This is an optimization exercise on Yosys and OpenROAD, whose aim is small area, not a production implementation.
Function was checked by simulation only, so behaviour that the tests miss may differ from the original.
Some runs may be left out. An edit can pass the tests and still lose a function that they never use.
The clock cells of runs 3 to 6 and 8 to 13 come from the design's own scripts or RTL, not from TritonCTS.
The clock port is modelled as an ideal driver, which makes a skipped or thinned clock tree look cheaper than it is; a real chip needs a root buffer or a tree.

**design/flow/design.v**
```verilog
`timescale 1ns / 1ps
module ATM(
    input            clk,
    input            rst,
    input  [1:0]     mode,
    input  [11:0]    keypad,
    input            load,
    output [2:0]     nstate,
    output           auth,
    output reg [7:0] bal
);
    reg [2:0] st;
    reg       kv;           
    reg [1:0] ki;           
    reg [1:0] acc;          
    reg [7:0] db0, db1, db2, db3;
    assign nstate = {st[2] & ~st[1], st[1] & ~st[2], st[0]};
    assign auth   = st[2] | st[1];
    wire s_idle = ~st[2] & ~st[1] & ~st[0];
    wire s_auth = st == 3'd1;
    wire s_menu = st == 3'd2;
    wire s_bal  = st == 3'd3;
    wire s_wd   = st == 3'd4;
    wire s_tr   = st == 3'd5;
    wire [3:0] ka = keypad[11:8];
    wire [7:0] kp = keypad[7:0];
    wire m0 = keypad == 12'hA11;
    wire m1 = keypad == 12'hB22;
    wire m2 = keypad == 12'hC33;
    wire m3 = keypad == 12'hD44;
    reg [7:0] src, tgb;
    always @(*) begin
        case (acc)
            2'd0: src = db0;
            2'd1: src = db1;
            2'd2: src = db2;
            default: src = db3;
        endcase
    end
    wire       tv = ka[3] & (ka[2] ^ ka[1]);      
    wire [1:0] ti = {~ka[1], ka[0]};              
    always @(*) begin
        case (ti)
            2'd0: tgb = db0;
            2'd1: tgb = db1;
            2'd2: tgb = db2;
            default: tgb = db3;
        endcase
    end
    wire [7:0] amt  = kp & {8{st[2]}};
    wire [8:0] dif9 = {1'b0, src} - {1'b0, amt};
    wire [7:0] diff = dif9[7:0];
    wire       a_le = ~dif9[8];                   
    wire       a_nz = |kp;
    wire [8:0] sum9 = {1'b0, tgb} + {1'b0, kp};
    wire       s_ok = ~sum9[8] & ~(&sum9[7:0]);   
    wire ok_w = a_nz & a_le;
    wire ok_t = ok_w & tv & (ti != acc) & s_ok;
    wire do_w = s_wd & load & ok_w;
    wire do_t = s_tr & load & ok_t;
    wire we_s = do_w | do_t;      
    wire [3:0] sa = {acc == 2'd3, acc == 2'd2, acc == 2'd1, acc == 2'd0};
    wire [3:0] ta = {ti == 2'd3, ti == 2'd2, ti == 2'd1, ti == 2'd0};
    wire [3:0] we = ({4{we_s}} & sa) | ({4{do_t}} & ta);
    wire we0 = we[0], we1 = we[1], we2 = we[2], we3 = we[3];
    wire [7:0] wd0 = sa[0] ? diff : sum9[7:0];
    wire [7:0] wd1 = sa[1] ? diff : sum9[7:0];
    wire [7:0] wd2 = sa[2] ? diff : sum9[7:0];
    wire [7:0] wd3 = sa[3] ? diff : sum9[7:0];
    always @(posedge clk) begin
        if (rst) begin
            st  <= 3'd0;
            kv  <= 1'b0;
            ki  <= 2'd0;
            acc <= 2'd0;
            bal <= 8'd0;
            db0 <= 8'd50;
            db1 <= 8'd175;
            db2 <= 8'd200;
            db3 <= 8'd40;
        end else begin
            if (load) begin
                kv <= m0 | m1 | m2 | m3;
                ki <= {m2 | m3, m1 | m3};
            end
            case (st)
                3'd1: if (kv) begin st <= 3'd2; acc <= ki; end
                3'd2: case (mode)
                        2'b00: st <= 3'd2;
                        2'b01: st <= 3'd3;
                        2'b10: st <= 3'd4;
                        default: st <= 3'd5;
                      endcase
                3'd3: st <= 3'd2;
                3'd4, 3'd5: if (load) st <= we_s ? 3'd0 : 3'd6;
                default: st <= 3'd1;
            endcase
            if (s_bal | do_w) bal <= diff;
            if (we0) db0 <= wd0;
            if (we1) db1 <= wd1;
            if (we2) db2 <= wd2;
            if (we3) db3 <= wd3;
        end
    end
endmodule
module seven_seg_display_bal(
    input            clk,
    input            rst,
    input      [7:0] bal,
    output reg [6:0] seg,
    output reg [3:0] an,
    output           dp
);
    assign dp = 1'b1;
    reg [14:0] lf;
    reg [1:0]  dg;
    wire z    = ~|lf[13:0];
    wire wrap = lf[14] & z;           
    always @(posedge clk)
        if (rst) begin
            lf <= 15'd0;
            dg <= 2'd0;
        end else begin
            lf <= {lf[13:0], lf[14] ^ lf[13] ^ z};
            if (wrap) dg <= dg + 2'd1;
        end
    function [3:0] a3;
        input [3:0] x;
        case (x)
            4'd5: a3 = 4'd8;
            4'd6: a3 = 4'd9;
            4'd7: a3 = 4'd10;
            4'd8: a3 = 4'd11;
            4'd9: a3 = 4'd12;
            default: a3 = x;
        endcase
    endfunction
    wire [3:0] c1 = a3({1'b0, bal[7:5]});
    wire [3:0] c2 = a3({c1[2:0], bal[4]});
    wire [3:0] c3 = a3({c2[2:0], bal[3]});
    wire [3:0] c4 = a3({1'b0, c1[3], c2[3], c3[3]});
    wire [3:0] c5 = a3({c3[2:0], bal[2]});
    wire [3:0] c6 = a3({c4[2:0], c5[3]});
    wire [3:0] c7 = a3({c5[2:0], bal[1]});
    wire [3:0] hundreds = {2'b0, c4[3], c6[3]};
    wire [3:0] tens     = {c6[2:0], c7[3]};
    wire [3:0] ones     = {c7[2:0], bal[0]};
    reg  [3:0] digit;
    always @(*) begin
        case (dg)
            2'b00: begin an = 4'b1110; digit = ones;     end
            2'b01: begin an = 4'b1101; digit = tens;     end
            2'b10: begin an = 4'b1011; digit = hundreds; end
            default: begin an = 4'b0111; digit = 4'd0;   end
        endcase
    end
    always @(*) begin
        case (digit)
            4'd0: seg = 7'b1000000;
            4'd1: seg = 7'b1111001;
            4'd2: seg = 7'b0100100;
            4'd3: seg = 7'b0110000;
            4'd4: seg = 7'b0011001;
            4'd5: seg = 7'b0010010;
            4'd6: seg = 7'b0000010;
            4'd7: seg = 7'b1111000;
            4'd8: seg = 7'b0000000;
            4'd9: seg = 7'b0010000;
            default: seg = 7'b1111111;
        endcase
    end
endmodule
`timescale 1ns / 1ps
module ATM_top(
    input        clk,         
    input        rst,         
    input  [1:0] mode,
    input  [11:0] keypad,
    input        load,
    output       auth,
    output [2:0] nstate,
    output [6:0] seg,
    output [3:0] an,
    output       dp
);
    wire [7:0] bal;
    ATM atm_fsm(
        .clk(clk),
        .rst(rst),
        .mode(mode),
        .keypad(keypad),
        .load(load),
        .auth(auth),
        .nstate(nstate),
        .bal(bal)
    );
    seven_seg_display_bal display_unit(
        .clk(clk),
        .rst(rst),
        .bal(bal),
        .seg(seg),
        .an(an),
        .dp(dp)
    );
endmodule
```
**design/flow/run.sh**
```bash
#!/bin/bash
# synth_recipe.tcl (not shown) runs the flow's synth.tcl, then flattens the netlist and writes it again
# the make line also repeats each setting of config.mk as NAME=value (left out here)
make -C /OpenROAD-flow-scripts/flow DESIGN_CONFIG=/design/flow/config.mk WORK_HOME=/design/flow/orfs CLKGATE_MAP_FILE= SYNTH_SCRIPT=/design/flow/synth_recipe.tcl finish
```
**design/flow/config.mk**
```make
export PLATFORM = sky130hd
export DESIGN_NAME = ATM_top
export DESIGN_NICKNAME = ATM_top
export VERILOG_FILES = /design/flow/design.v
export SDC_FILE = /design/flow/constraint.sdc
export NUM_CORES = 4
export LEC_CHECK = 0
export ABC_AREA = 1
export CAP_MARGIN = 20
export CORE_MARGIN = 2
export CORE_UTILIZATION = 40
export PLACE_DENSITY = 0.6
export SLEW_MARGIN = 20
```
**design/flow/constraint.sdc**
```tcl
create_clock -name core_clock -period 10.0 [get_ports {clk}]
set_input_delay 2.0000 -clock core_clock [delete_from_list [all_inputs] [get_ports {clk}]]
set_output_delay 2.0000 -clock core_clock [all_outputs]
set_load 0.01 [all_outputs]
```
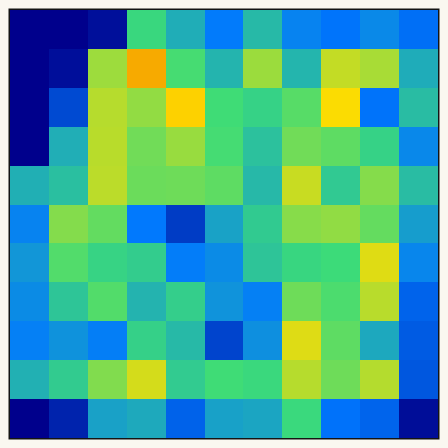
Figure 1: run 1, cell density map.
The die is cut into 11 by 11 equal tiles; dark blue is low, red is high, 0 to 100% covered.
5.0% of the tiles are nearly empty. The emptiest ninth of the die: upper left. The fullest tile reaches 81%. 1.7% of the tiles are over 75% full.
Initial Util: 0.414
fin util: 0.475
Core Region: 11600 um2

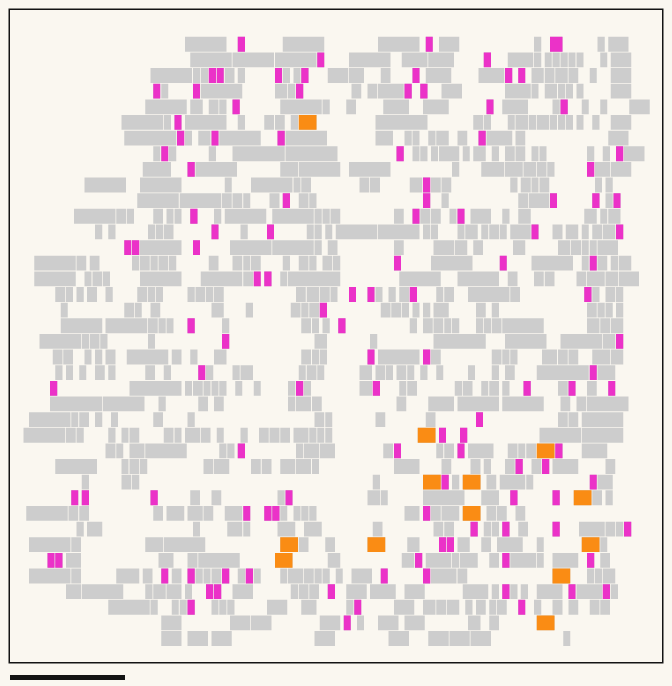
Figure 2: run 1, logic cells by family.
Bar = 20 um.
Key: orange = XOR/XNOR gates [cells 13, most used xor2_1]; magenta = inverters [cells 118, most used inv_1, where widely spread]

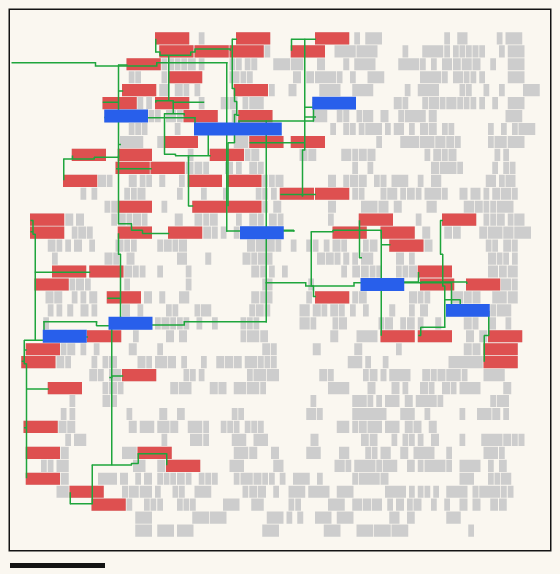
Figure 3: run 1, clock network drawn from the DEF.
Bar = 20 um.
Key: blue = clock drivers [count 9]; green = clock wires [length 889 um]; red = flip-flops [count 65]
There are 10 routed clock nets.
Worst Skew: 0.00659 ns
Worst-Skew Late Latency: 0.33 ns

==> results_dict.tcl, run 1 <==
set metrics [dict create \
    num_vias 4916 \
    worstPathRequired_ns 10.26 \
    rsz0062_at_grt "no" \
    synth-async-reset-ratio 0 \
    port-buffer-count 31 \
    worst_pin_slew_ns 0.970 \
    synthFlopType "dfxtp_1" \
    viasPerCell 5.27 \
    synth_area_um2 4790 \
    cts_made_buffers 9 \
    synth_top_area_share 0.272 \
    syn-instance-count 760 \
    setup_viol 0 \
    wl_per_cell_um 15.8 \
    finalHoldViolations 0 \
    die_area_um2 12900 \
    path_clk_slew_ns 0.06 \
    syn_avg_cell_area_um2 6.30 \
    hp-class "register to register" \
    dr.pass1.iters 5 \
    relSlewSlack 0.349 \
    dp_hpwl_um 11700 \
    cts_tree "done" \
    synthTopCellsByArea "dfxtp_1 27%, nand2_1 16%, o21ai_0 8.6%" \
    grt_pass1_vias 4574 \
    track_usage 0.240 \
    met3_length_um 929 \
    area.sequential_um2 1300 \
    cp_data_arrival_time_ns 6.14 \
    reg2regPathDepth 21 \
    cts_sinks 65 \
    fmax_mhz 170 \
    die_h_um 113 \
    grt-ovfl-total 0 \
    antenna_found_initial 0 \
    cp-end-kind "register" \
    finalWeightedCongestion 1.03 \
    yosysWarningCount 2 \
    crit_path_start_kind "primary input" \
    synth_edf_count 0 \
    met1_length_um 7040 \
    post_cts_resized 0 \
    wl_um 14700 \
    multi_input_area_um2 2960 \
    worst_hold_path.num_cells 2 \
    fin_nets 831 \
    post_cts_buffers 0 \
    slowest_stage "xnor2_1" \
    num_antenna_cells 0 \
    cts_root_buf "clkbuf_16" \
    routed.top_layer "met4" \
    fin_crit_ns 5.88 \
    drtIter0Drc 384 \
    post-route-period-util 0.588 \
    syn-num-nets 806 \
    critPathMaxStageDelay_ns 0.71 \
    cts_buffer_depth 2 \
    grt_pass1_wl_um 23900 \
    finalMaxSlewViolations 0 \
    outcome "complete, no violations" \
    drcViolationCount 0 \
    fillers 1215 \
    drive_gt1_frac 0.0835 \
    die_x_um 113 \
    drv_cap 0 \
    grt_max_degree 38 \
    final_cell_area_um2 5490 \
    ys_seq_area_frac 0.272 \
    ant_nets 0 \
    crit_type "primary input to register" \
    synth.top_cells.by_count "210 x nand2_1, 105 x inv_1, 82 x o21ai_0" \
    cp_cell_sequence "clkdlybuf4s50_1 -> inv_1 -> nor2_1 -> inv_1 -> o211ai_1 -> o21ai_0 -> inv_1 -> ha_1 -> a21oi_1 -> nand2_1 -> xnor2_1 -> nor4_1 -> nand4_1 -> nand2_1 -> inv_2 -> nor2_2 -> inv_2 -> nand2_2 -> inv_2 -> nand2_1 -> a21oi_1" \
    dpl_cell_area_um2 5210 \
    tns_ns 0 \
    ys_types 41 \
    htree_num_levels 3 \
    io_pins 33 \
    synth_top_area_cell "dfxtp_1" \
    ys_seq_elements 65 \
    crit_fanout 9 \
    critPathTopFamily "buffers and inverters" \
    cp_num_cells 21 \
    synthToLayoutAreaGrowth_pct 14.8 \
    yosysMostFrequentCell "nand2_1" \
    ctsHoldBuffers 0 \
    crit_buf_inv 7 \
    dr_wl_met2_um 6550 \
    row_count 39 \
]
## run 1: stage by stage
stage,util,std cells,setup slack [ns],hold WS (ns)
5_1_grt,0.475,933,3.74,0.432
6_report,0.475,933,4.12,0.418
2_1_floorplan,-,760,4.85,0.403
3_5_place_dp,0.451,917,3.88,0.414
3_3_place_gp,0.451,917,3.99,0.411
4_1_cts,0.475,933,4.20,0.424
## run 1: metal layers
| layer | vias up | global-route usage |
|---|---|---|
| met5 | - | 0 |
| met4 | 0 | 0.0553 |
| met3 | 14 | 0.0462 |
| met2 | 148 | 0.374 |
| met1 | 2242 | 0.343 |
| li1 | 2512 | - |
## run 1: state kept, by name (all words and copies together), names as in the netlist
signal / cells
atm_fsm.db2: 8
atm_fsm.kv: 1
atm_fsm.st: 3
atm_fsm.bal: 8
display_unit.lf: 15
display_unit.dg: 2
atm_fsm.db3: 8
atm_fsm.db1: 8
atm_fsm.acc: 2
atm_fsm.ki: 2
atm_fsm.db0: 8
## run 1: placed cells by master (no fill, tap or decap), types with 7 or more instances in the layout
master / synthesis / layout
xor2_1: 10 / 10
o211ai_1: 14 / 14
inv_2: 8 / 8
ha_1: 27 / 27
clkdlybuf4s50_1: 0 / 31
nand2_2: 19 / 19
a21oi_1: 41 / 41
nor2_1: 40 / 40
nand2_1: 210 / 210
nand4_1: 11 / 11
clkbuf_16: 0 / 9
inv_1: 105 / 105
o21ai_0: 82 / 82
nand3_2: 7 / 7
dfxtp_1: 65 / 65
nand3_1: 47 / 47
## run 1: cell type report
class	instances	share of cell area
multi-input cells	558	0.539
clock buffers	11	0.0442
clock inverters	5	0.00729
flip-flops and latches	65	0.237
well taps	143	0.0326
repair buffers	33	0.0592
inverters	118	0.0811
## run 1: worst paths after layout
kind | startpoint | to | slack [ns]
hold reg to reg | display_unit.lf[6]$_SDFF_PP0_ | display_unit.lf[7]$_SDFF_PP0_ | 0.42
setup / recovery | keypad[9] | atm_fsm.db3[1]$_SDFFE_PP0P_ | 4.12
setup reg to reg | atm_fsm.acc[1]$_SDFFE_PP0P_ | atm_fsm.bal[7]$_SDFFE_PP0P_ | 5.44
hold / removal | display_unit.lf[6]$_SDFF_PP0_ | display_unit.lf[7]$_SDFF_PP0_ | 0.42
## run 1: logic make-up (layout without fill, tap and decap cells)
kind of cell	Yosys count	count (layout)	share of synthesized area
AND/OR/NAND/NOR	353	353	0.324
AO/OA/AOI/OAI	162	162	0.191
buffers and inverters	137	167	0.110
flip-flops	65	65	0.272
adder cells (fa/ha/maj)	29	29	0.0789
XOR/XNOR	13	13	0.0238
other	1	1	0.000783
## run 1: worst reg2reg max path: stages (launching register included)
cell and delay, ns:
dfxtp_1 0.59, inv_1 0.12, nor2_1 0.69, nand2_1 0.11, o211ai_1 0.14, o21ai_0 0.13, ha_1 0.23, inv_1 0.11
fa_1 0.23, nand3_1 0.09, nand3_1 0.12, a21oi_1 0.08, o21ai_1 0.20, a21oi_1 0.10, nor2_1 0.09, o21ai_0 0.18
nor2_1 0.26, inv_1 0.06, nand2_1 0.29, clkinv_1 0.32, o21ai_0 0.24, a21oi_1 0.06
==> run 1 -> run 2 <==
==> design/flow/flow/run.sh (new file) <==
#!/bin/bash
# Own layout flow: the standard synthesis, then the combinational logic
# between the (unchanged) flip-flops is re-mapped for area with a stronger ABC
# script, then the standard layout with small port buffers and a lighter
# clock tree. Each tool's output goes to a log file in the work folder.
set -euo pipefail
WORK=$(pwd)
FLOWDIR=$WORK/flow
YOSYS=${YOSYS_EXE:-/OpenROAD-flow-scripts/tools/install/yosys/bin/yosys}
R=$WORK/orfs/results/$FLOW_PLATFORM/ATM_top/base

# 1. standard synthesis, unchanged
bash standard.sh synth > $WORK/1_synth_standard.log 2>&1

# 2. re-map the combinational logic (flip-flops kept as they are)
cp $R/1_2_yosys.v $WORK/1_2_yosys_standard.v
LIB=$FLOW_HOME/platforms/$FLOW_PLATFORM/lib/sky130_fd_sc_hd__tt_025C_1v80.lib \
TOP=$FLOW_TOP IN=$WORK/1_2_yosys_standard.v OUT=$WORK/1_2_yosys_remap.v \
ABCSCR=$FLOWDIR/remap.abc DONT_USE="*lpflow* *probe*" \
  $YOSYS -c $FLOWDIR/remap.tcl > $WORK/1_remap_yosys.log 2>&1
cp $WORK/1_2_yosys_remap.v $R/1_2_yosys.v
rm -f $R/1_synth.odb $R/1_synth.sdc

# 3. standard layout on the re-mapped netlist
export BUFFER_PORTS_ARGS="-buffer_cell sky130_fd_sc_hd__buf_1"
export CTS_ARGS="${OWN_CTS_ARGS:--sink_clustering_enable -repair_clock_nets -dont_use_dummy_load}"
bash standard.sh finish > $WORK/2_layout_standard.log 2>&1
==> design/flow/flow/remap.abc (new file) <==
strash; &get -n; &deepsyn -T 30; &put; dch -f; amap; topo
==> design/flow/flow/remap.tcl (new file) <==
# Re-map the combinational logic of a mapped netlist; sequential cells are
# black boxes, so every flip-flop keeps its instance name and cell type.
yosys -import
set lib $::env(LIB)
read_liberty -ignore_miss_func $lib
read_verilog $::env(IN)
hierarchy -top $::env(TOP)
blackbox sky130_fd_sc_hd__*df* sky130_fd_sc_hd__conb_1
flatten
# names made from flattened cells' pins are hidden so the netlist's own net
# names are kept
yosys rename -hide w:_*_.*
opt_clean
set dus {}
foreach c $::env(DONT_USE) { lappend dus -dont_use $c }
abc -liberty $lib {*}$dus -script $::env(ABCSCR)
opt_clean -purge
hilomap -singleton -hicell sky130_fd_sc_hd__conb_1 HI -locell sky130_fd_sc_hd__conb_1 LO
splitnets
opt_clean -purge
insbuf -buf sky130_fd_sc_hd__buf_1 A X

tee -o $::env(OUT).stat stat -liberty $lib
write_verilog -noattr -noexpr -nohex -nodec $::env(OUT)
==> design/flow/standard.sh (new file) <==
#!/bin/bash
# synth_recipe.tcl (not shown) runs the flow's synth.tcl, then flattens the netlist and writes it again
# the make line also repeats each setting of config.mk as NAME=value (left out here)
make -C /OpenROAD-flow-scripts/flow DESIGN_CONFIG=/design/flow/config.mk WORK_HOME=/design/flow/orfs CLKGATE_MAP_FILE= SYNTH_SCRIPT=/design/flow/synth_recipe.tcl "${@:-finish}"
removed: design/flow/run.sh
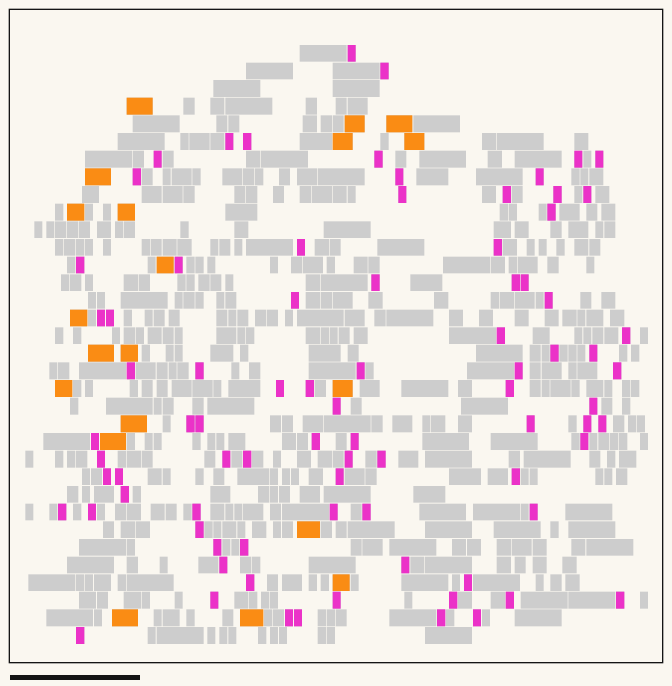
Figure 4: run 2, logic cells by family.
Bar = 20 um.
Key: orange = AND-OR and OR-AND gates [cells 20]; magenta = inverters [cells 83, most used clkinv_1, where widely spread]
fraction of area in multi-input gates: 0.512
most common cell after layout, fill and taps aside: nor2_1
Finished Layout Cells: 695

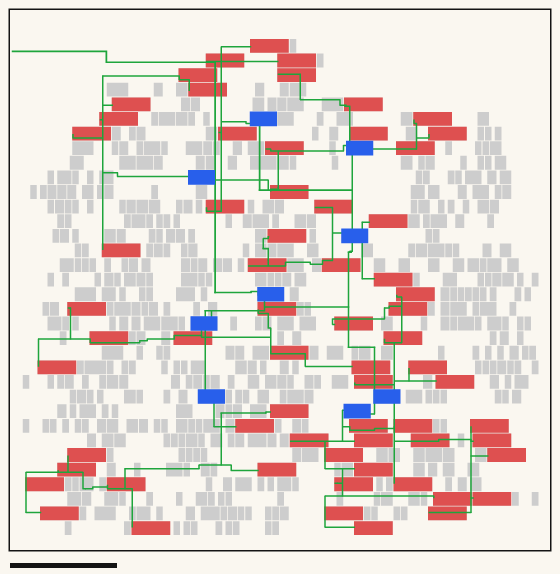
Figure 5: run 2, clock network drawn from the DEF.
Bar = 20 um.
Key: blue = clock drivers [count 9]; red = flip-flops [count 65]; green = clock wires [length 926 um]
There are 10 routed clock nets. Position of the flops: widely spread.

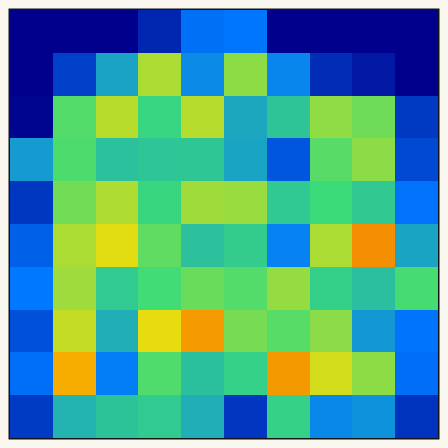
Figure 6: run 2, cell density map.
The die is cut into 10 by 10 equal tiles; dark blue is low, red is high, 0 to 100% covered.
10% of the tiles are nearly empty. The fullest tile reaches 84%. The mean over all tiles is 39%. 4.0% of the tiles are over 75% full.

==> results_dict.tcl, run 2 <==
set metrics [dict create \
    drv_cap 0 \
    hold_slack_ns 0.395 \
    num_antenna_cells 0 \
    dp_hpwl_um 9070 \
    dpl_cell_area_um2 4000 \
    worstPathRequired_ns 10.19 \
    grt-ovfl-total 0 \
    cts_root_buf "clkbuf_8" \
    synthToLayoutAreaGrowth_pct 10.7 \
    crit_start "keypad[8]" \
    skew_ns 0.0293 \
    utilization 0.451 \
    port-buffer-count 31 \
    cts_tree "done" \
    rsz0062_at_grt "no" \
    fin_crit_ns 7.59 \
    syn-instance-count 542 \
    crit_path_start_kind "primary input" \
    grt_max_degree 35 \
    antenna_found_initial 0 \
    cts_sinks 65 \
    finalMaxSlewViolations 0 \
    crit_fanout 7 \
    critPathMaxStageDelay_ns 0.75 \
    die_x_um 101 \
    post_cts_buffers 0 \
    htree_num_levels 3 \
    worst_pin_slew_ns 0.940 \
    relSlewSlack 0.367 \
    largest-register "display_unit.lf" \
    clk_latency_ns 0.35 \
    fin_nets 603 \
    grt_pass1_vias 3661 \
    post-route-period-util 0.759 \
    drtIter0Drc 484 \
    viasPerCell 6.00 \
    finalHoldViolations 0 \
    post_cts_resized 0 \
    drcViolationCount 0 \
    slowest_stage "o21ai_0" \
    critPathTopFamily "compound AO/OA/AOI/OAI gates" \
    fmax_mhz 132 \
    largest_reg_flops 15 \
    final_cell_area_um2 4120 \
    layout_common_cells "87 x nor2_1, 83 x clkinv_1, 65 x dfxtp_1" \
    crit_buf_inv 4 \
    crit_type "primary input to register" \
    worstHoldStart "display_unit.lf[12]$_SDFF_PP0_" \
    finalWeightedCongestion 1.01 \
    syn_avg_cell_area_um2 6.87 \
    track_usage 0.245 \
    setup_viol 0 \
    cts_made_buffers 9 \
    io_pins 33 \
    synth_area_um2 3730 \
    tns_ns 0 \
    row_count 35 \
    wl_um 12000 \
    wl_per_cell_um 17.2 \
    start_util 0.407 \
    path_clk_slew_ns 0.09 \
    dr.pass1.iters 7 \
    grt_pass1_wl_um 19200 \
    r2r-start "atm_fsm.acc[0]$_SDFFE_PP0P_" \
    die_area_um2 10100 \
    floorplan.core_area_um2 9150 \
    crit_path_frequent_cell "o21ai_0" \
    syn-num-nets 559 \
    cp_data_arrival_time_ns 7.77 \
    cts_buffer_depth 2 \
    cp-end-kind "register" \
    ant_nets 0 \
    outcome "complete, no violations" \
    ctsHoldBuffers 0 \
    die_h_um 101 \
    hp-class "register to register" \
    drive_gt1_frac 0.0205 \
    yosysWarningCount 2 \
    num_vias 4172 \
]
## run 2: routing by layer
metal,up-vias,track usage,routed length (um)
met2,203,0.404,5490
li1,2044,-,-
met1,1909,0.328,5390
met3,16,0.0395,920
met4,0,0.0780,163
met5,-,0,0
## run 2: worst reg2reg max path: cells and delay by family, from the launching register on
kind            cells  cell delay (ns)
simple gates       12             2.37
compound gates     11             2.33
buf+inv             4             0.95
flops               1             0.42
## run 2: metrics by stage
| stage | std cells | setup slack (ns) |
|---|---|---|
| after floorplan | 542 | 3.97 |
| after global placement | 686 | 2.42 |
| after detailed placement | 686 | 2.21 |
| after CTS | 695 | 2.58 |
| after global routing | 695 | 1.89 |
| final | 695 | 2.41 |
## run 2: worst paths after layout
check,end,slack (ns),depth (start not counted)
setup reg to reg,atm_fsm.db0[2]$_SDFFE_PP0P_,3.81,27
setup / recovery,atm_fsm.db0[3]$_SDFFE_PP0P_,2.41,28
hold / removal,display_unit.lf[13]$_SDFF_PP0_,0.40,2
hold reg to reg,display_unit.lf[13]$_SDFF_PP0_,0.40,2
## run 2: final cells by class
cell class / count / area, um2
Sequential cell: 65 / 1300
Timing Repair Buffer: 34 / 139
Multi-Input combinational cell: 393 / 2110
Inverter: 83 / 312
Fill cell: 973 / 5030
Clock buffer: 9 / 124
Tap cell: 111 / 139
==> run 2 -> run 3 <==
--- a/design/flow/flow/run.sh
+++ b/design/flow/flow/run.sh
@@ -22,6 +22,14 @@
 rm -f $R/1_synth.odb $R/1_synth.sdc
 
-# 3. standard layout on the re-mapped netlist
+# 3. standard floorplan and placement, with small port buffers
 export BUFFER_PORTS_ARGS="-buffer_cell sky130_fd_sc_hd__buf_1"
-export CTS_ARGS="${OWN_CTS_ARGS:--sink_clustering_enable -repair_clock_nets -dont_use_dummy_load}"
-bash standard.sh finish > $WORK/2_layout_standard.log 2>&1
+bash standard.sh place > $WORK/2_place_standard.log 2>&1
+
+# 4. clock distribution (flow/clock.tcl) in place of TritonCTS
+RESULTS_DIR=$R LIB=$FLOW_HOME/platforms/$FLOW_PLATFORM/lib/sky130_fd_sc_hd__tt_025C_1v80.lib \
+PLATFORM_DIR=$FLOW_HOME/platforms/$FLOW_PLATFORM CLOCK_PORT=clk \
+CLKBUF=${OWN_CLKBUF:-sky130_fd_sc_hd__clkbuf_8} NGROUP=${OWN_NGROUP:-4} \
+  ${OPENROAD_EXE:-$FLOW_HOME/../tools/install/OpenROAD/bin/openroad} -no_init -exit $FLOWDIR/clock.tcl > $WORK/3_clock_openroad.log 2>&1
+
+# 5. standard routing and finishing
+bash standard.sh finish > $WORK/4_route_standard.log 2>&1
==> design/flow/flow/clock.tcl (new file) <==
# Clock distribution in place of TritonCTS: the flip-flops are split into
# NGROUP groups by position (halves by x, then by y), and the clock port drives
# one clock buffer (CLKBUF) per group, placed at the group's centre, which
# drives that group's clock pins. All groups are alike (same buffer, similar
# loads), so no register's clock is made early or late on purpose. Then
# detailed placement and hold repair, as ORFS's cts step does.
set R $::env(RESULTS_DIR)
read_liberty $::env(LIB)
read_db $R/3_place.odb
read_sdc $R/3_place.sdc
source $::env(PLATFORM_DIR)/setRC.tcl
set block [ord::get_db_block]
set clk [$block findNet $::env(CLOCK_PORT)]
set master [[ord::get_db] findMaster $::env(CLKBUF)]
set sinks {}
foreach it [$clk getITerms] {
  set loc [[$it getInst] getLocation]
  lappend sinks [list $it [lindex $loc 0] [lindex $loc 1]]
}
proc split2 {l idx} {
  set l [lsort -integer -index $idx $l]
  set h [expr {[llength $l] / 2}]
  return [list [lrange $l 0 [expr {$h - 1}]] [lrange $l $h end]]
}
set groups [list $sinks]
set ng $::env(NGROUP)
set axis 1
while {[llength $groups] < $ng} {
  set new {}
  foreach g $groups { foreach h [split2 $g $axis] { lappend new $h } }
  set groups $new
  set axis [expr {3 - $axis}]
}
set k 0
foreach g $groups {
  set inst [odb::dbInst_create $block $master clkbuf_$k]
  set net [odb::dbNet_create $block clknet_$k]
  $net setSigType CLOCK
  set xs 0; set ys 0
  foreach s $g {
    set it [lindex $s 0]
    $it disconnect
    $it connect $net
    set xs [expr {$xs + [lindex $s 1]}]; set ys [expr {$ys + [lindex $s 2]}]
  }
  set n [llength $g]
  [$inst findITerm A] connect $clk
  [$inst findITerm X] connect $net
  $inst setLocation [expr {$xs / $n}] [expr {$ys / $n}]
  $inst setPlacementStatus PLACED
  puts "clock buffer clkbuf_$k drives $n sinks"
  incr k
}
set_propagated_clock [all_clocks]
detailed_placement
estimate_parasitics -placement
repair_timing -hold -setup_margin 0 -hold_margin 0
detailed_placement
check_placement
write_db $R/4_1_cts.odb
write_db $R/4_cts.odb
write_sdc $R/4_cts.sdc
==> results_dict.tcl, run 3 <==
set metrics [dict create \
    tns_ns 0 \
    crit_fanout 7 \
    row_count 35 \
    synthToLayoutAreaGrowth_pct 8.83 \
    fmax_mhz 131 \
    dp_hpwl_um 9070 \
    start_util 0.407 \
    synth_area_um2 3730 \
    dr.pass1.iters 6 \
    rsz0062_at_grt "no" \
    path_clk_slew_ns 0.10 \
    cp_data_arrival_time_ns 7.65 \
    syn_avg_cell_area_um2 6.87 \
    wl_per_cell_um 17.0 \
    drtIter0Drc 441 \
    worst_pin_slew_ns 0.924 \
    outcome "complete, no violations" \
    worst_slack_ns 2.38 \
    post-route-period-util 0.762 \
    crit_path_start_kind "primary input" \
    floorplan.core_area_um2 9150 \
    track_usage 0.232 \
    hp-class "register to register" \
    finalMaxSlewViolations 0 \
    syn-instance-count 542 \
    drv_cap 0 \
    grt_max_degree 35 \
    grt_pass1_vias 3635 \
    worstPathRequired_ns 10.03 \
    yosysWarningCount 2 \
    drcViolationCount 0 \
    largest_reg_flops 15 \
    viasPerCell 5.99 \
    slowest_stage "o21ai_0" \
    grt_pass1_wl_um 19100 \
    largest-register "display_unit.lf" \
    fillers 975 \
    relSlewSlack 0.377 \
    io_pins 33 \
    antenna_found_initial 0 \
    setup_viol 0 \
    grt-ovfl-total 0 \
    num_vias 4131 \
    syn-num-nets 559 \
    num_antenna_cells 0 \
    crit_type "primary input to register" \
    place_ws_ns 2.21 \
    finalHoldViolations 0 \
    die_area_um2 10100 \
    cp-end-kind "register" \
    ant_nets 0 \
    die_h_um 101 \
    critPathMaxStageDelay_ns 0.74 \
    port-buffer-count 31 \
    final_common_cell "nor2_1" \
    fin_crit_ns 7.62 \
    drive_gt1_frac 0.0121 \
    wl_um 11700 \
    die_x_um 101 \
    rrSetupSlack_ns 3.82 \
    finalWeightedCongestion 1.01 \
    crit_path_frequent_cell "o21ai_0" \
    hold_slack_ns 0.417 \
    fin_nets 598 \
    layout_common_cells "87 x nor2_1, 83 x clkinv_1, 65 x dfxtp_1" \
]
run 3: changes by cell type in the layout (fill, tap and decap cells not counted):
cell	change
clkbuf_8	-5
run 3: per-stage QoR:
stage / cells / utilization / instance area, um2
floorplan: 542 / - / 3730
finish: 690 / 0.443 / 4060
detailed placement: 686 / 0.437 / 4000
global placement: 686 / 0.437 / 4000
global route: 690 / 0.443 / 4060
run 3: layout make-up:
| type | count | area (um2) | area share |
|---|---|---|---|
| flip-flops and latches | 65 | 1300 | 0.321 |
| inverters | 83 | 312 | 0.0768 |
| multi-input cells | 393 | 2110 | 0.520 |
| plain buffers | 4 | 55.1 | 0.0136 |
| well taps | 111 | 139 | 0.0342 |
| repair buffers | 34 | 139 | 0.0342 |
run 3: per-layer routing:
layer  global-route usage  part of all wire  vias to the layer above
met5                    0                 0                        -
met4               0.0537             0.024                        0
met3               0.0125             0.075                       24
met2                0.396              0.45                      203
met1                0.325              0.45                     1866
li1                     -                 -                     2038
run 3: critical path, delay by kind of cell:
| kind | cells | cell delay, ns |
|---|---|---|
| buf+inv | 4 | 0.86 |
| compound gates | 12 | 2.78 |
| simple gates | 12 | 2.01 |
run 3: worst paths after layout:
check / start / end / cells past startpoint
hold reg to reg: display_unit.lf[11]$_SDFF_PP0_ / display_unit.lf[12]$_SDFF_PP0_ / 2
setup reg to reg: atm_fsm.acc[0]$_SDFFE_PP0P_ / atm_fsm.db0[2]$_SDFFE_PP0P_ / 27
setup / recovery: keypad[8] / atm_fsm.db0[3]$_SDFFE_PP0P_ / 28
hold / removal: display_unit.lf[11]$_SDFF_PP0_ / display_unit.lf[12]$_SDFF_PP0_ / 2
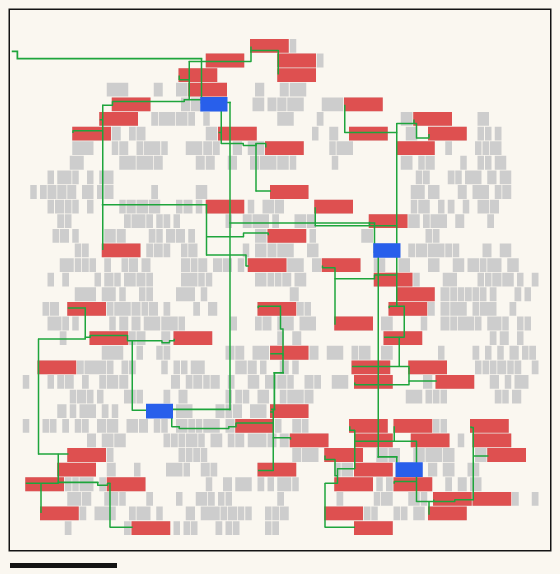
Figure 7: run 3, clock network drawn from the DEF.
Bar = 20 um.
Key: green = clock wires [length 813 um]; blue = clock drivers [count 4]; red = flip-flops [count 65]
Position of the flops: widely spread.
Worst-Skew Late Latency: 0.17 ns
Worst Skew: 0.0204 ns

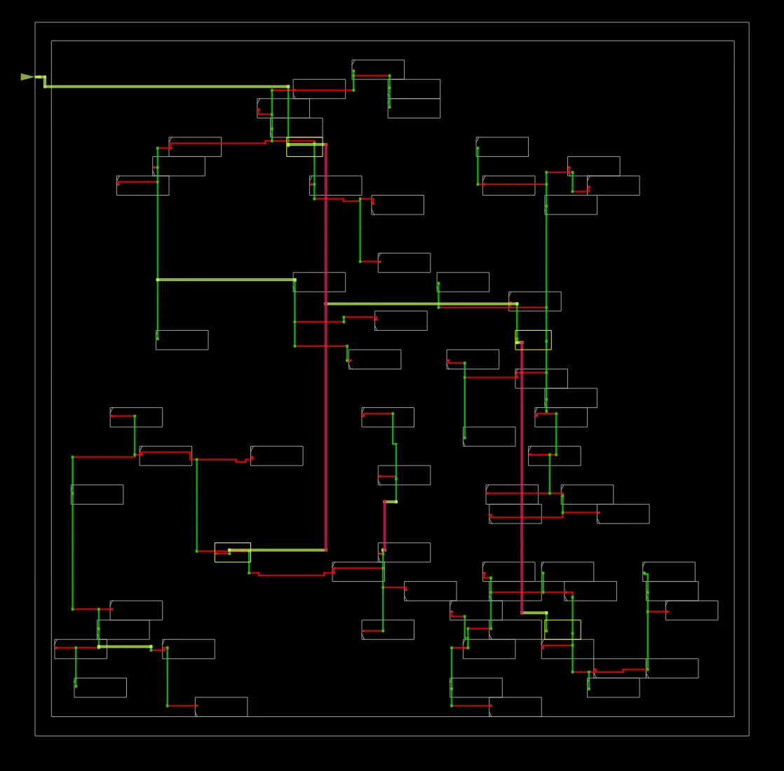
Figure 8: run 3, clock nets.
Seq cells: 65

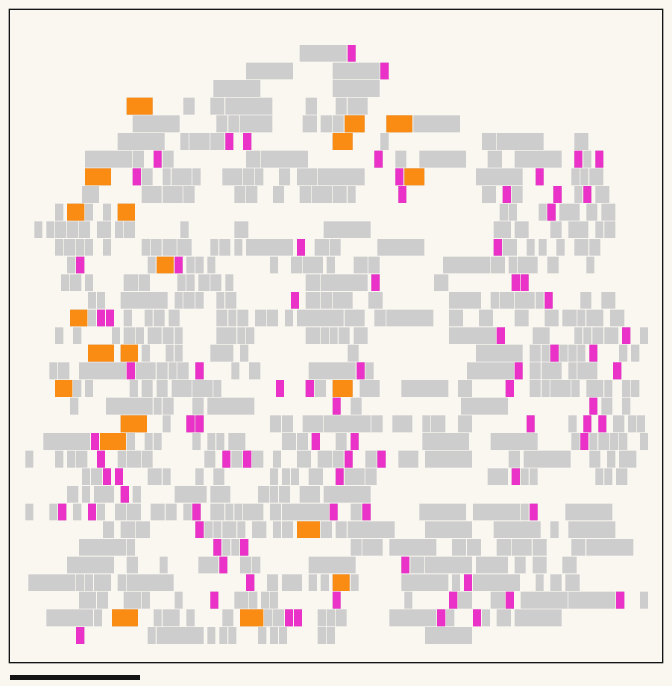
Figure 9: run 3, logic cells by family.
Bar = 20 um.
Key: orange = AND-OR and OR-AND gates [cells 20]; magenta = inverters [cells 83, most used clkinv_1, where widely spread]

==> run 3 -> run 4 <==
--- a/design/flow/design.v
+++ b/design/flow/design.v
@@ -8,5 +8,5 @@
     output [2:0]     nstate,
     output           auth,
-    output reg [7:0] bal
+    output [7:0]     bal
 );
     reg [2:0] st;
@@ -14,13 +14,12 @@
     reg [1:0] ki;           
     reg [1:0] acc;          
+    reg [7:0] nbal;         
     reg [7:0] db0, db1, db2, db3;
+    assign bal    = ~nbal;
     assign nstate = {st[2] & ~st[1], st[1] & ~st[2], st[0]};
     assign auth   = st[2] | st[1];
-    wire s_idle = ~st[2] & ~st[1] & ~st[0];
-    wire s_auth = st == 3'd1;
-    wire s_menu = st == 3'd2;
-    wire s_bal  = st == 3'd3;
-    wire s_wd   = st == 3'd4;
-    wire s_tr   = st == 3'd5;
+    wire s_bal = st == 3'd3;
+    wire s_wd  = st == 3'd4;
+    wire s_tr  = st == 3'd5;
     wire [3:0] ka = keypad[11:8];
     wire [7:0] kp = keypad[7:0];
@@ -60,19 +59,10 @@
     wire do_t = s_tr & load & ok_t;
     wire we_s = do_w | do_t;      
-    wire [3:0] sa = {acc == 2'd3, acc == 2'd2, acc == 2'd1, acc == 2'd0};
-    wire [3:0] ta = {ti == 2'd3, ti == 2'd2, ti == 2'd1, ti == 2'd0};
-    wire [3:0] we = ({4{we_s}} & sa) | ({4{do_t}} & ta);
-    wire we0 = we[0], we1 = we[1], we2 = we[2], we3 = we[3];
-    wire [7:0] wd0 = sa[0] ? diff : sum9[7:0];
-    wire [7:0] wd1 = sa[1] ? diff : sum9[7:0];
-    wire [7:0] wd2 = sa[2] ? diff : sum9[7:0];
-    wire [7:0] wd3 = sa[3] ? diff : sum9[7:0];
+    wire [3:0] sa  = {acc == 2'd3, acc == 2'd2, acc == 2'd1, acc == 2'd0};
+    wire [3:0] ta  = {ti == 2'd3, ti == 2'd2, ti == 2'd1, ti == 2'd0};
+    wire [3:0] wdv = {4{we_s}} & sa;
+    wire [3:0] wsv = {4{do_t}} & ta;
     always @(posedge clk) begin
         if (rst) begin
-            st  <= 3'd0;
-            kv  <= 1'b0;
-            ki  <= 2'd0;
-            acc <= 2'd0;
-            bal <= 8'd0;
             db0 <= 8'd50;
             db1 <= 8'd175;
@@ -80,25 +70,33 @@
             db3 <= 8'd40;
         end else begin
-            if (load) begin
+            if (wdv[0]) db0 <= diff; else if (wsv[0]) db0 <= sum9[7:0];
+            if (wdv[1]) db1 <= diff; else if (wsv[1]) db1 <= sum9[7:0];
+            if (wdv[2]) db2 <= diff; else if (wsv[2]) db2 <= sum9[7:0];
+            if (wdv[3]) db3 <= diff; else if (wsv[3]) db3 <= sum9[7:0];
+        end
+    end
+    always @(posedge clk) begin
+        if (load) begin
+            ki <= {m2 | m3, m1 | m3};
+        end
+        if (st == 3'd1 && kv)
+            acc <= ki;
+    end
+    always @(posedge clk) begin
+        if (rst) begin
+            st   <= 3'd0;
+            kv   <= 1'b0;
+            nbal <= 8'hff;
+        end else begin
+            if (load)
                 kv <= m0 | m1 | m2 | m3;
-                ki <= {m2 | m3, m1 | m3};
-            end
             case (st)
-                3'd1: if (kv) begin st <= 3'd2; acc <= ki; end
-                3'd2: case (mode)
-                        2'b00: st <= 3'd2;
-                        2'b01: st <= 3'd3;
-                        2'b10: st <= 3'd4;
-                        default: st <= 3'd5;
-                      endcase
+                3'd1: if (kv) st <= 3'd2;
+                3'd2: st <= {mode[1], ~mode[1], mode[0]};
                 3'd3: st <= 3'd2;
                 3'd4, 3'd5: if (load) st <= we_s ? 3'd0 : 3'd6;
                 default: st <= 3'd1;
             endcase
-            if (s_bal | do_w) bal <= diff;
-            if (we0) db0 <= wd0;
-            if (we1) db1 <= wd1;
-            if (we2) db2 <= wd2;
-            if (we3) db3 <= wd3;
+            if (s_bal | do_w) nbal <= ~diff;
         end
     end
@@ -113,14 +111,17 @@
 );
     assign dp = 1'b1;
-    reg [14:0] lf;
-    reg [1:0]  dg;
-    wire z    = ~|lf[13:0];
-    wire wrap = lf[14] & z;           
+    localparam [14:0] POL = 15'h2aaa;
+    reg  [14:0] p;
+    reg  [1:0]  dg;
+    wire [14:0] lf   = p ^ POL;
+    wire        z    = ~|lf[13:0];
+    wire        wrap = lf[14] & z;          
+    wire [14:0] lfn  = {lf[13:0], lf[14] ^ lf[13] ^ z};
     always @(posedge clk)
         if (rst) begin
-            lf <= 15'd0;
+            p  <= POL;
             dg <= 2'd0;
         end else begin
-            lf <= {lf[13:0], lf[14] ^ lf[13] ^ z};
+            p <= lfn ^ POL;
             if (wrap) dg <= dg + 2'd1;
         end
@@ -167,5 +168,5 @@
             4'd8: seg = 7'b0000000;
             4'd9: seg = 7'b0010000;
-            default: seg = 7'b1111111;
+            default: seg = 7'bxxxxxxx;
         endcase
     end
--- a/design/flow/config.mk
+++ b/design/flow/config.mk
@@ -10,4 +10,5 @@
 export CORE_MARGIN = 2
 export CORE_UTILIZATION = 40
+export GPL_TIMING_DRIVEN = 0
 export PLACE_DENSITY = 0.6
 export SLEW_MARGIN = 20
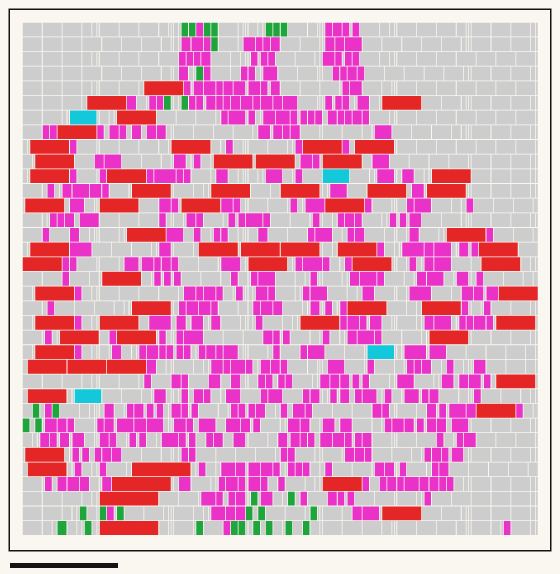
Figure 10: run 4, placed cells, one color a class.
Bar = 20 um. Fill, decap, tap and diode cells in gray.
Key: green = other buffers and delay cells [cells 32]; cyan = clock drivers [cells 4]; red = flops [cells 65]; magenta = combinational and other logic [cells 471]
Core Region: 9110 um2
fin util: 0.441
Seq/total area: 0.334
post-route cell area: 4010 um2
row count: 35

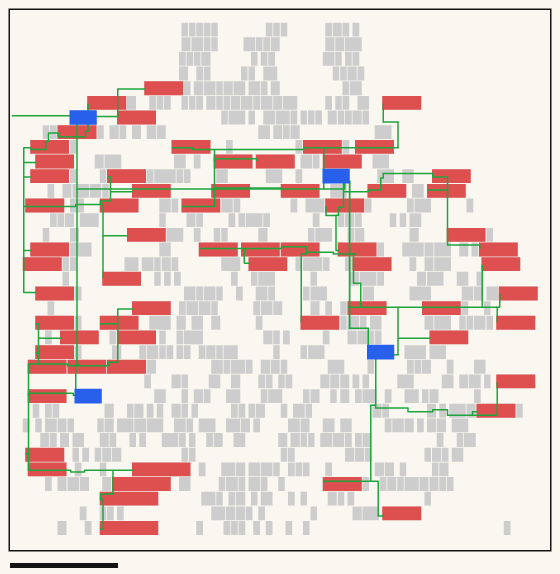
Figure 11: run 4, clock network drawn from the DEF.
Bar = 20 um.
Key: green = clock wires [length 745 um]; red = flip-flops [count 65]; blue = clock drivers [count 4]
There are 5 routed clock nets.

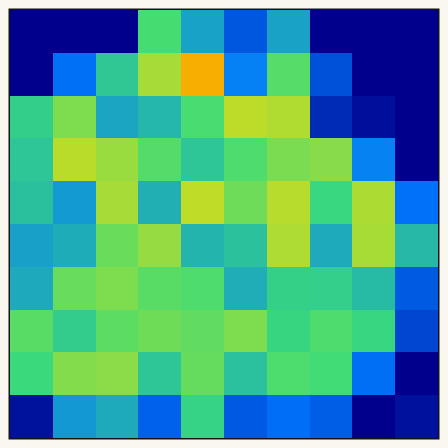
Figure 12: run 4, cell density map.
The die is cut into 10 by 10 equal tiles; dark blue is low, red is high, 0 to 100% covered.
The emptiest ninth of the die: upper right. The mean over all tiles is 39%. 13% of the tiles are nearly empty. 1.0% of the tiles are over 75% full. The fullest tile reaches 80%.
Initial Util: 0.406

==> results_dict.tcl, run 4 <==
set metrics [dict create \
    setup_viol 0 \
    post-route-period-util 0.791 \
    worst_slack_ns 2.09 \
    syn-num-nets 554 \
    num_antenna_cells 0 \
    wl_per_cell_um 16.2 \
    tns_ns 0 \
    cp-end-kind "register" \
    syn-instance-count 537 \
    clk_latency_ns 0.17 \
    final_common_cell "nor2_1" \
    die_x_um 100 \
    place_ws_ns 2.20 \
    die_area_um2 10000 \
    drtIter0Drc 324 \
    die_h_um 100 \
    ant_nets 0 \
    area.sequential_um2 1340 \
    fin_crit_ns 7.91 \
    crit_path_start_kind "primary input" \
    cp_data_arrival_time_ns 8.00 \
    drive_gt1_frac 0.00874 \
    finalWeightedCongestion 0.929 \
    dp_hpwl_um 8490 \
    worst_pin_slew_ns 0.855 \
    rsz0062_at_grt "no" \
    wl_um 11100 \
    viasPerCell 5.84 \
    fillers 956 \
    antenna_found_initial 0 \
    fin_nets 591 \
    drv_cap 0 \
    grt_pass1_vias 3652 \
    dr.pass1.iters 6 \
    synth_area_um2 3700 \
    fmax_mhz 127 \
    hp-class "register to register" \
    crit_fanout 11 \
    yosysWarningCount 2 \
    drcViolationCount 0 \
    grt_max_degree 30 \
    outcome "complete, no violations" \
    crit_type "primary input to register" \
    port-buffer-count 31 \
    dp.cells 679 \
    finalMaxSlewViolations 0 \
    io_pins 33 \
    path_clk_slew_ns 0.11 \
    finalHoldViolations 0 \
    skew_ns 0.0202 \
    dpl_cell_area_um2 3960 \
    reg2regPathDepth 29 \
    syn_avg_cell_area_um2 6.89 \
    multi_input_area_um2 2080 \
    grt_pass1_wl_um 17900 \
    worstPathRequired_ns 10.10 \
    layout_common_cells "108 x nor2_1, 74 x clkinv_1, 61 x nand2_1, 61 x dfxtp_1, 48 x o21ai_0" \
    largest_reg_flops 15 \
    track_usage 0.220 \
    num_vias 3987 \
    relSlewSlack 0.430 \
    largest-register "display_unit.p" \
    grt-ovfl-total 0 \
    synthToLayoutAreaGrowth_pct 8.42 \
    layoutNonFillerInstCount 683 \
    worst_hold_path.num_cells 1 \
]
## run 4: worst paths after layout
path	start	end	slack, ns
max	keypad[9]	atm_fsm.db0[2]$_SDFFE_PP0P_	2.09
min	display_unit.p[0]$_SDFF_PP0_	display_unit.p[1]$_SDFF_PP1_	0.40
max reg2reg	atm_fsm.acc[0]$_DFFE_PP_	atm_fsm.db0[2]$_SDFFE_PP0P_	2.88
min reg2reg	display_unit.p[0]$_SDFF_PP0_	display_unit.p[1]$_SDFF_PP1_	0.40
## run 4: layer usage
metal  GRT usage  up-vias  share of wire
met5           0        -              0
met4      0.0643        0          0.032
met3     0.00975       26          0.053
met2       0.363      120           0.45
met1       0.313     1844           0.46
li1            -     1997              -
## run 4: worst max-delay path, stage by stage
cell       delay [ns]
buf_1            0.34
clkinv_1         0.21
nand2_1          0.40
o22ai_1          0.15
nor2_1           0.17
o21ai_0          0.19
o21ai_0          0.30
o22ai_1          0.13
nand2_1          0.10
o21ai_0          0.11
nand2_1          0.10
o21ai_0          0.12
o21ai_0          0.65
nor3_1           0.19
nor2_1           0.14
a21oi_1          0.07
a2111oi_0        0.56
o21ai_0          0.24
a211oi_1         0.49
nor2_1           0.22
nor2_1           0.42
clkinv_1         0.29
or2_0            0.26
a31oi_1          0.15
## run 4: through the flow
stage                      util  hold slack [ns]
final                     0.441            0.401
after global routing      0.441            0.408
after detailed placement  0.434            0.375
after global placement    0.434            0.374
after floorplan               -            0.361
## run 4: cell type report
type / instances / share of cell area
buffer: 5 / 0.0147
timing repair buffer: 31 / 0.0293
tap: 111 / 0.0346
sequential: 65 / 0.334
inverter: 74 / 0.0692
multi-input combinational: 397 / 0.518
==> run 4 -> run 5 <==
--- a/design/flow/config.mk
+++ b/design/flow/config.mk
@@ -10,5 +10,4 @@
 export CORE_MARGIN = 2
 export CORE_UTILIZATION = 40
-export GPL_TIMING_DRIVEN = 0
 export PLACE_DENSITY = 0.6
 export SLEW_MARGIN = 20
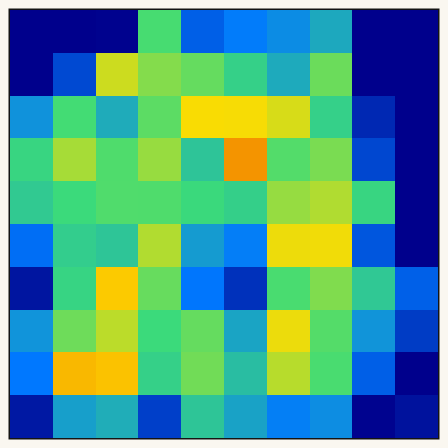
Figure 13: run 5, cell density map.
The die is cut into 10 by 10 equal tiles; dark blue is low, red is high, 0 to 100% covered.
14% of the tiles are nearly empty. The mean over all tiles is 39%. The fullest tile reaches 83%. The emptiest ninth of the die: upper right. 4.0% of the tiles are over 75% full.

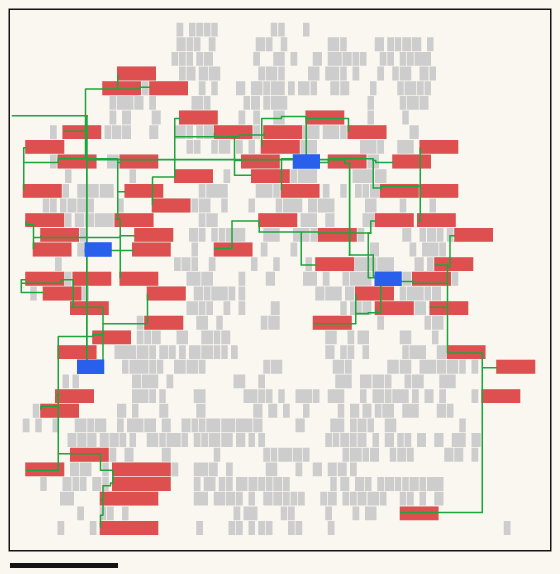
Figure 14: run 5, clock network drawn from the DEF.
Bar = 20 um.
Key: green = clock wires [length 695 um]; red = flip-flops [count 65]; blue = clock drivers [count 4]
There are 5 routed clock nets.

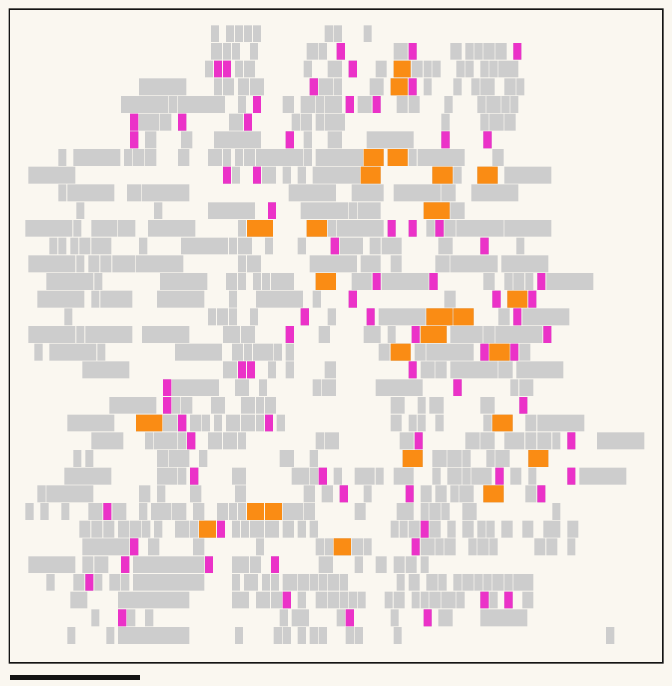
Figure 15: run 5, logic cells by family.
Bar = 20 um.
Key: magenta = inverters [cells 74, most used clkinv_1]; orange = AND-OR and OR-AND gates [cells 26, most used o22a_1]
Finished Layout Cells: 683
fraction of area in multi-input gates: 0.518

==> results_dict.tcl, run 5 <==
set metrics [dict create \
    outcome "complete, no violations" \
    antenna_found_initial 0 \
    floorplan.core_area_um2 9110 \
    row_count 35 \
    die_area_um2 10000 \
    worstHoldStart "display_unit.p[10]$_SDFF_PP0_" \
    grt-ovfl-total 0 \
    start_util 0.406 \
    min_to "display_unit.p[11]$_SDFF_PP1_" \
    finalWeightedCongestion 1.01 \
    crit_path_frequent_cell "nor2_1" \
    final_common_cell "nor2_1" \
    synth_area_um2 3700 \
    grtUsageMet1 0.317 \
    die_x_um 100 \
    grt_pass1_wl_um 18500 \
    wl_per_cell_um 16.6 \
    r2r-start "atm_fsm.acc[1]$_DFFE_PP_" \
    cp_data_arrival_time_ns 7.67 \
    grt_pass1_vias 3727 \
    use_met2 0.368 \
    grt_max_degree 30 \
    io_pins 33 \
    relSlewSlack 0.348 \
    dr.pass1.iters 5 \
    num_antenna_cells 0 \
    busiest_layer "met2" \
    layout_common_cells "108 x nor2_1, 74 x clkinv_1, 61 x nand2_1, 61 x dfxtp_1, 48 x o21ai_0" \
    setup_viol 0 \
    drcViolationCount 0 \
    fillers 976 \
    tns_ns 0 \
    syn-instance-count 537 \
    drtIter0Drc 411 \
    crit_fanout 5 \
    slowest_stage "a2111oi_0" \
    dp.cells 679 \
    rsz0062_at_grt "no" \
    yosysWarningCount 2 \
    fin_nets 591 \
    gr-usage-met3 0.0188 \
    die_h_um 100 \
    hp-class "register to register" \
    track_usage 0.224 \
    clk_latency_ns 0.16 \
    worst_hold_path.num_cells 1 \
    drv_cap 0 \
    ant_nets 0 \
    crit_type "primary input to register" \
    syn_avg_cell_area_um2 6.89 \
    critPathMaxStageDelay_ns 0.43 \
    crit_path_start_kind "primary input" \
    path_clk_slew_ns 0.11 \
    port-buffer-count 31 \
    syn-num-nets 554 \
    post-route-period-util 0.764 \
    skew_ns 0.0186 \
    fmax_mhz 131 \
    dp_hpwl_um 8960 \
    synthToLayoutAreaGrowth_pct 8.49 \
    reg2regPathDepth 31 \
    num_vias 4099 \
    hold_slack_ns 0.394 \
    multi_input_area_um2 2080 \
    viasPerCell 6.00 \
    finalHoldViolations 0 \
    cp_num_cells 30 \
    cp-end-kind "register" \
    largest-register "display_unit.p" \
    largest_reg_flops 15 \
    area.sequential_um2 1340 \
    worst_pin_slew_ns 0.968 \
    finalMaxSlewViolations 0 \
    reg2reg_to "atm_fsm.db3[2]$_SDFFE_PP0P_" \
    critPathTopFamily "compound AO/OA/AOI/OAI gates" \
    drive_gt1_frac 0.00874 \
    crit_buf_inv 3 \
    worstPathRequired_ns 10.03 \
    wl_um 11300 \
    fin_crit_ns 7.64 \
    rrSetupSlack_ns 3.08 \
]
==> run 5: area by class of cell <==
type	count	share of cell area
Tap cell	111	0.0346
Sequential cell	65	0.334
Buffer	4	0.0137
Multi-Input combinational cell	397	0.518
Inverter	74	0.0692
Timing Repair Buffer	32	0.0309
==> run 5: metrics by stage <==
stage	setup WS, ns	util	area (um2)
global placement	2.44	0.435	3960
global route	1.76	0.441	4020
floorplan	3.59	-	3700
finish	2.36	0.441	4020
detailed placement	2.37	0.435	3960
==> run 5: how the worst max path moves through the flow <==
stage,from,to,slack [ns]
finish,keypad[0],atm_fsm.db3[2]$_SDFFE_PP0P_,2.36
global route,keypad[0],atm_fsm.db3[2]$_SDFFE_PP0P_,1.76
detailed placement,keypad[0],atm_fsm.db3[2]$_SDFFE_PP0P_,2.37
global placement,keypad[0],atm_fsm.db3[5]$_SDFFE_PP1P_,2.44
floorplan,keypad[0],atm_fsm.db3[5]$_SDFFE_PP1P_,3.59
==> run 5: metal layers <==
metal  vias up  wire (um)
li1       1989          -
met1      1907       5190
met2       175       5120
met3        28        684
met4         0        327
met5         -          0
==> run 5: worst reg2reg max path, delay by kind of cell (launching register included) <==
family                 cells  cell delay, ns
buffers and inverters      2            0.18
AO/OA/AOI/OAI             16            3.57
flip-flops                 1            0.43
AND/OR/NAND/NOR           13            2.61
Figure 16. Placed cells, one color a class (run 5).
Bar = 20 um. Fill, decap, tap and diode cells in gray.
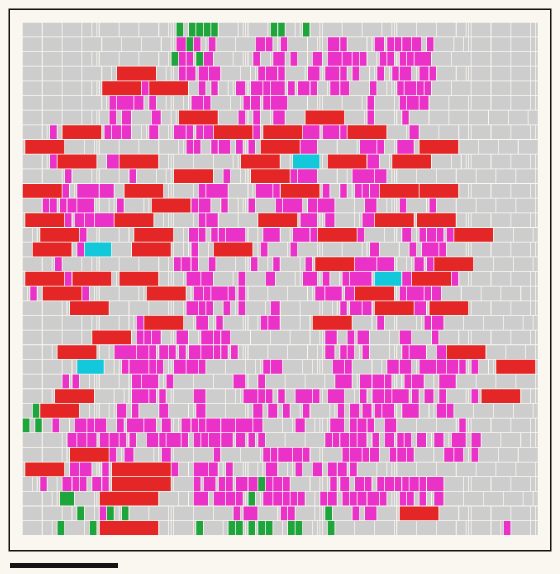

==> run 5 -> run 6 <==
--- a/design/flow/flow/run.sh
+++ b/design/flow/flow/run.sh
@@ -29,5 +29,5 @@
 RESULTS_DIR=$R LIB=$FLOW_HOME/platforms/$FLOW_PLATFORM/lib/sky130_fd_sc_hd__tt_025C_1v80.lib \
 PLATFORM_DIR=$FLOW_HOME/platforms/$FLOW_PLATFORM CLOCK_PORT=clk \
-CLKBUF=${OWN_CLKBUF:-sky130_fd_sc_hd__clkbuf_8} NGROUP=${OWN_NGROUP:-4} \
+CLKBUF_LIST="sky130_fd_sc_hd__clkbuf_2 sky130_fd_sc_hd__clkbuf_4 sky130_fd_sc_hd__clkbuf_8 sky130_fd_sc_hd__clkbuf_16" SLEW_TARGET=0.115 NGROUP=4 \
   ${OPENROAD_EXE:-$FLOW_HOME/../tools/install/OpenROAD/bin/openroad} -no_init -exit $FLOWDIR/clock.tcl > $WORK/3_clock_openroad.log 2>&1
 
--- a/design/flow/flow/clock.tcl
+++ b/design/flow/flow/clock.tcl
@@ -1,8 +1,9 @@
 # Clock distribution in place of TritonCTS: the flip-flops are split into
-# NGROUP groups by position (halves by x, then by y), and the clock port drives
-# one clock buffer (CLKBUF) per group, placed at the group's centre, which
-# drives that group's clock pins. All groups are alike (same buffer, similar
-# loads), so no register's clock is made early or late on purpose. Then
-# detailed placement and hold repair, as ORFS's cts step does.
+# NGROUP groups by position (halves by y, then by x), and the clock port
+# drives one clock buffer per group, placed at the group's centre, which
+# drives that group's clock pins. All groups get the same buffer: the
+# smallest of CLKBUF_LIST whose clock-pin slew, estimated from placement,
+# stays under SLEW_TARGET. No register's clock is made early or late on
+# purpose. Then detailed placement and hold repair, as ORFS's cts step does.
 set R $::env(RESULTS_DIR)
 read_liberty $::env(LIB)
@@ -12,5 +13,5 @@
 set block [ord::get_db_block]
 set clk [$block findNet $::env(CLOCK_PORT)]
-set master [[ord::get_db] findMaster $::env(CLKBUF)]
+set master [[ord::get_db] findMaster [lindex $::env(CLKBUF_LIST) end]]
 set sinks {}
 foreach it [$clk getITerms] {
@@ -54,4 +55,29 @@
 set_propagated_clock [all_clocks]
 detailed_placement
+
+# smallest clock buffer (all groups alike) whose clock pins' slew, estimated
+# from placement, stays under SLEW_TARGET (ns)
+proc worst_clk_slew {} {
+  estimate_parasitics -placement
+  set worst 0.0
+  foreach pin [get_pins -hierarchical */CLK] {
+    foreach e {rise fall} { foreach a {min max} {
+      set s [get_property $pin slew_${a}_$e]
+      if {$s > $worst} { set worst $s }
+    }}
+  }
+  return $worst
+}
+set chosen ""
+foreach b $::env(CLKBUF_LIST) {
+  set m [[ord::get_db] findMaster $b]
+  for {set i 0} {$i < $k} {incr i} { [$block findInst clkbuf_$i] swapMaster $m }
+  set w [worst_clk_slew]
+  puts "clock buffer $b: worst clock pin slew $w"
+  set chosen $b
+  if {$w <= $::env(SLEW_TARGET)} { break }
+}
+puts "clock buffer chosen: $chosen"
+detailed_placement
 estimate_parasitics -placement
 repair_timing -hold -setup_margin 0 -hold_margin 0
--- a/design/flow/config.mk
+++ b/design/flow/config.mk
@@ -9,5 +9,6 @@
 export CAP_MARGIN = 20
 export CORE_MARGIN = 2
-export CORE_UTILIZATION = 40
-export PLACE_DENSITY = 0.6
+export CORE_UTILIZATION = 65
+export GPL_TIMING_DRIVEN = 0
+export PLACE_DENSITY = 0.8
 export SLEW_MARGIN = 20
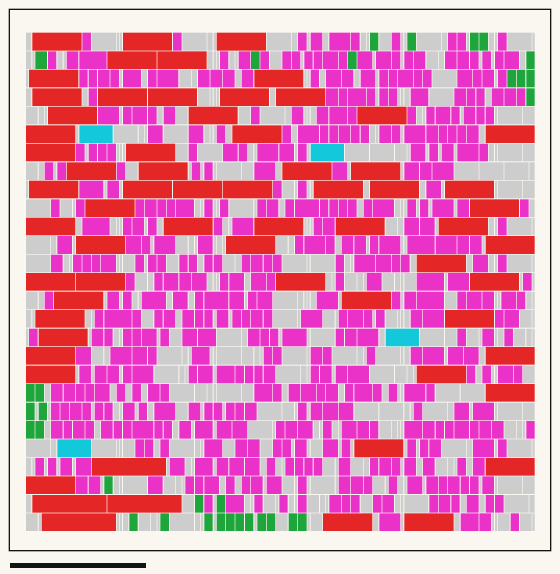
Figure 17: run 6, placed cells, one color a class.
Bar = 20 um. Fill, decap, tap and diode cells in gray.
Key: cyan = clock drivers [cells 4]; magenta = combinational and other logic [cells 471]; red = flops [cells 65]; green = other buffers and delay cells [cells 32]

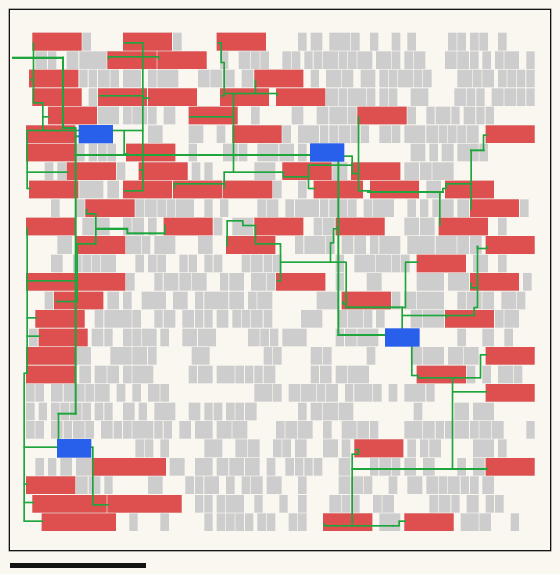
Figure 18: run 6, clock network drawn from the DEF.
Bar = 20 um.
Key: blue = clock drivers [count 4]; red = flip-flops [count 65]; green = clock wires [length 656 um]
There are 5 routed clock nets.

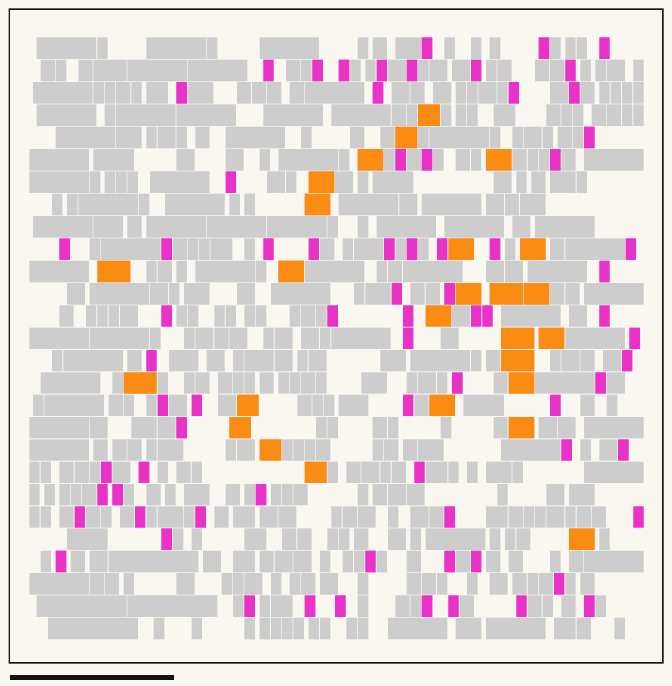
Figure 19: run 6, logic cells by family.
Bar = 20 um.
Key: magenta = inverters [cells 74, most used clkinv_1, where widely spread]; orange = AND-OR and OR-AND gates [cells 26, most used o22a_1]

==> results_dict.tcl, run 6 <==
set metrics [dict create \
    fillers 444 \
    crit_type "primary input to register" \
    grt_pass1_vias 3799 \
    crit_fanout 6 \
    reg2regPathDepth 30 \
    reg2reg_to "atm_fsm.db0[2]$_SDFFE_PP0P_" \
    hp-class "register to register" \
    path_clk_slew_ns 0.10 \
    ant_nets 0 \
    yosysWarningCount 2 \
    num_antenna_cells 0 \
    num_vias 4244 \
    start_util 0.672 \
    finalHoldViolations 0 \
    final_common_cell "nor2_1" \
    worstPathRequired_ns 10.09 \
    fin_nets 591 \
    synthToLayoutAreaGrowth_pct 7.10 \
    syn-instance-count 537 \
    drcViolationCount 0 \
    rsz0062_at_grt "no" \
    wl_um 11100 \
    largest-register "display_unit.p" \
    die_x_um 79.5 \
    setup_viol 0 \
    largest_reg_flops 15 \
    worst_hold_path.num_cells 1 \
    worst_pin_slew_ns 0.832 \
    grt-ovfl-total 0 \
    syn-num-nets 554 \
    relSlewSlack 0.445 \
    crit_path_start_kind "primary input" \
    port-buffer-count 31 \
    min_to "display_unit.p[1]$_SDFF_PP1_" \
    cp_data_arrival_time_ns 7.99 \
    final_cell_area_um2 3960 \
    drtIter0Drc 498 \
    floorplan.core_area_um2 5510 \
    rrSetupSlack_ns 2.78 \
    cp-end-kind "register" \
    tns_ns 0 \
    grt_pass1_wl_um 18000 \
    viasPerCell 6.59 \
    r2r-start "atm_fsm.acc[1]$_DFFE_PP_" \
    finalMaxSlewViolations 0 \
    worstHoldStart "display_unit.p[0]$_SDFF_PP0_" \
    fmax_mhz 127 \
    dpl_cell_area_um2 3910 \
    dp_hpwl_um 8300 \
    wl_per_cell_um 17.2 \
    finalWeightedCongestion 1.01 \
    io_pins 33 \
    drive_gt1_frac 0.00874 \
    die_h_um 79.5 \
    clk_latency_ns 0.17 \
    row_count 27 \
    track_usage 0.355 \
    drv_cap 0 \
    utilization 0.720 \
    fin_crit_ns 7.90 \
    post-route-period-util 0.790 \
    skew_ns 0.0229 \
    layout_common_cells "108 x nor2_1, 74 x clkinv_1, 61 x nand2_1, 61 x dfxtp_1, 48 x o21ai_0" \
    antenna_found_initial 0 \
    synth_area_um2 3700 \
    dr.pass1.iters 9 \
    grt_max_degree 30 \
    syn_avg_cell_area_um2 6.89 \
    die_area_um2 6310 \
    outcome "complete, no violations" \
]
==> run 6: worst max-delay path, cell delays in order <==
cell and delay [ns]:
buf_1 0.18, clkinv_1 0.21, nor2_1 0.19, o21ai_0 0.12, nor2_1 0.17, clkinv_1 0.08, a22oi_1 0.22, o21ai_0 0.22
nor2_1 0.18, o21ai_0 0.16, nor2b_1 0.18, o22ai_1 0.18, nor2_1 0.08, o21ai_0 0.24, o21ai_0 0.14, a21o_1 0.19
nor2_1 0.13, or2_0 0.16, and2_0 0.20, o221ai_1 0.17, a2111oi_0 0.49, o21ai_0 0.22, a211oi_1 0.48, nor2_1 0.21
nor2_1 0.45, clkinv_1 0.32, or2_0 0.28, a31oi_1 0.16
==> run 6: metrics by stage <==
stage          cells  worst slack (ns)  hold slack (ns)
2_1_floorplan    537              3.59            0.361
5_1_grt          644              1.55            0.425
6_report         644              2.10            0.396
3_3_place_gp     640              2.27            0.375
3_5_place_dp     640              2.29            0.373
==> run 6: worst max-delay path by stage <==
stage | from | to | slack, ns
floorplan | keypad[0] | atm_fsm.db3[5]$_SDFFE_PP1P_ | 3.59
global placement | keypad[9] | atm_fsm.db0[2]$_SDFFE_PP0P_ | 2.27
detailed placement | keypad[0] | atm_fsm.db0[2]$_SDFFE_PP0P_ | 2.29
global route | keypad[0] | atm_fsm.db0[2]$_SDFFE_PP0P_ | 1.55
finish | keypad[0] | atm_fsm.db0[2]$_SDFFE_PP0P_ | 2.10
==> run 6: metal layers <==
| metal | vias to the layer above | share of wire | global-route usage |
|---|---|---|---|
| met5 | - | 0 | 0 |
| met4 | 0 | 0.027 | 0.0966 |
| met3 | 37 | 0.10 | 0.0385 |
| met2 | 286 | 0.46 | 0.600 |
| met1 | 1930 | 0.41 | 0.482 |
| li1 | 1991 | - | - |
==> run 6: area by class of cell <==
type	instances	area, um2	share of cell area
flip-flops and latches	65	1340	0.338
multi-input cells	397	2080	0.524
inverters	74	278	0.0701
well taps	72	90.1	0.0227
plain buffers	5	58.8	0.0148
repair buffers	31	118	0.0297
==> run 6 -> run 7 <==
--- a/design/flow/config.mk
+++ b/design/flow/config.mk
@@ -9,6 +9,6 @@
 export CAP_MARGIN = 20
 export CORE_MARGIN = 2
-export CORE_UTILIZATION = 65
+export CORE_UTILIZATION = 80
 export GPL_TIMING_DRIVEN = 0
-export PLACE_DENSITY = 0.8
+export PLACE_DENSITY = 0.9
 export SLEW_MARGIN = 20
==> results_dict.tcl, run 7 <==
set metrics [dict create \
    syn-num-nets 554 \
    outcome "did not finish" \
    die_x_um 72.0 \
    die_h_um 72.0 \
    haltStage "global placement (3_3_place_gp)" \
    io_pins 33 \
    syn_avg_cell_area_um2 6.89 \
    yosysWarningCount 2 \
    synth_area_um2 3700 \
    syn-instance-count 537 \
    error "[ERROR GPL-0301] Utilization 101.872 % exceeds 100%." \
    start_util 0.838 \
    port-buffer-count 31 \
    row_count 24 \
]
==> run 7 -> run 8 <==
--- a/design/flow/flow/run.sh
+++ b/design/flow/flow/run.sh
@@ -13,11 +13,42 @@
 bash standard.sh synth > $WORK/1_synth_standard.log 2>&1
 
-# 2. re-map the combinational logic (flip-flops kept as they are)
+# 2. re-map the combinational logic (flip-flops kept as they are): ABC's
+#    deepsyn with several random seeds and two mappings, in rounds, each round
+#    starting from the smallest netlist so far; keep the smallest
+LIBF=$FLOW_HOME/platforms/$FLOW_PLATFORM/lib/sky130_fd_sc_hd__tt_025C_1v80.lib
+RM=$WORK/remap
+mkdir -p $RM
 cp $R/1_2_yosys.v $WORK/1_2_yosys_standard.v
-LIB=$FLOW_HOME/platforms/$FLOW_PLATFORM/lib/sky130_fd_sc_hd__tt_025C_1v80.lib \
-TOP=$FLOW_TOP IN=$WORK/1_2_yosys_standard.v OUT=$WORK/1_2_yosys_remap.v \
-ABCSCR=$FLOWDIR/remap.abc DONT_USE="*lpflow* *probe*" \
-  $YOSYS -c $FLOWDIR/remap.tcl > $WORK/1_remap_yosys.log 2>&1
-cp $WORK/1_2_yosys_remap.v $R/1_2_yosys.v
+remap_one() {  # round seed map
+  local tag=r$1_s$2_m$3 amap="amap"
+  [[ $3 == 2 ]] && amap="amap -x"
+  echo "strash; &get -n; &deepsyn -T 10 -S $2; &put; dch -f; $amap; topo" > $RM/$tag.abc
+  LIB=$LIBF TOP=$FLOW_TOP IN=$RM/in_r$1.v OUT=$RM/$tag.v ABCSCR=$RM/$tag.abc \
+  DONT_USE="*lpflow* *probe*" timeout 600 $YOSYS -c $FLOWDIR/remap.tcl > $RM/$tag.log 2>&1 || true
+}
+export -f remap_one
+export RM LIBF FLOW_TOP YOSYS FLOWDIR
+best=$WORK/1_2_yosys_standard.v
+for round in 1 2; do
+  cp $best $RM/in_r$round.v
+  for seed in $(seq 1 ${REMAP_SEEDS:-12}); do for m in 1 2; do echo "$round $seed $m"; done; done \
+    | xargs -P ${NUM_CORES:-4} -L 1 bash -c 'remap_one $0 $1 $2'
+  for f in $RM/r${round}_*.v.stat; do
+    a=$(awk '/Chip area for module/ {print $NF}' $f)
+    echo "$(basename $f .stat) $a" >> $WORK/1_remap_choice.log
+  done
+  # smallest candidate that is proven equivalent to the standard netlist
+  for b in $(for f in $RM/r${round}_*.v.stat; do echo "$(awk '/Chip area for module/ {print $NF}' $f) ${f%.stat}"; done | sort -g | cut -d' ' -f2); do
+    if LIB=$LIBF TOP=$FLOW_TOP GOLD=$WORK/1_2_yosys_standard.v GATE=$b \
+         timeout 900 $YOSYS -c $FLOWDIR/eq.tcl > $b.eq.log 2>&1; then
+      best=$b
+      break
+    fi
+    echo "$b not proven equivalent" >> $WORK/1_remap_choice.log
+  done
+  echo "round $round best $best" >> $WORK/1_remap_choice.log
+done
+cp $best $WORK/1_2_yosys_remap.v
+cp $best $R/1_2_yosys.v
 rm -f $R/1_synth.odb $R/1_synth.sdc
 
==> design/flow/flow/eq.tcl (new file) <==
# Equivalence of two mapped netlists (GOLD, GATE) of TOP, flip-flops paired by
# name; exits with an error unless every output and flip-flop input is proven.
yosys -import
set lib $::env(LIB)
read_liberty -ignore_miss_func $lib
read_verilog $::env(GOLD)
hierarchy -top $::env(TOP)
yosys rename $::env(TOP) gold
flatten gold
design -stash g
read_liberty -ignore_miss_func $lib
read_verilog $::env(GATE)
hierarchy -top $::env(TOP)
yosys rename $::env(TOP) gate
flatten gate
design -stash t
design -copy-from g -as gold gold
design -copy-from t -as gate gate
equiv_make gold gate eq
hierarchy -top eq
equiv_simple -seq 2
equiv_induct
equiv_status -assert
--- a/design/flow/config.mk
+++ b/design/flow/config.mk
@@ -9,6 +9,6 @@
 export CAP_MARGIN = 20
 export CORE_MARGIN = 2
-export CORE_UTILIZATION = 80
+export CORE_UTILIZATION = 40
 export GPL_TIMING_DRIVEN = 0
-export PLACE_DENSITY = 0.9
+export PLACE_DENSITY = 0.6
 export SLEW_MARGIN = 20
removed: design/flow/flow/remap.abc
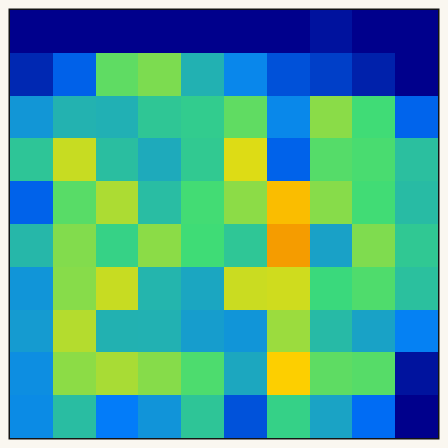
Figure 20: run 8, cell density map.
The die is cut into 10 by 10 equal tiles; dark blue is low, red is high, 0 to 100% covered.
The emptiest ninth of the die: upper right. 11% of the tiles are nearly empty. The fullest tile reaches 82%. The mean over all tiles is 39%.
Core Region: 8760 um2
fin util: 0.454
Initial Util: 0.414

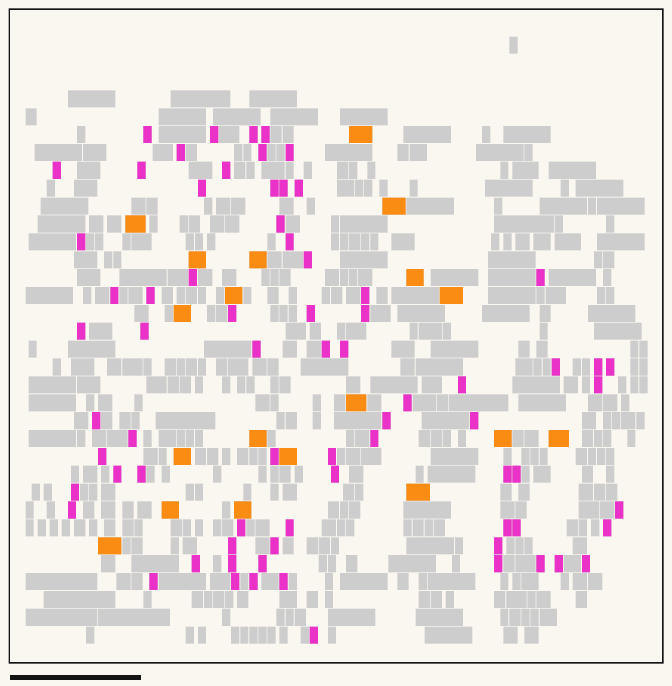
Figure 21: run 8, logic cells by family.
Bar = 20 um.
Key: orange = AND-OR and OR-AND gates [cells 19, most used o21a_1]; magenta = inverters [cells 73, most used clkinv_1, where widely spread]
Finished Layout Cells: 663
fraction of area in multi-input gates: 0.504

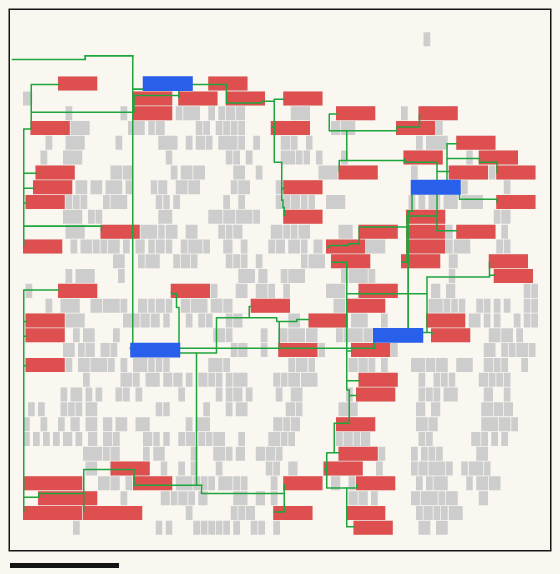
Figure 22: run 8, clock network drawn from the DEF.
Bar = 20 um.
Key: red = flip-flops [count 65]; green = clock wires [length 731 um]; blue = clock drivers [count 4]
There are 5 routed clock nets.
Worst Skew: 0.0132 ns
Worst-Skew Late Latency: 0.15 ns

==> results_dict.tcl, run 8 <==
set metrics [dict create \
    ant_nets 0 \
    grt_pass1_vias 3669 \
    drcViolationCount 0 \
    num_vias 4022 \
    port-buffer-count 31 \
    rsz0062_at_grt "no" \
    num_antenna_cells 0 \
    viasPerCell 6.07 \
    wl_um 11400 \
    worstPathRequired_ns 10.00 \
    wl_per_cell_um 17.3 \
    largest_reg_flops 15 \
    die_h_um 99.2 \
    drv_cap 0 \
    outcome "complete, no violations" \
    post-route-period-util 0.669 \
    synth_area_um2 3620 \
    fin_crit_ns 6.69 \
    crit_start "keypad[9]" \
    layout_common_cells "107 x nor2_1, 73 x clkinv_1, 69 x nand2_1" \
    largest-register "display_unit.p" \
    worstHoldStart "display_unit.p[12]$_SDFF_PP0_" \
    crit_fanout 10 \
    finalWeightedCongestion 0.936 \
    path_clk_slew_ns 0.07 \
    fin_nets 574 \
    hp-class "register to register" \
    grt-ovfl-total 0 \
    dr.pass1.iters 7 \
    grt_pass1_wl_um 18500 \
    dp_hpwl_um 8350 \
    grt_max_degree 37 \
    crit_type "primary input to register" \
    track_usage 0.229 \
    die_area_um2 9840 \
    fmax_mhz 149 \
    io_pins 33 \
    tns_ns 0 \
    row_count 34 \
    r2r-start "atm_fsm.acc[0]$_DFFE_PP_" \
    relSlewSlack 0.335 \
    drtIter0Drc 324 \
    die_x_um 99.2 \
    finalMaxSlewViolations 0 \
    finalHoldViolations 0 \
    syn-instance-count 520 \
    cp_data_arrival_time_ns 6.69 \
    syn-num-nets 537 \
    syn_avg_cell_area_um2 6.97 \
    drive_gt1_frac 0.00901 \
    yosysWarningCount 2 \
    cp-end-kind "register" \
    setup_viol 0 \
    antenna_found_initial 0 \
    final_common_cell "nor2_1" \
    synthToLayoutAreaGrowth_pct 9.73 \
    crit_path_start_kind "primary input" \
    worst_pin_slew_ns 0.987 \
]
## run 8: critical path, cell delays in order
cell and delay, ns:
buf_1 0.20, clkinv_1 0.14, nand2_1 0.41, o22ai_1 0.15, nor2_1 0.15, nor2_1 0.07
a21o_1 0.18, nor2_1 0.12, nor2_1 0.08, o21ai_0 0.21, nand2_1 0.09, nand2_1 0.09
nand2_1 0.06, o21ai_0 0.11, clkinv_1 0.19, nand4_1 0.19, a21oi_1 0.08, nor4_1 0.36
nor2_1 0.22, nor2_1 0.72, nor2_1 0.42, a222oi_1 0.36, nor2_1 0.07
## run 8: layout make-up
cell class	instances	area (um2)
Sequential cell	65	1340
Buffer	5	104
Timing Repair Buffer	31	118
Fill cell	918	4790
Tap cell	108	135
Multi-Input combinational cell	381	2010
Inverter	73	274
## run 8: path summary, 6_finish.rpt
| check | endpoint | slack [ns] | cells after the start |
|---|---|---|---|
| max | atm_fsm.db1[6]$_SDFFE_PP0P_ | 3.31 | 23 |
| min | display_unit.p[13]$_SDFF_PP1_ | 0.38 | 1 |
| max reg2reg | atm_fsm.db1[6]$_SDFFE_PP0P_ | 4.43 | 28 |
| min reg2reg | display_unit.p[13]$_SDFF_PP1_ | 0.38 | 1 |
## run 8: through the flow
stage	area [um2]	std cells	setup WS (ns)	hold slack (ns)
6_report	3980	663	3.31	0.381
5_1_grt	3980	663	2.67	0.396
3_5_place_dp	3880	659	3.25	0.366
3_3_place_gp	3880	659	3.37	0.360
2_1_floorplan	3620	520	4.45	0.353
## run 8: metal layers
metal  wire [um]  global-route usage  vias to the layer above
li1            -                   -                     1948
met1        4950               0.315                     1854
met2        5270               0.391                      194
met3         899              0.0190                       26
met4         320              0.0590                        0
met5           0                   0                        -
==> run 8 -> run 9 <==
--- a/design/flow/flow/run.sh
+++ b/design/flow/flow/run.sh
@@ -60,5 +60,5 @@
 RESULTS_DIR=$R LIB=$FLOW_HOME/platforms/$FLOW_PLATFORM/lib/sky130_fd_sc_hd__tt_025C_1v80.lib \
 PLATFORM_DIR=$FLOW_HOME/platforms/$FLOW_PLATFORM CLOCK_PORT=clk \
-CLKBUF_LIST="sky130_fd_sc_hd__clkbuf_2 sky130_fd_sc_hd__clkbuf_4 sky130_fd_sc_hd__clkbuf_8 sky130_fd_sc_hd__clkbuf_16" SLEW_TARGET=0.115 NGROUP=4 \
+CLKBUF_LIST="sky130_fd_sc_hd__clkbuf_2 sky130_fd_sc_hd__clkbuf_4 sky130_fd_sc_hd__clkbuf_8 sky130_fd_sc_hd__clkbuf_16" SLEW_TARGET=0.118 NGROUP=4 \
   ${OPENROAD_EXE:-$FLOW_HOME/../tools/install/OpenROAD/bin/openroad} -no_init -exit $FLOWDIR/clock.tcl > $WORK/3_clock_openroad.log 2>&1
 
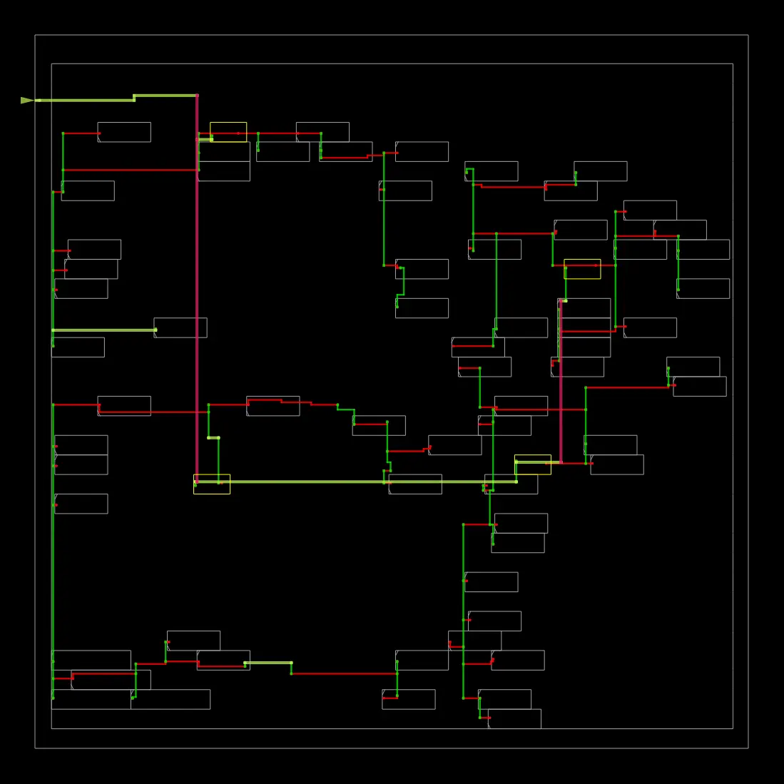
Figure 23: run 9, clock nets.
Worst Skew: 0.0217 ns
Worst-Skew Late Latency: 0.17 ns

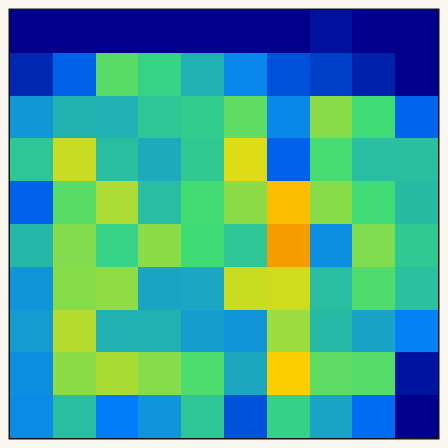
Figure 24: run 9, cell density map.
The die is cut into 10 by 10 equal tiles; dark blue is low, red is high, 0 to 100% covered.
The fullest tile reaches 82%. The densest ninth of the die: center. The mean over all tiles is 39%.
fin util: 0.449

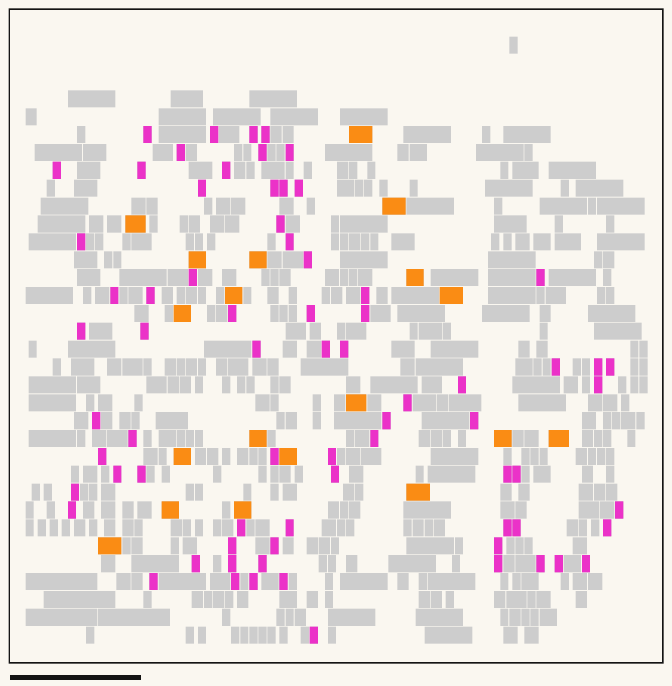
Figure 25: run 9, logic cells by family.
Bar = 20 um.
Key: magenta = inverters [cells 73, most used clkinv_1, where widely spread]; orange = AND-OR and OR-AND gates [cells 19, most used o21a_1]

==> results_dict.tcl, run 9 <==
set metrics [dict create \
    outcome "complete, no violations" \
    use_met2 0.393 \
    worst_slack_ns 3.37 \
    num_antenna_cells 0 \
    drive_gt1_frac 0.00901 \
    busiest_layer "met2" \
    worstPathRequired_ns 10.02 \
    place_ws_ns 3.25 \
    row_count 34 \
    grt_pass1_wl_um 18500 \
    synth_area_um2 3620 \
    syn_avg_cell_area_um2 6.97 \
    path_clk_slew_ns 0.10 \
    wl_um 11500 \
    crit_fanout 10 \
    worst_pin_slew_ns 1.03 \
    finalHoldViolations 0 \
    fin_nets 574 \
    die_x_um 99.2 \
    crit_path_start_kind "primary input" \
    largest_reg_flops 15 \
    wl_per_cell_um 17.3 \
    crit_type "primary input to register" \
    dr.pass1.iters 7 \
    final_common_cell "nor2_1" \
    drtIter0Drc 334 \
    die_h_um 99.2 \
    grtUsageMet1 0.315 \
    finalMaxSlewViolations 0 \
    num_vias 3992 \
    hp-class "register to register" \
    syn-instance-count 520 \
    grt_pass1_vias 3667 \
    viasPerCell 6.02 \
    syn-num-nets 537 \
    yosysWarningCount 2 \
    start_util 0.414 \
    gr-usage-met3 0.0176 \
    largest-register "display_unit.p" \
    synthToLayoutAreaGrowth_pct 8.49 \
    fin_crit_ns 6.63 \
    cp_data_arrival_time_ns 6.65 \
    grt_max_degree 37 \
    layout_common_cells "107 x nor2_1, 73 x clkinv_1, 69 x nand2_1" \
    finalWeightedCongestion 0.936 \
    tns_ns 0 \
    drv_cap 0 \
    fillers 924 \
    rsz0062_at_grt "no" \
    track_usage 0.229 \
    port-buffer-count 31 \
    die_area_um2 9840 \
    ant_nets 0 \
    dp_hpwl_um 8350 \
    cp-end-kind "register" \
    io_pins 33 \
    hold_slack_ns 0.389 \
    relSlewSlack 0.308 \
    post-route-period-util 0.663 \
    setup_viol 0 \
    floorplan.core_area_um2 8760 \
    fmax_mhz 151 \
    grt-ovfl-total 0 \
    antenna_found_initial 0 \
    drcViolationCount 0 \
]
==> run 9: layout make-up <==
cell class / count / area [um2] / share of cell area
multi-input cells: 381 / 2010 / 0.510
flip-flops and latches: 65 / 1340 / 0.341
inverters: 73 / 274 / 0.0697
well taps: 108 / 135 / 0.0344
repair buffers: 31 / 118 / 0.0299
plain buffers: 5 / 58.8 / 0.0150
==> run 9: metal layers <==
metal / vias to the layer above / part of all wire / routed length (um)
li1: 1942 / - / -
met4: 0 / 0.022 / 247
met5: - / 0 / 0
met2: 170 / 0.46 / 5310
met3: 21 / 0.078 / 893
met1: 1859 / 0.44 / 5010
==> run 9: through the flow <==
step | instances | area [um2] | util
3_5_place_dp | 659 | 3880 | 0.442
2_1_floorplan | 520 | 3620 | -
5_1_grt | 663 | 3930 | 0.449
3_3_place_gp | 659 | 3880 | 0.442
6_report | 663 | 3930 | 0.449
==> run 9: critical path, stage by stage <==
cell and delay [ns]:
buf_1 0.20, clkinv_1 0.14, nand2_1 0.40, o22ai_1 0.14
nor2_1 0.15, nor2_1 0.07, a21o_1 0.18, nor2_1 0.13
nor2_1 0.08, o21ai_0 0.21, nand2_1 0.09, nand2_1 0.09
nand2_1 0.06, o21ai_0 0.11, clkinv_1 0.19, nand4_1 0.19
a21oi_1 0.08, nor4_1 0.38, nor2_1 0.22, nor2_1 0.69
nor2_1 0.41, a222oi_1 0.35, nor2_1 0.07
==> run 9: worst paths after layout <==
kind,startpoint,end,slack (ns),depth (start not counted)
worst max-delay path,keypad[9],atm_fsm.db1[4]$_SDFFE_PP0P_,3.37,23
worst min-delay path,display_unit.p[12]$_SDFF_PP0_,display_unit.p[13]$_SDFF_PP1_,0.39,1
worst min register to register,display_unit.p[12]$_SDFF_PP0_,display_unit.p[13]$_SDFF_PP1_,0.39,1
worst max register to register,atm_fsm.acc[0]$_DFFE_PP_,atm_fsm.db1[4]$_SDFFE_PP0P_,4.46,28
==> run 9 -> run 10 <==
--- a/design/flow/design.v
+++ b/design/flow/design.v
@@ -63,17 +63,16 @@
     wire [3:0] wdv = {4{we_s}} & sa;
     wire [3:0] wsv = {4{do_t}} & ta;
-    always @(posedge clk) begin
-        if (rst) begin
-            db0 <= 8'd50;
-            db1 <= 8'd175;
-            db2 <= 8'd200;
-            db3 <= 8'd40;
-        end else begin
-            if (wdv[0]) db0 <= diff; else if (wsv[0]) db0 <= sum9[7:0];
-            if (wdv[1]) db1 <= diff; else if (wsv[1]) db1 <= sum9[7:0];
-            if (wdv[2]) db2 <= diff; else if (wsv[2]) db2 <= sum9[7:0];
-            if (wdv[3]) db3 <= diff; else if (wsv[3]) db3 <= sum9[7:0];
-        end
-    end
+    wire [3:0] sd = wdv & {4{~rst}};
+    wire [3:0] ss = wsv & {4{~rst}};
+    wire [3:0] sh = ~wdv & ~wsv & {4{~rst}};
+    localparam [31:0] INIT = {8'd40, 8'd200, 8'd175, 8'd50};
+    wire [31:0] dbq = {db3, db2, db1, db0};
+    wire [31:0] dbd;
+    genvar gi;
+    generate for (gi = 0; gi < 32; gi = gi + 1) begin : g_db
+        assign dbd[gi] = (INIT[gi] & rst) | (sd[gi/8] & diff[gi%8]) |
+                         (ss[gi/8] & sum9[gi%8]) | (sh[gi/8] & dbq[gi]);
+    end endgenerate
+    always @(posedge clk) {db3, db2, db1, db0} <= dbd;
     always @(posedge clk) begin
         if (load) begin
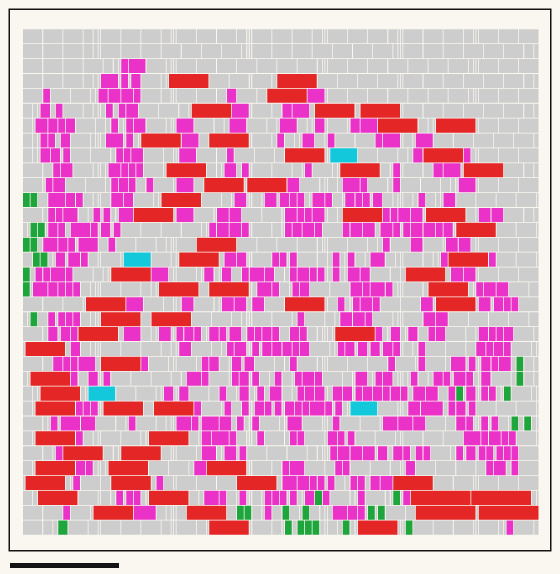
Figure 26: run 10, placed cells, one color a class.
Bar = 20 um. Fill, decap, tap and diode cells in gray.
Key: cyan = clock drivers [cells 4]; green = other buffers and delay cells [cells 32]; magenta = combinational and other logic [cells 446]; red = flops [cells 65]

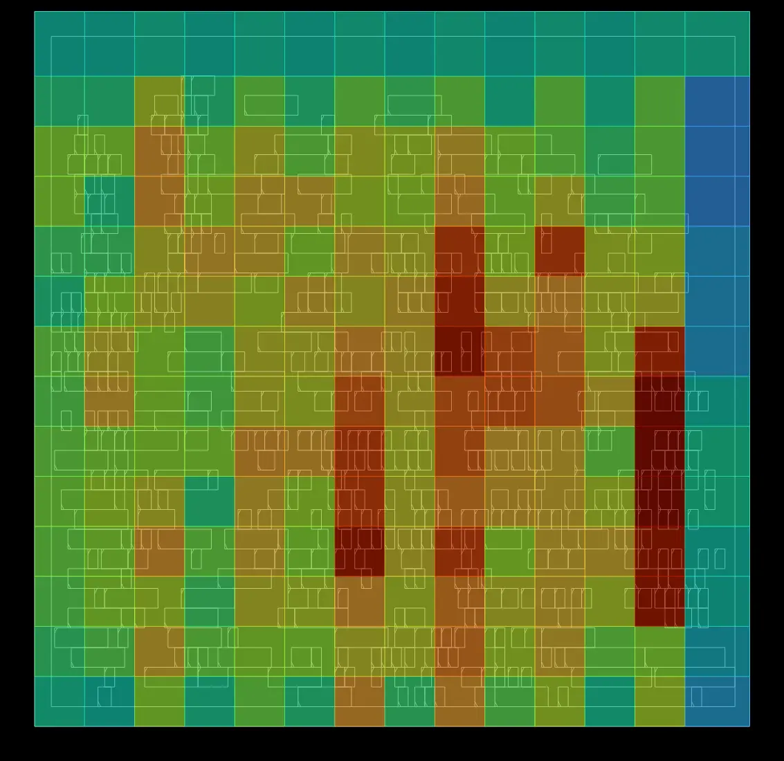
Figure 27: run 10, track usage over the die.
Avg WL per Cell: 16.8 um
met1 usage: 0.313
M2 GR Usage: 0.352
GRT Util Overall: 0.216
GR peak layer: met2

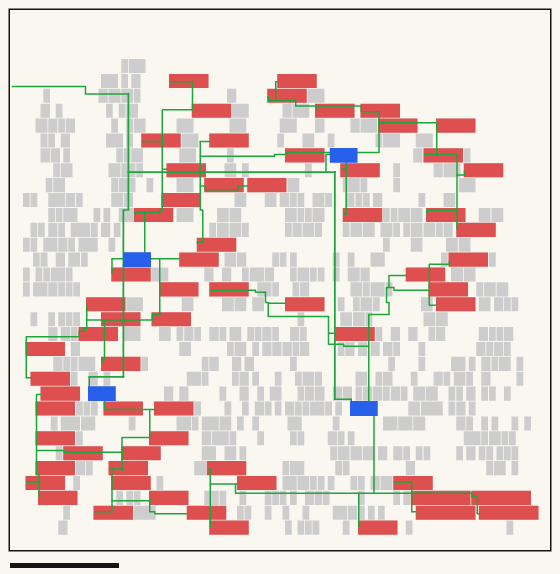
Figure 28: run 10, clock network drawn from the DEF.
Bar = 20 um.
Key: green = clock wires [length 750 um]; red = flip-flops [count 65]; blue = clock drivers [count 4]
There are 5 routed clock nets.
Worst Skew: 0.0283 ns

==> results_dict.tcl, run 10 <==
set metrics [dict create \
    die_area_um2 9730 \
    finalHoldViolations 0 \
    port-buffer-count 31 \
    layout_common_cells "101 x nor2_1, 73 x nand2_1, 61 x dfxtp_1" \
    synthToLayoutAreaGrowth_pct 8.59 \
    largest_reg_flops 15 \
    viasPerCell 5.94 \
    crit_path_start_kind "primary input" \
    syn_avg_cell_area_um2 7.00 \
    dr.pass1.iters 5 \
    largest-register "display_unit.p" \
    outcome "complete, no violations" \
    final_common_cell "nor2_1" \
    ant_nets 0 \
    drv_cap 0 \
    io_pins 33 \
    worst_pin_slew_ns 0.982 \
    setup_viol 0 \
    critPathTopFamily "compound AO/OA/AOI/OAI gates" \
    place_ws_ns 2.80 \
    drive_gt1_frac 0.00914 \
    cp-end-kind "register" \
    grt_pass1_wl_um 17300 \
    drtIter0Drc 368 \
    dp.cells 651 \
    fin_nets 566 \
    row_count 34 \
    worstPathRequired_ns 10.02 \
    fin_crit_ns 7.16 \
    die_x_um 98.6 \
    path_clk_slew_ns 0.09 \
    slowest_stage "nor2_1" \
    syn-num-nets 529 \
    rrSetupSlack_ns 4.06 \
    start_util 0.411 \
    grt_pass1_vias 3437 \
    synth_area_um2 3580 \
    crit_buf_inv 4 \
    dp_hpwl_um 8250 \
    cp_data_arrival_time_ns 7.18 \
    crit_type "primary input to register" \
    rsz0062_at_grt "no" \
    dpl_cell_area_um2 3830 \
    tns_ns 0 \
    floorplan.core_area_um2 8720 \
    fmax_mhz 140 \
    crit_path_frequent_cell "o21ai_0" \
    hp-class "register to register" \
    drcViolationCount 0 \
    final_cell_area_um2 3890 \
    num_antenna_cells 0 \
    antenna_found_initial 0 \
    wl_um 11000 \
    worst_slack_ns 2.84 \
    grt_max_degree 29 \
    finalWeightedCongestion 0.932 \
    syn-instance-count 512 \
    num_vias 3893 \
    grt-ovfl-total 0 \
    clk_latency_ns 0.17 \
    finalMaxSlewViolations 0 \
]
-- run 10: final timing paths --
check                                             startpoint                      endpoint  cells past startpoint
worst min register to register  display_unit.p[6]$_SDFF_PP0_  display_unit.p[7]$_SDFF_PP1_                      1
worst min-delay path            display_unit.p[6]$_SDFF_PP0_  display_unit.p[7]$_SDFF_PP1_                      1
worst max register to register      atm_fsm.acc[1]$_DFFE_PP_        atm_fsm.db3[1]$_DFF_P_                     26
worst max-delay path                               keypad[0]        atm_fsm.db3[1]$_DFF_P_                     25
-- run 10: stage by stage --
step                      hold slack, ns
after floorplan                    0.361
after global placement             0.369
after detailed placement           0.371
after global routing               0.415
final                              0.389
-- run 10: layer usage --
layer	GRT usage	wire length (um)	vias up
met4	0.0632	237	0
met5	0	0	-
li1	-	-	1949
met1	0.313	5010	1770
met3	0.00922	696	24
met2	0.352	5040	150
-- run 10: final cells by class --
type / instances / area [um2]
Tap cell: 108 / 135
Timing Repair Buffer: 31 / 118
Sequential cell: 65 / 1340
Multi-Input combinational cell: 399 / 2060
Inverter: 47 / 176
Buffer: 5 / 58.8
Fill cell: 905 / 4830
==> run 10 -> run 11 <==
--- a/design/flow/design.v
+++ b/design/flow/design.v
@@ -75,4 +75,7 @@
     end endgenerate
     always @(posedge clk) {db3, db2, db1, db0} <= dbd;
+    wire be = (s_bal | do_w) & ~rst;
+    wire bh = ~(s_bal | do_w) & ~rst;
+    always @(posedge clk) nbal <= {8{rst}} | ({8{be}} & ~diff) | ({8{bh}} & nbal);
     always @(posedge clk) begin
         if (load) begin
@@ -86,5 +89,4 @@
             st   <= 3'd0;
             kv   <= 1'b0;
-            nbal <= 8'hff;
         end else begin
             if (load)
@@ -97,5 +99,4 @@
                 default: st <= 3'd1;
             endcase
-            if (s_bal | do_w) nbal <= ~diff;
         end
     end
==> results_dict.tcl, run 11 <==
set metrics [dict create \
    reg2regPathDepth 34 \
    grt_max_degree 28 \
    layout_common_cells "91 x nor2_1, 78 x nand2_1, 61 x dfxtp_1" \
    worstPathRequired_ns 10.06 \
    ant_nets 0 \
    grt_pass1_vias 3641 \
    clk_latency_ns 0.15 \
    syn-num-nets 518 \
    finalHoldViolations 0 \
    fin_crit_ns 7.30 \
    setup_viol 0 \
    outcome "complete, no violations" \
    dp_hpwl_um 8290 \
    finalMaxSlewViolations 0 \
    place_ws_ns 2.64 \
    num_antenna_cells 0 \
    die_area_um2 9680 \
    dr.pass1.iters 6 \
    worst_pin_slew_ns 1.02 \
    synthToLayoutAreaGrowth_pct 10.0 \
    io_pins 33 \
    crit_type "primary input to register" \
    wl_um 11200 \
    fmax_mhz 137 \
    grt-ovfl-total 0 \
    port-buffer-count 31 \
    relSlewSlack 0.316 \
    crit_fanout 10 \
    drcViolationCount 0 \
    cp_data_arrival_time_ns 7.35 \
    antenna_found_initial 0 \
    die_x_um 98.4 \
    rsz0062_at_grt "no" \
    dp.cells 640 \
    crit_path_start_kind "primary input" \
    fin_nets 555 \
    drtIter0Drc 310 \
    drv_cap 0 \
    skew_ns 0.0169 \
    syn_avg_cell_area_um2 7.12 \
    syn-instance-count 501 \
    die_h_um 98.4 \
    largest-register "display_unit.p" \
    cp-end-kind "register" \
    largest_reg_flops 15 \
    hp-class "register to register" \
    path_clk_slew_ns 0.07 \
    final_common_cell "nor2_1" \
    drive_gt1_frac 0.0112 \
    grt_pass1_wl_um 18300 \
    num_vias 3889 \
    synth_area_um2 3560 \
    finalWeightedCongestion 0.917 \
    worst_hold_path.num_cells 1 \
    viasPerCell 6.04 \
    yosysWarningCount 2 \
    hold_slack_ns 0.385 \
    worst_slack_ns 2.70 \
    start_util 0.411 \
    post-route-period-util 0.730 \
    tns_ns 0 \
]
## run 11: cell types whose count changed in the layout (fill, tap and decap cells not counted), moves of 3 or more
cell / change
nor3_1: +8
clkbuf_8: -4
o221ai_1: +12
clkbuf_16: +4
o32ai_1: +3
nor2_1: -10
o21a_1: +6
nor4_1: -4
or3_1: +6
a211oi_1: -7
o22ai_1: -23
nand2_1: +5
o21ai_0: -9
## run 11: through the flow
| stage | area, um2 | utilization |
|---|---|---|
| detailed placement | 3820 | 0.440 |
| global route | 3920 | 0.452 |
| global placement | 3820 | 0.440 |
| finish | 3920 | 0.452 |
| floorplan | 3560 | - |
## run 11: area by class of cell
class / instances / area (um2)
fillers: 919 / 4760
multi-input cells: 387 / 2040
flip-flops and latches: 65 / 1340
inverters: 48 / 180
well taps: 108 / 135
repair buffers: 31 / 118
plain buffers: 5 / 104
## run 11: worst paths after layout
kind	from	endpoint	slack, ns
worst max register to register	atm_fsm.acc[1]$_DFFE_PP_	atm_fsm.db2[5]$_DFF_P_	4.01
worst max-delay path	keypad[9]	atm_fsm.db2[5]$_DFF_P_	2.70
worst min register to register	display_unit.p[8]$_SDFF_PP0_	display_unit.p[9]$_SDFF_PP1_	0.39
worst min-delay path	display_unit.p[8]$_SDFF_PP0_	display_unit.p[9]$_SDFF_PP1_	0.39
## run 11: metal layers
layer / up-vias / part of all wire / wire [um] / GRT usage
met3: 19 / 0.064 / 717 / 0.0157
li1: 1912 / - / - / -
met2: 154 / 0.46 / 5180 / 0.381
met1: 1804 / 0.45 / 5040 / 0.316
met4: 0 / 0.023 / 254 / 0.0558
met5: - / 0 / 0 / 0
## run 11: critical path, stage by stage
cell,delay (ns)
buf_1,0.17
clkinv_1,0.15
nand2_1,0.39
o22ai_1,0.14
nor2_1,0.19
a21o_1,0.21
nor2_1,0.07
nor2_1,0.11
nand2_1,0.08
nand2_1,0.08
nand2_1,0.06
and2_0,0.16
nand2_1,0.08
o21ai_0,0.16
o21ai_0,0.52
clkinv_1,0.20
or4_1,0.44
nor4_1,0.29
o21a_1,0.18
nor3_1,0.07
nor2_1,0.37
nor2_1,0.16
nor3_1,0.80
nand2_1,0.13
o221ai_1,0.11
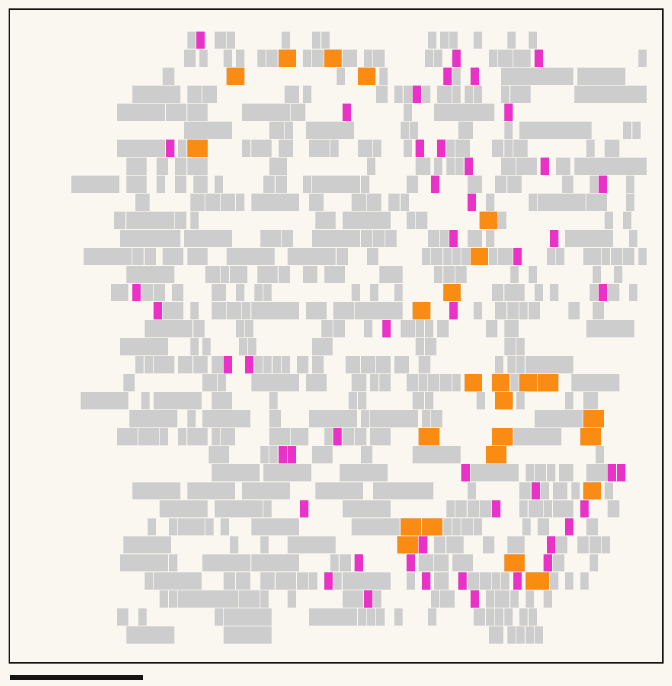
Figure 29: run 11, logic cells by family.
Bar = 20 um.
Key: magenta = inverters [cells 48, most used clkinv_1]; orange = AND-OR and OR-AND gates [cells 25, most used o21a_1]
Finished Layout Cells: 644
fraction of area in multi-input gates: 0.521

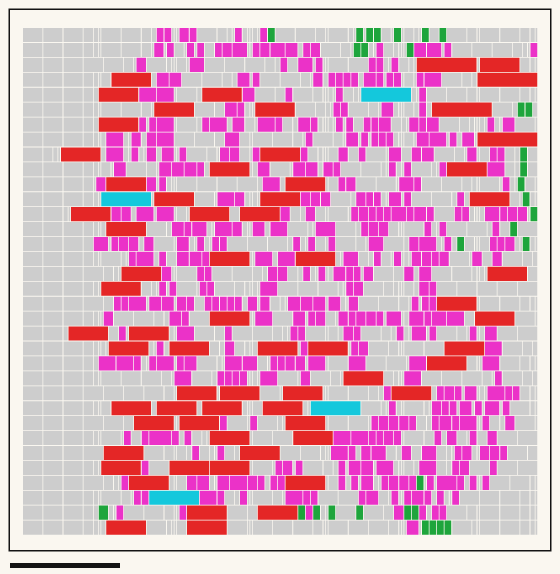
Figure 30: run 11, placed cells, one color a class.
Bar = 20 um. Fill, decap, tap and diode cells in gray.
Key: red = flops [cells 65]; cyan = clock drivers [cells 4]; green = other buffers and delay cells [cells 32]; magenta = combinational and other logic [cells 435]
fin util: 0.452
row count: 34
Core Region: 8680 um2
Seq/total area: 0.342

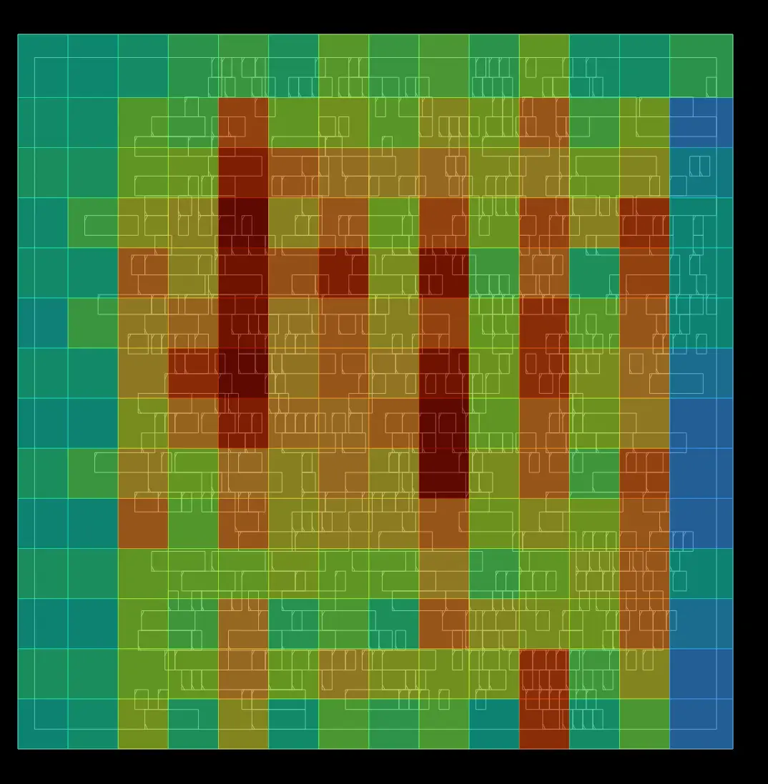
Figure 31: run 11, track usage over the die.
M2 GR Usage: 0.381
GRT Util Overall: 0.226
met3 Use GR: 0.0157
Avg WL per Cell: 17.4 um

==> run 11 -> run 12 <==
--- a/design/flow/flow/run.sh
+++ b/design/flow/flow/run.sh
@@ -30,4 +30,5 @@
 export RM LIBF FLOW_TOP YOSYS FLOWDIR
 best=$WORK/1_2_yosys_standard.v
+besta=""
 for round in 1 2; do
   cp $best $RM/in_r$round.v
@@ -38,9 +39,12 @@
     echo "$(basename $f .stat) $a" >> $WORK/1_remap_choice.log
   done
-  # smallest candidate that is proven equivalent to the standard netlist
+  # smallest candidate so far that is proven equivalent to the standard netlist
   for b in $(for f in $RM/r${round}_*.v.stat; do echo "$(awk '/Chip area for module/ {print $NF}' $f) ${f%.stat}"; done | sort -g | cut -d' ' -f2); do
+    a=$(awk '/Chip area for module/ {print $NF}' $b.stat)
+    if [[ -n "$besta" ]] && ! awk -v a="$a" -v b="$besta" 'BEGIN{exit !(a < b)}'; then break; fi
     if LIB=$LIBF TOP=$FLOW_TOP GOLD=$WORK/1_2_yosys_standard.v GATE=$b \
          timeout 900 $YOSYS -c $FLOWDIR/eq.tcl > $b.eq.log 2>&1; then
       best=$b
+      besta=$a
       break
     fi
@@ -60,5 +64,5 @@
 RESULTS_DIR=$R LIB=$FLOW_HOME/platforms/$FLOW_PLATFORM/lib/sky130_fd_sc_hd__tt_025C_1v80.lib \
 PLATFORM_DIR=$FLOW_HOME/platforms/$FLOW_PLATFORM CLOCK_PORT=clk \
-CLKBUF_LIST="sky130_fd_sc_hd__clkbuf_2 sky130_fd_sc_hd__clkbuf_4 sky130_fd_sc_hd__clkbuf_8 sky130_fd_sc_hd__clkbuf_16" SLEW_TARGET=0.118 NGROUP=4 \
+CLKBUF_LIST="sky130_fd_sc_hd__clkbuf_4 sky130_fd_sc_hd__buf_6 sky130_fd_sc_hd__clkbuf_8 sky130_fd_sc_hd__buf_8 sky130_fd_sc_hd__buf_12 sky130_fd_sc_hd__clkbuf_16" SLEW_TARGET=0.112 NGROUP=4 \
   ${OPENROAD_EXE:-$FLOW_HOME/../tools/install/OpenROAD/bin/openroad} -no_init -exit $FLOWDIR/clock.tcl > $WORK/3_clock_openroad.log 2>&1
 
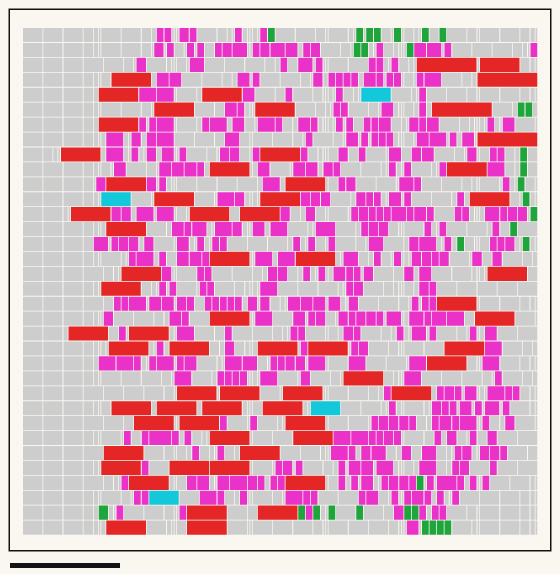
Figure 32: run 12, placed cells, one color a class.
Bar = 20 um. Fill, decap, tap and diode cells in gray.
Key: cyan = clock drivers [cells 4]; magenta = combinational and other logic [cells 435]; red = flops [cells 65]; green = other buffers and delay cells [cells 32]
Seq/total area: 0.345
post-route cell area: 3880 um2
fin util: 0.447

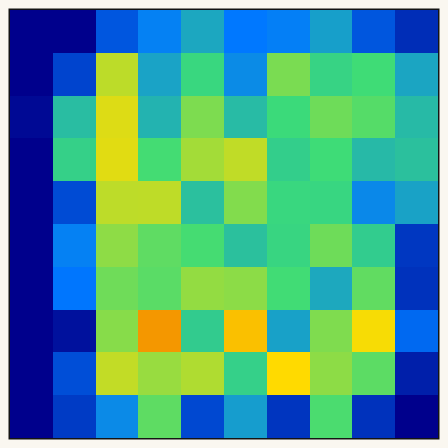
Figure 33: run 12, cell density map.
The die is cut into 10 by 10 equal tiles; dark blue is low, red is high, 0 to 100% covered.
The fullest tile reaches 83%. 12% of the tiles are nearly empty. 3.0% of the tiles are over 75% full. The mean over all tiles is 39%.

==> results_dict.tcl, run 12 <==
set metrics [dict create \
    slowest_stage "o21ai_0" \
    largest-register "display_unit.p" \
    outcome "complete, no violations" \
    skew_ns 0.0226 \
    critPathMaxStageDelay_ns 0.54 \
    worst_pin_slew_ns 0.989 \
    finalWeightedCongestion 0.917 \
    hp-class "register to register" \
    crit_type "primary input to register" \
    cp_num_cells 25 \
    largest_reg_flops 15 \
    setup_viol 0 \
    fillers 923 \
    antenna_found_initial 0 \
    num_vias 3909 \
    area.sequential_um2 1340 \
    syn-num-nets 518 \
    dpl_cell_area_um2 3820 \
    die_h_um 98.4 \
    path_clk_slew_ns 0.09 \
    syn_avg_cell_area_um2 7.12 \
    worstPathRequired_ns 10.03 \
    rsz0062_at_grt "no" \
    fin_nets 555 \
    drv_cap 0 \
    hold_slack_ns 0.390 \
    die_x_um 98.4 \
    crit_fanout 10 \
    track_usage 0.226 \
    use_met2 0.381 \
    crit_path_frequent_cell "nor2_1" \
    num_antenna_cells 0 \
    dp.cells 640 \
    crit_path_start_kind "primary input" \
    reg2regPathDepth 34 \
    grt-ovfl-total 0 \
    multi_input_area_um2 2040 \
    wl_per_cell_um 17.5 \
    dr.pass1.iters 5 \
    post-route-period-util 0.730 \
    port-buffer-count 31 \
    drtIter0Drc 308 \
    worst_slack_ns 2.70 \
    finalMaxSlewViolations 0 \
    clk_latency_ns 0.14 \
]
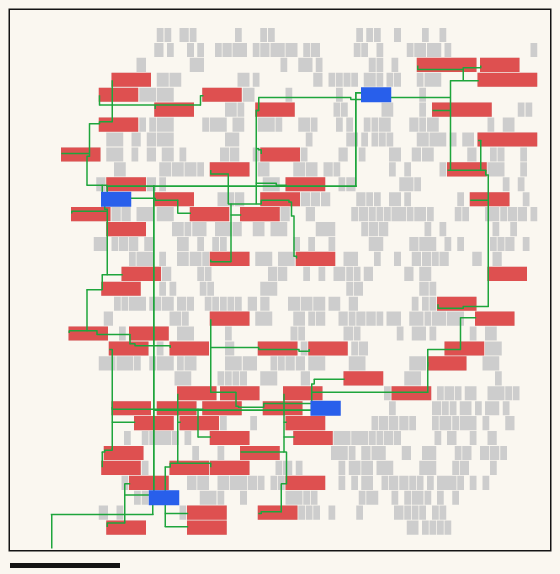
Figure 34: run 12, clock network drawn from the DEF.
Bar = 20 um.
Key: blue = clock drivers [count 4]; red = flip-flops [count 65]; green = clock wires [length 781 um]
Position of the flops: widely spread. There are 5 routed clock nets.

[run 12: cell count changes in the layout (fill, tap and decap cells not counted), sizes merged]
cell    previous run  this run
buf               32        36
clkbuf             4         0
[run 12: cell type report]
cell class	count	share of cell area
tap	108	0.0348
buffer	5	0.0164
timing repair buffer	31	0.0303
sequential	65	0.345
multi-input combinational	387	0.527
inverter	48	0.0464
[run 12: routing by layer]
metal	share of wire	up-vias
met1	0.45	1809
li1	-	1909
met3	0.067	23
met4	0.025	0
met5	0	-
met2	0.46	168
[run 12: final timing paths]
check / startpoint / slack [ns] / to
hold reg to reg: display_unit.p[8]$_SDFF_PP0_ / 0.39 / display_unit.p[9]$_SDFF_PP1_
hold / removal: display_unit.p[8]$_SDFF_PP0_ / 0.39 / display_unit.p[9]$_SDFF_PP1_
setup reg to reg: atm_fsm.acc[0]$_DFFE_PP_ / 4.00 / atm_fsm.db3[0]$_DFF_P_
setup / recovery: keypad[9] / 2.70 / atm_fsm.db3[0]$_DFF_P_
Figure 35. Track usage over the die (run 12).
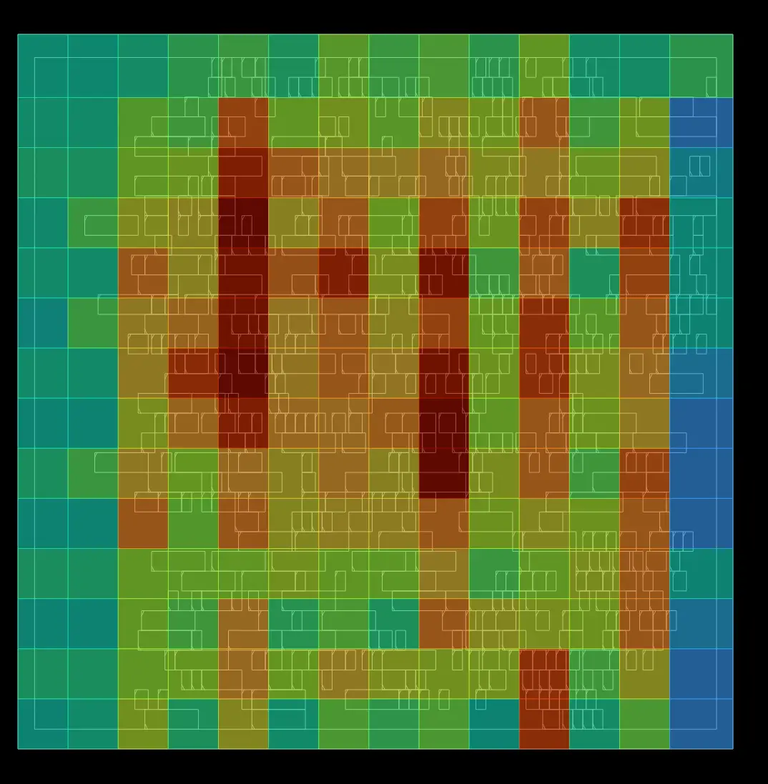

==> run 12 -> run 13 <==
--- a/design/flow/design.v
+++ b/design/flow/design.v
@@ -75,7 +75,4 @@
     end endgenerate
     always @(posedge clk) {db3, db2, db1, db0} <= dbd;
-    wire be = (s_bal | do_w) & ~rst;
-    wire bh = ~(s_bal | do_w) & ~rst;
-    always @(posedge clk) nbal <= {8{rst}} | ({8{be}} & ~diff) | ({8{bh}} & nbal);
     always @(posedge clk) begin
         if (load) begin
@@ -89,4 +86,5 @@
             st   <= 3'd0;
             kv   <= 1'b0;
+            nbal <= 8'hff;
         end else begin
             if (load)
@@ -99,4 +97,5 @@
                 default: st <= 3'd1;
             endcase
+            if (s_bal | do_w) nbal <= ~diff;
         end
     end
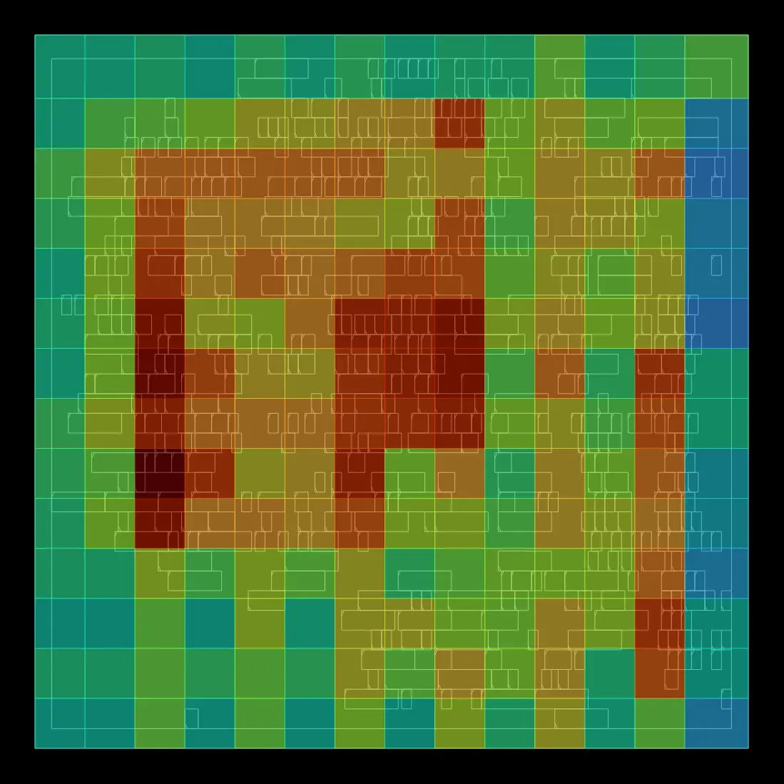
Figure 36: run 13, track usage over the die.
met3 Use GR: 0.0284
M2 GR Usage: 0.361
fin util: 0.447
GRT Util Overall: 0.228
met1 usage: 0.327

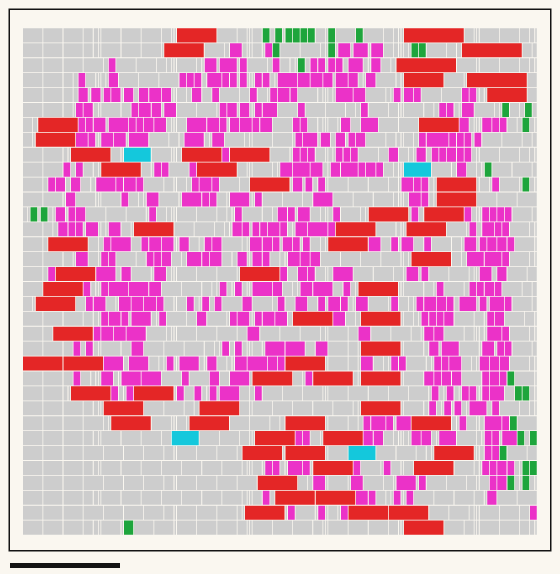
Figure 37: run 13, placed cells, one color a class.
Bar = 20 um. Fill, decap, tap and diode cells in gray.
Key: green = other buffers and delay cells [cells 32]; cyan = clock drivers [cells 4]; magenta = combinational and other logic [cells 434]; red = flops [cells 65]
post-route cell area: 3880 um2
Seq/total area: 0.346

==> results_dict.tcl, run 13 <==
set metrics [dict create \
    cp_data_arrival_time_ns 8.31 \
    num_antenna_cells 0 \
    fin_crit_ns 8.27 \
    outcome "complete, no violations" \
    drv_cap 0 \
    critPathTopFamily "compound AO/OA/AOI/OAI gates" \
    worstPathRequired_ns 10.05 \
    crit_path_start_kind "primary input" \
    min_to "display_unit.p[9]$_SDFF_PP1_" \
    start_util 0.411 \
    cp-end-kind "register" \
    finalWeightedCongestion 0.917 \
    die_h_um 98.5 \
    worst_pin_slew_ns 1.01 \
    final_common_cell "nor2_1" \
    synth_area_um2 3570 \
    viasPerCell 6.17 \
    hold_slack_ns 0.381 \
    layoutNonFillerInstCount 643 \
    row_count 34 \
    reg2regPathDepth 31 \
    rsz0062_at_grt "no" \
    dp_hpwl_um 8220 \
    hp-class "register to register" \
    synthToLayoutAreaGrowth_pct 8.62 \
    grt_pass1_wl_um 18400 \
    num_vias 3970 \
    dp.cells 639 \
    r2r-start "atm_fsm.st[2]$_SDFFE_PP0P_" \
    drcViolationCount 0 \
    reg2reg_to "atm_fsm.db1[4]$_DFF_P_" \
    dr.pass1.iters 6 \
    drtIter0Drc 564 \
    rrSetupSlack_ns 2.67 \
    finalMaxSlewViolations 0 \
]
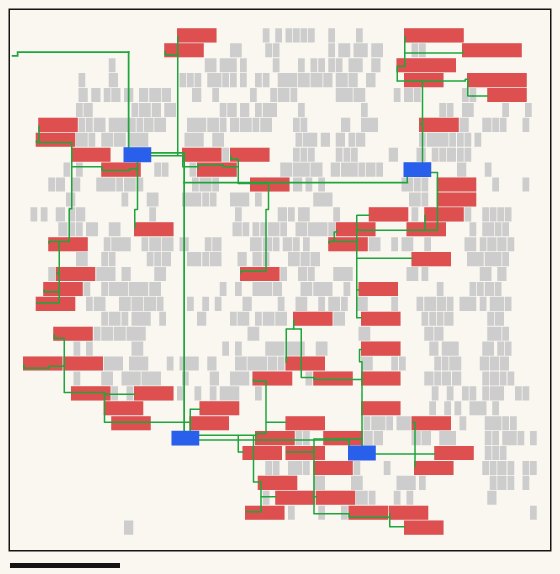
Figure 38: run 13, clock network drawn from the DEF.
Bar = 20 um.
Key: blue = clock drivers [count 4]; green = clock wires [length 705 um]; red = flip-flops [count 65]
There are 5 routed clock nets. Position of the flops: widely spread.
Worst-Skew Late Latency: 0.16 ns
Worst Skew: 0.0117 ns

## run 13: worst reg2reg max path: cells and delay by family, from the launching register on
| kind | cells | cell delay, ns |
|---|---|---|
| AND/OR/NAND/NOR | 10 | 1.93 |
| buffers and inverters | 2 | 0.48 |
| flip-flops | 1 | 0.69 |
| AO/OA/AOI/OAI | 19 | 4.10 |
## run 13: worst max path at each step
stage,from,end,cells past startpoint
after floorplan,keypad[0],atm_fsm.db1[1]$_DFF_P_,30
after global placement,keypad[0],atm_fsm.db1[4]$_DFF_P_,31
after detailed placement,keypad[0],atm_fsm.db1[6]$_DFF_P_,31
after global routing,keypad[0],atm_fsm.db1[4]$_DFF_P_,33
final,keypad[0],atm_fsm.db1[4]$_DFF_P_,31
## run 13: metal layers
layer | global-route usage | vias up | part of all wire
li1 | - | 1920 | -
met1 | 0.327 | 1782 | 0.42
met5 | 0 | - | 0
met3 | 0.0284 | 45 | 0.11
met2 | 0.361 | 223 | 0.43
met4 | 0.0695 | 0 | 0.037
## run 13: final cells by class
| type | count | area (um2) |
|---|---|---|
| sequential | 65 | 1340 |
| timing repair buffer | 31 | 118 |
| multi-input combinational | 367 | 1970 |
| fill | 921 | 4800 |
| tap | 108 | 135 |
| buffer | 5 | 58.8 |
| inverter | 67 | 251 |

-- separate check: timing with driven ports --
In the flow no input, the clock included, has a driving cell. The finished layouts below were timed again as built, in two steps.
Step 1: set_driving_cell puts a clkbuf_16 on clk and a buf_2 on each other input, an assumption about the parent block.
Step 2 times the ports against the registers' clock, not the clock port: input delays grow and output delays shrink by t, the midpoint of the rising clock arrivals with the driver on.
a / b / c = no drivers / after step 1 / after step 2; a / b = the first two.
run | t (ns) | setup WS [ns] | slew at the worst register clock pin (ns) | worst data-port slew with drivers (ns)
run 1 | 0.367 | 4.120 / 4.129 / 3.762 | 0.06 / 0.06 | 0.03
run 2 | 0.366 | 2.414 / 2.424 / 2.058 | 0.09 / 0.09 | 0.04
run 3 | 0.225 | 2.376 / 2.420 / 2.195 | 0.11 / 0.11 | 0.04
run 4 | 0.217 | 2.095 / 2.128 / 1.911 | 0.11 / 0.11 | 0.03
run 5 | 0.213 | 2.359 / 2.395 / 2.182 | 0.11 / 0.11 | 0.03
run 6 | 0.220 | 2.098 / 2.139 / 1.920 | 0.12 / 0.12 | 0.03
run 8 | 0.216 | 3.307 / 3.363 / 3.147 | 0.08 / 0.08 | 0.03
run 9 | 0.223 | 3.366 / 3.407 / 3.184 | 0.12 / 0.12 | 0.03
run 10 | 0.224 | 2.839 / 2.881 / 2.657 | 0.12 / 0.12 | 0.04
run 11 | 0.218 | 2.703 / 2.758 / 2.540 | 0.08 / 0.08 | 0.03
run 12 | 0.200 | 2.702 / 2.753 / 2.553 | 0.11 / 0.11 | 0.03
run 13 | 0.217 | 1.733 / 1.776 / 1.558 | 0.10 / 0.10 | 0.03
After both steps every run listed still meets setup and hold. For run 1, which loses most, drivers alone change the setup slack by +0.009 ns; drivers and shift together by -0.358 ns.
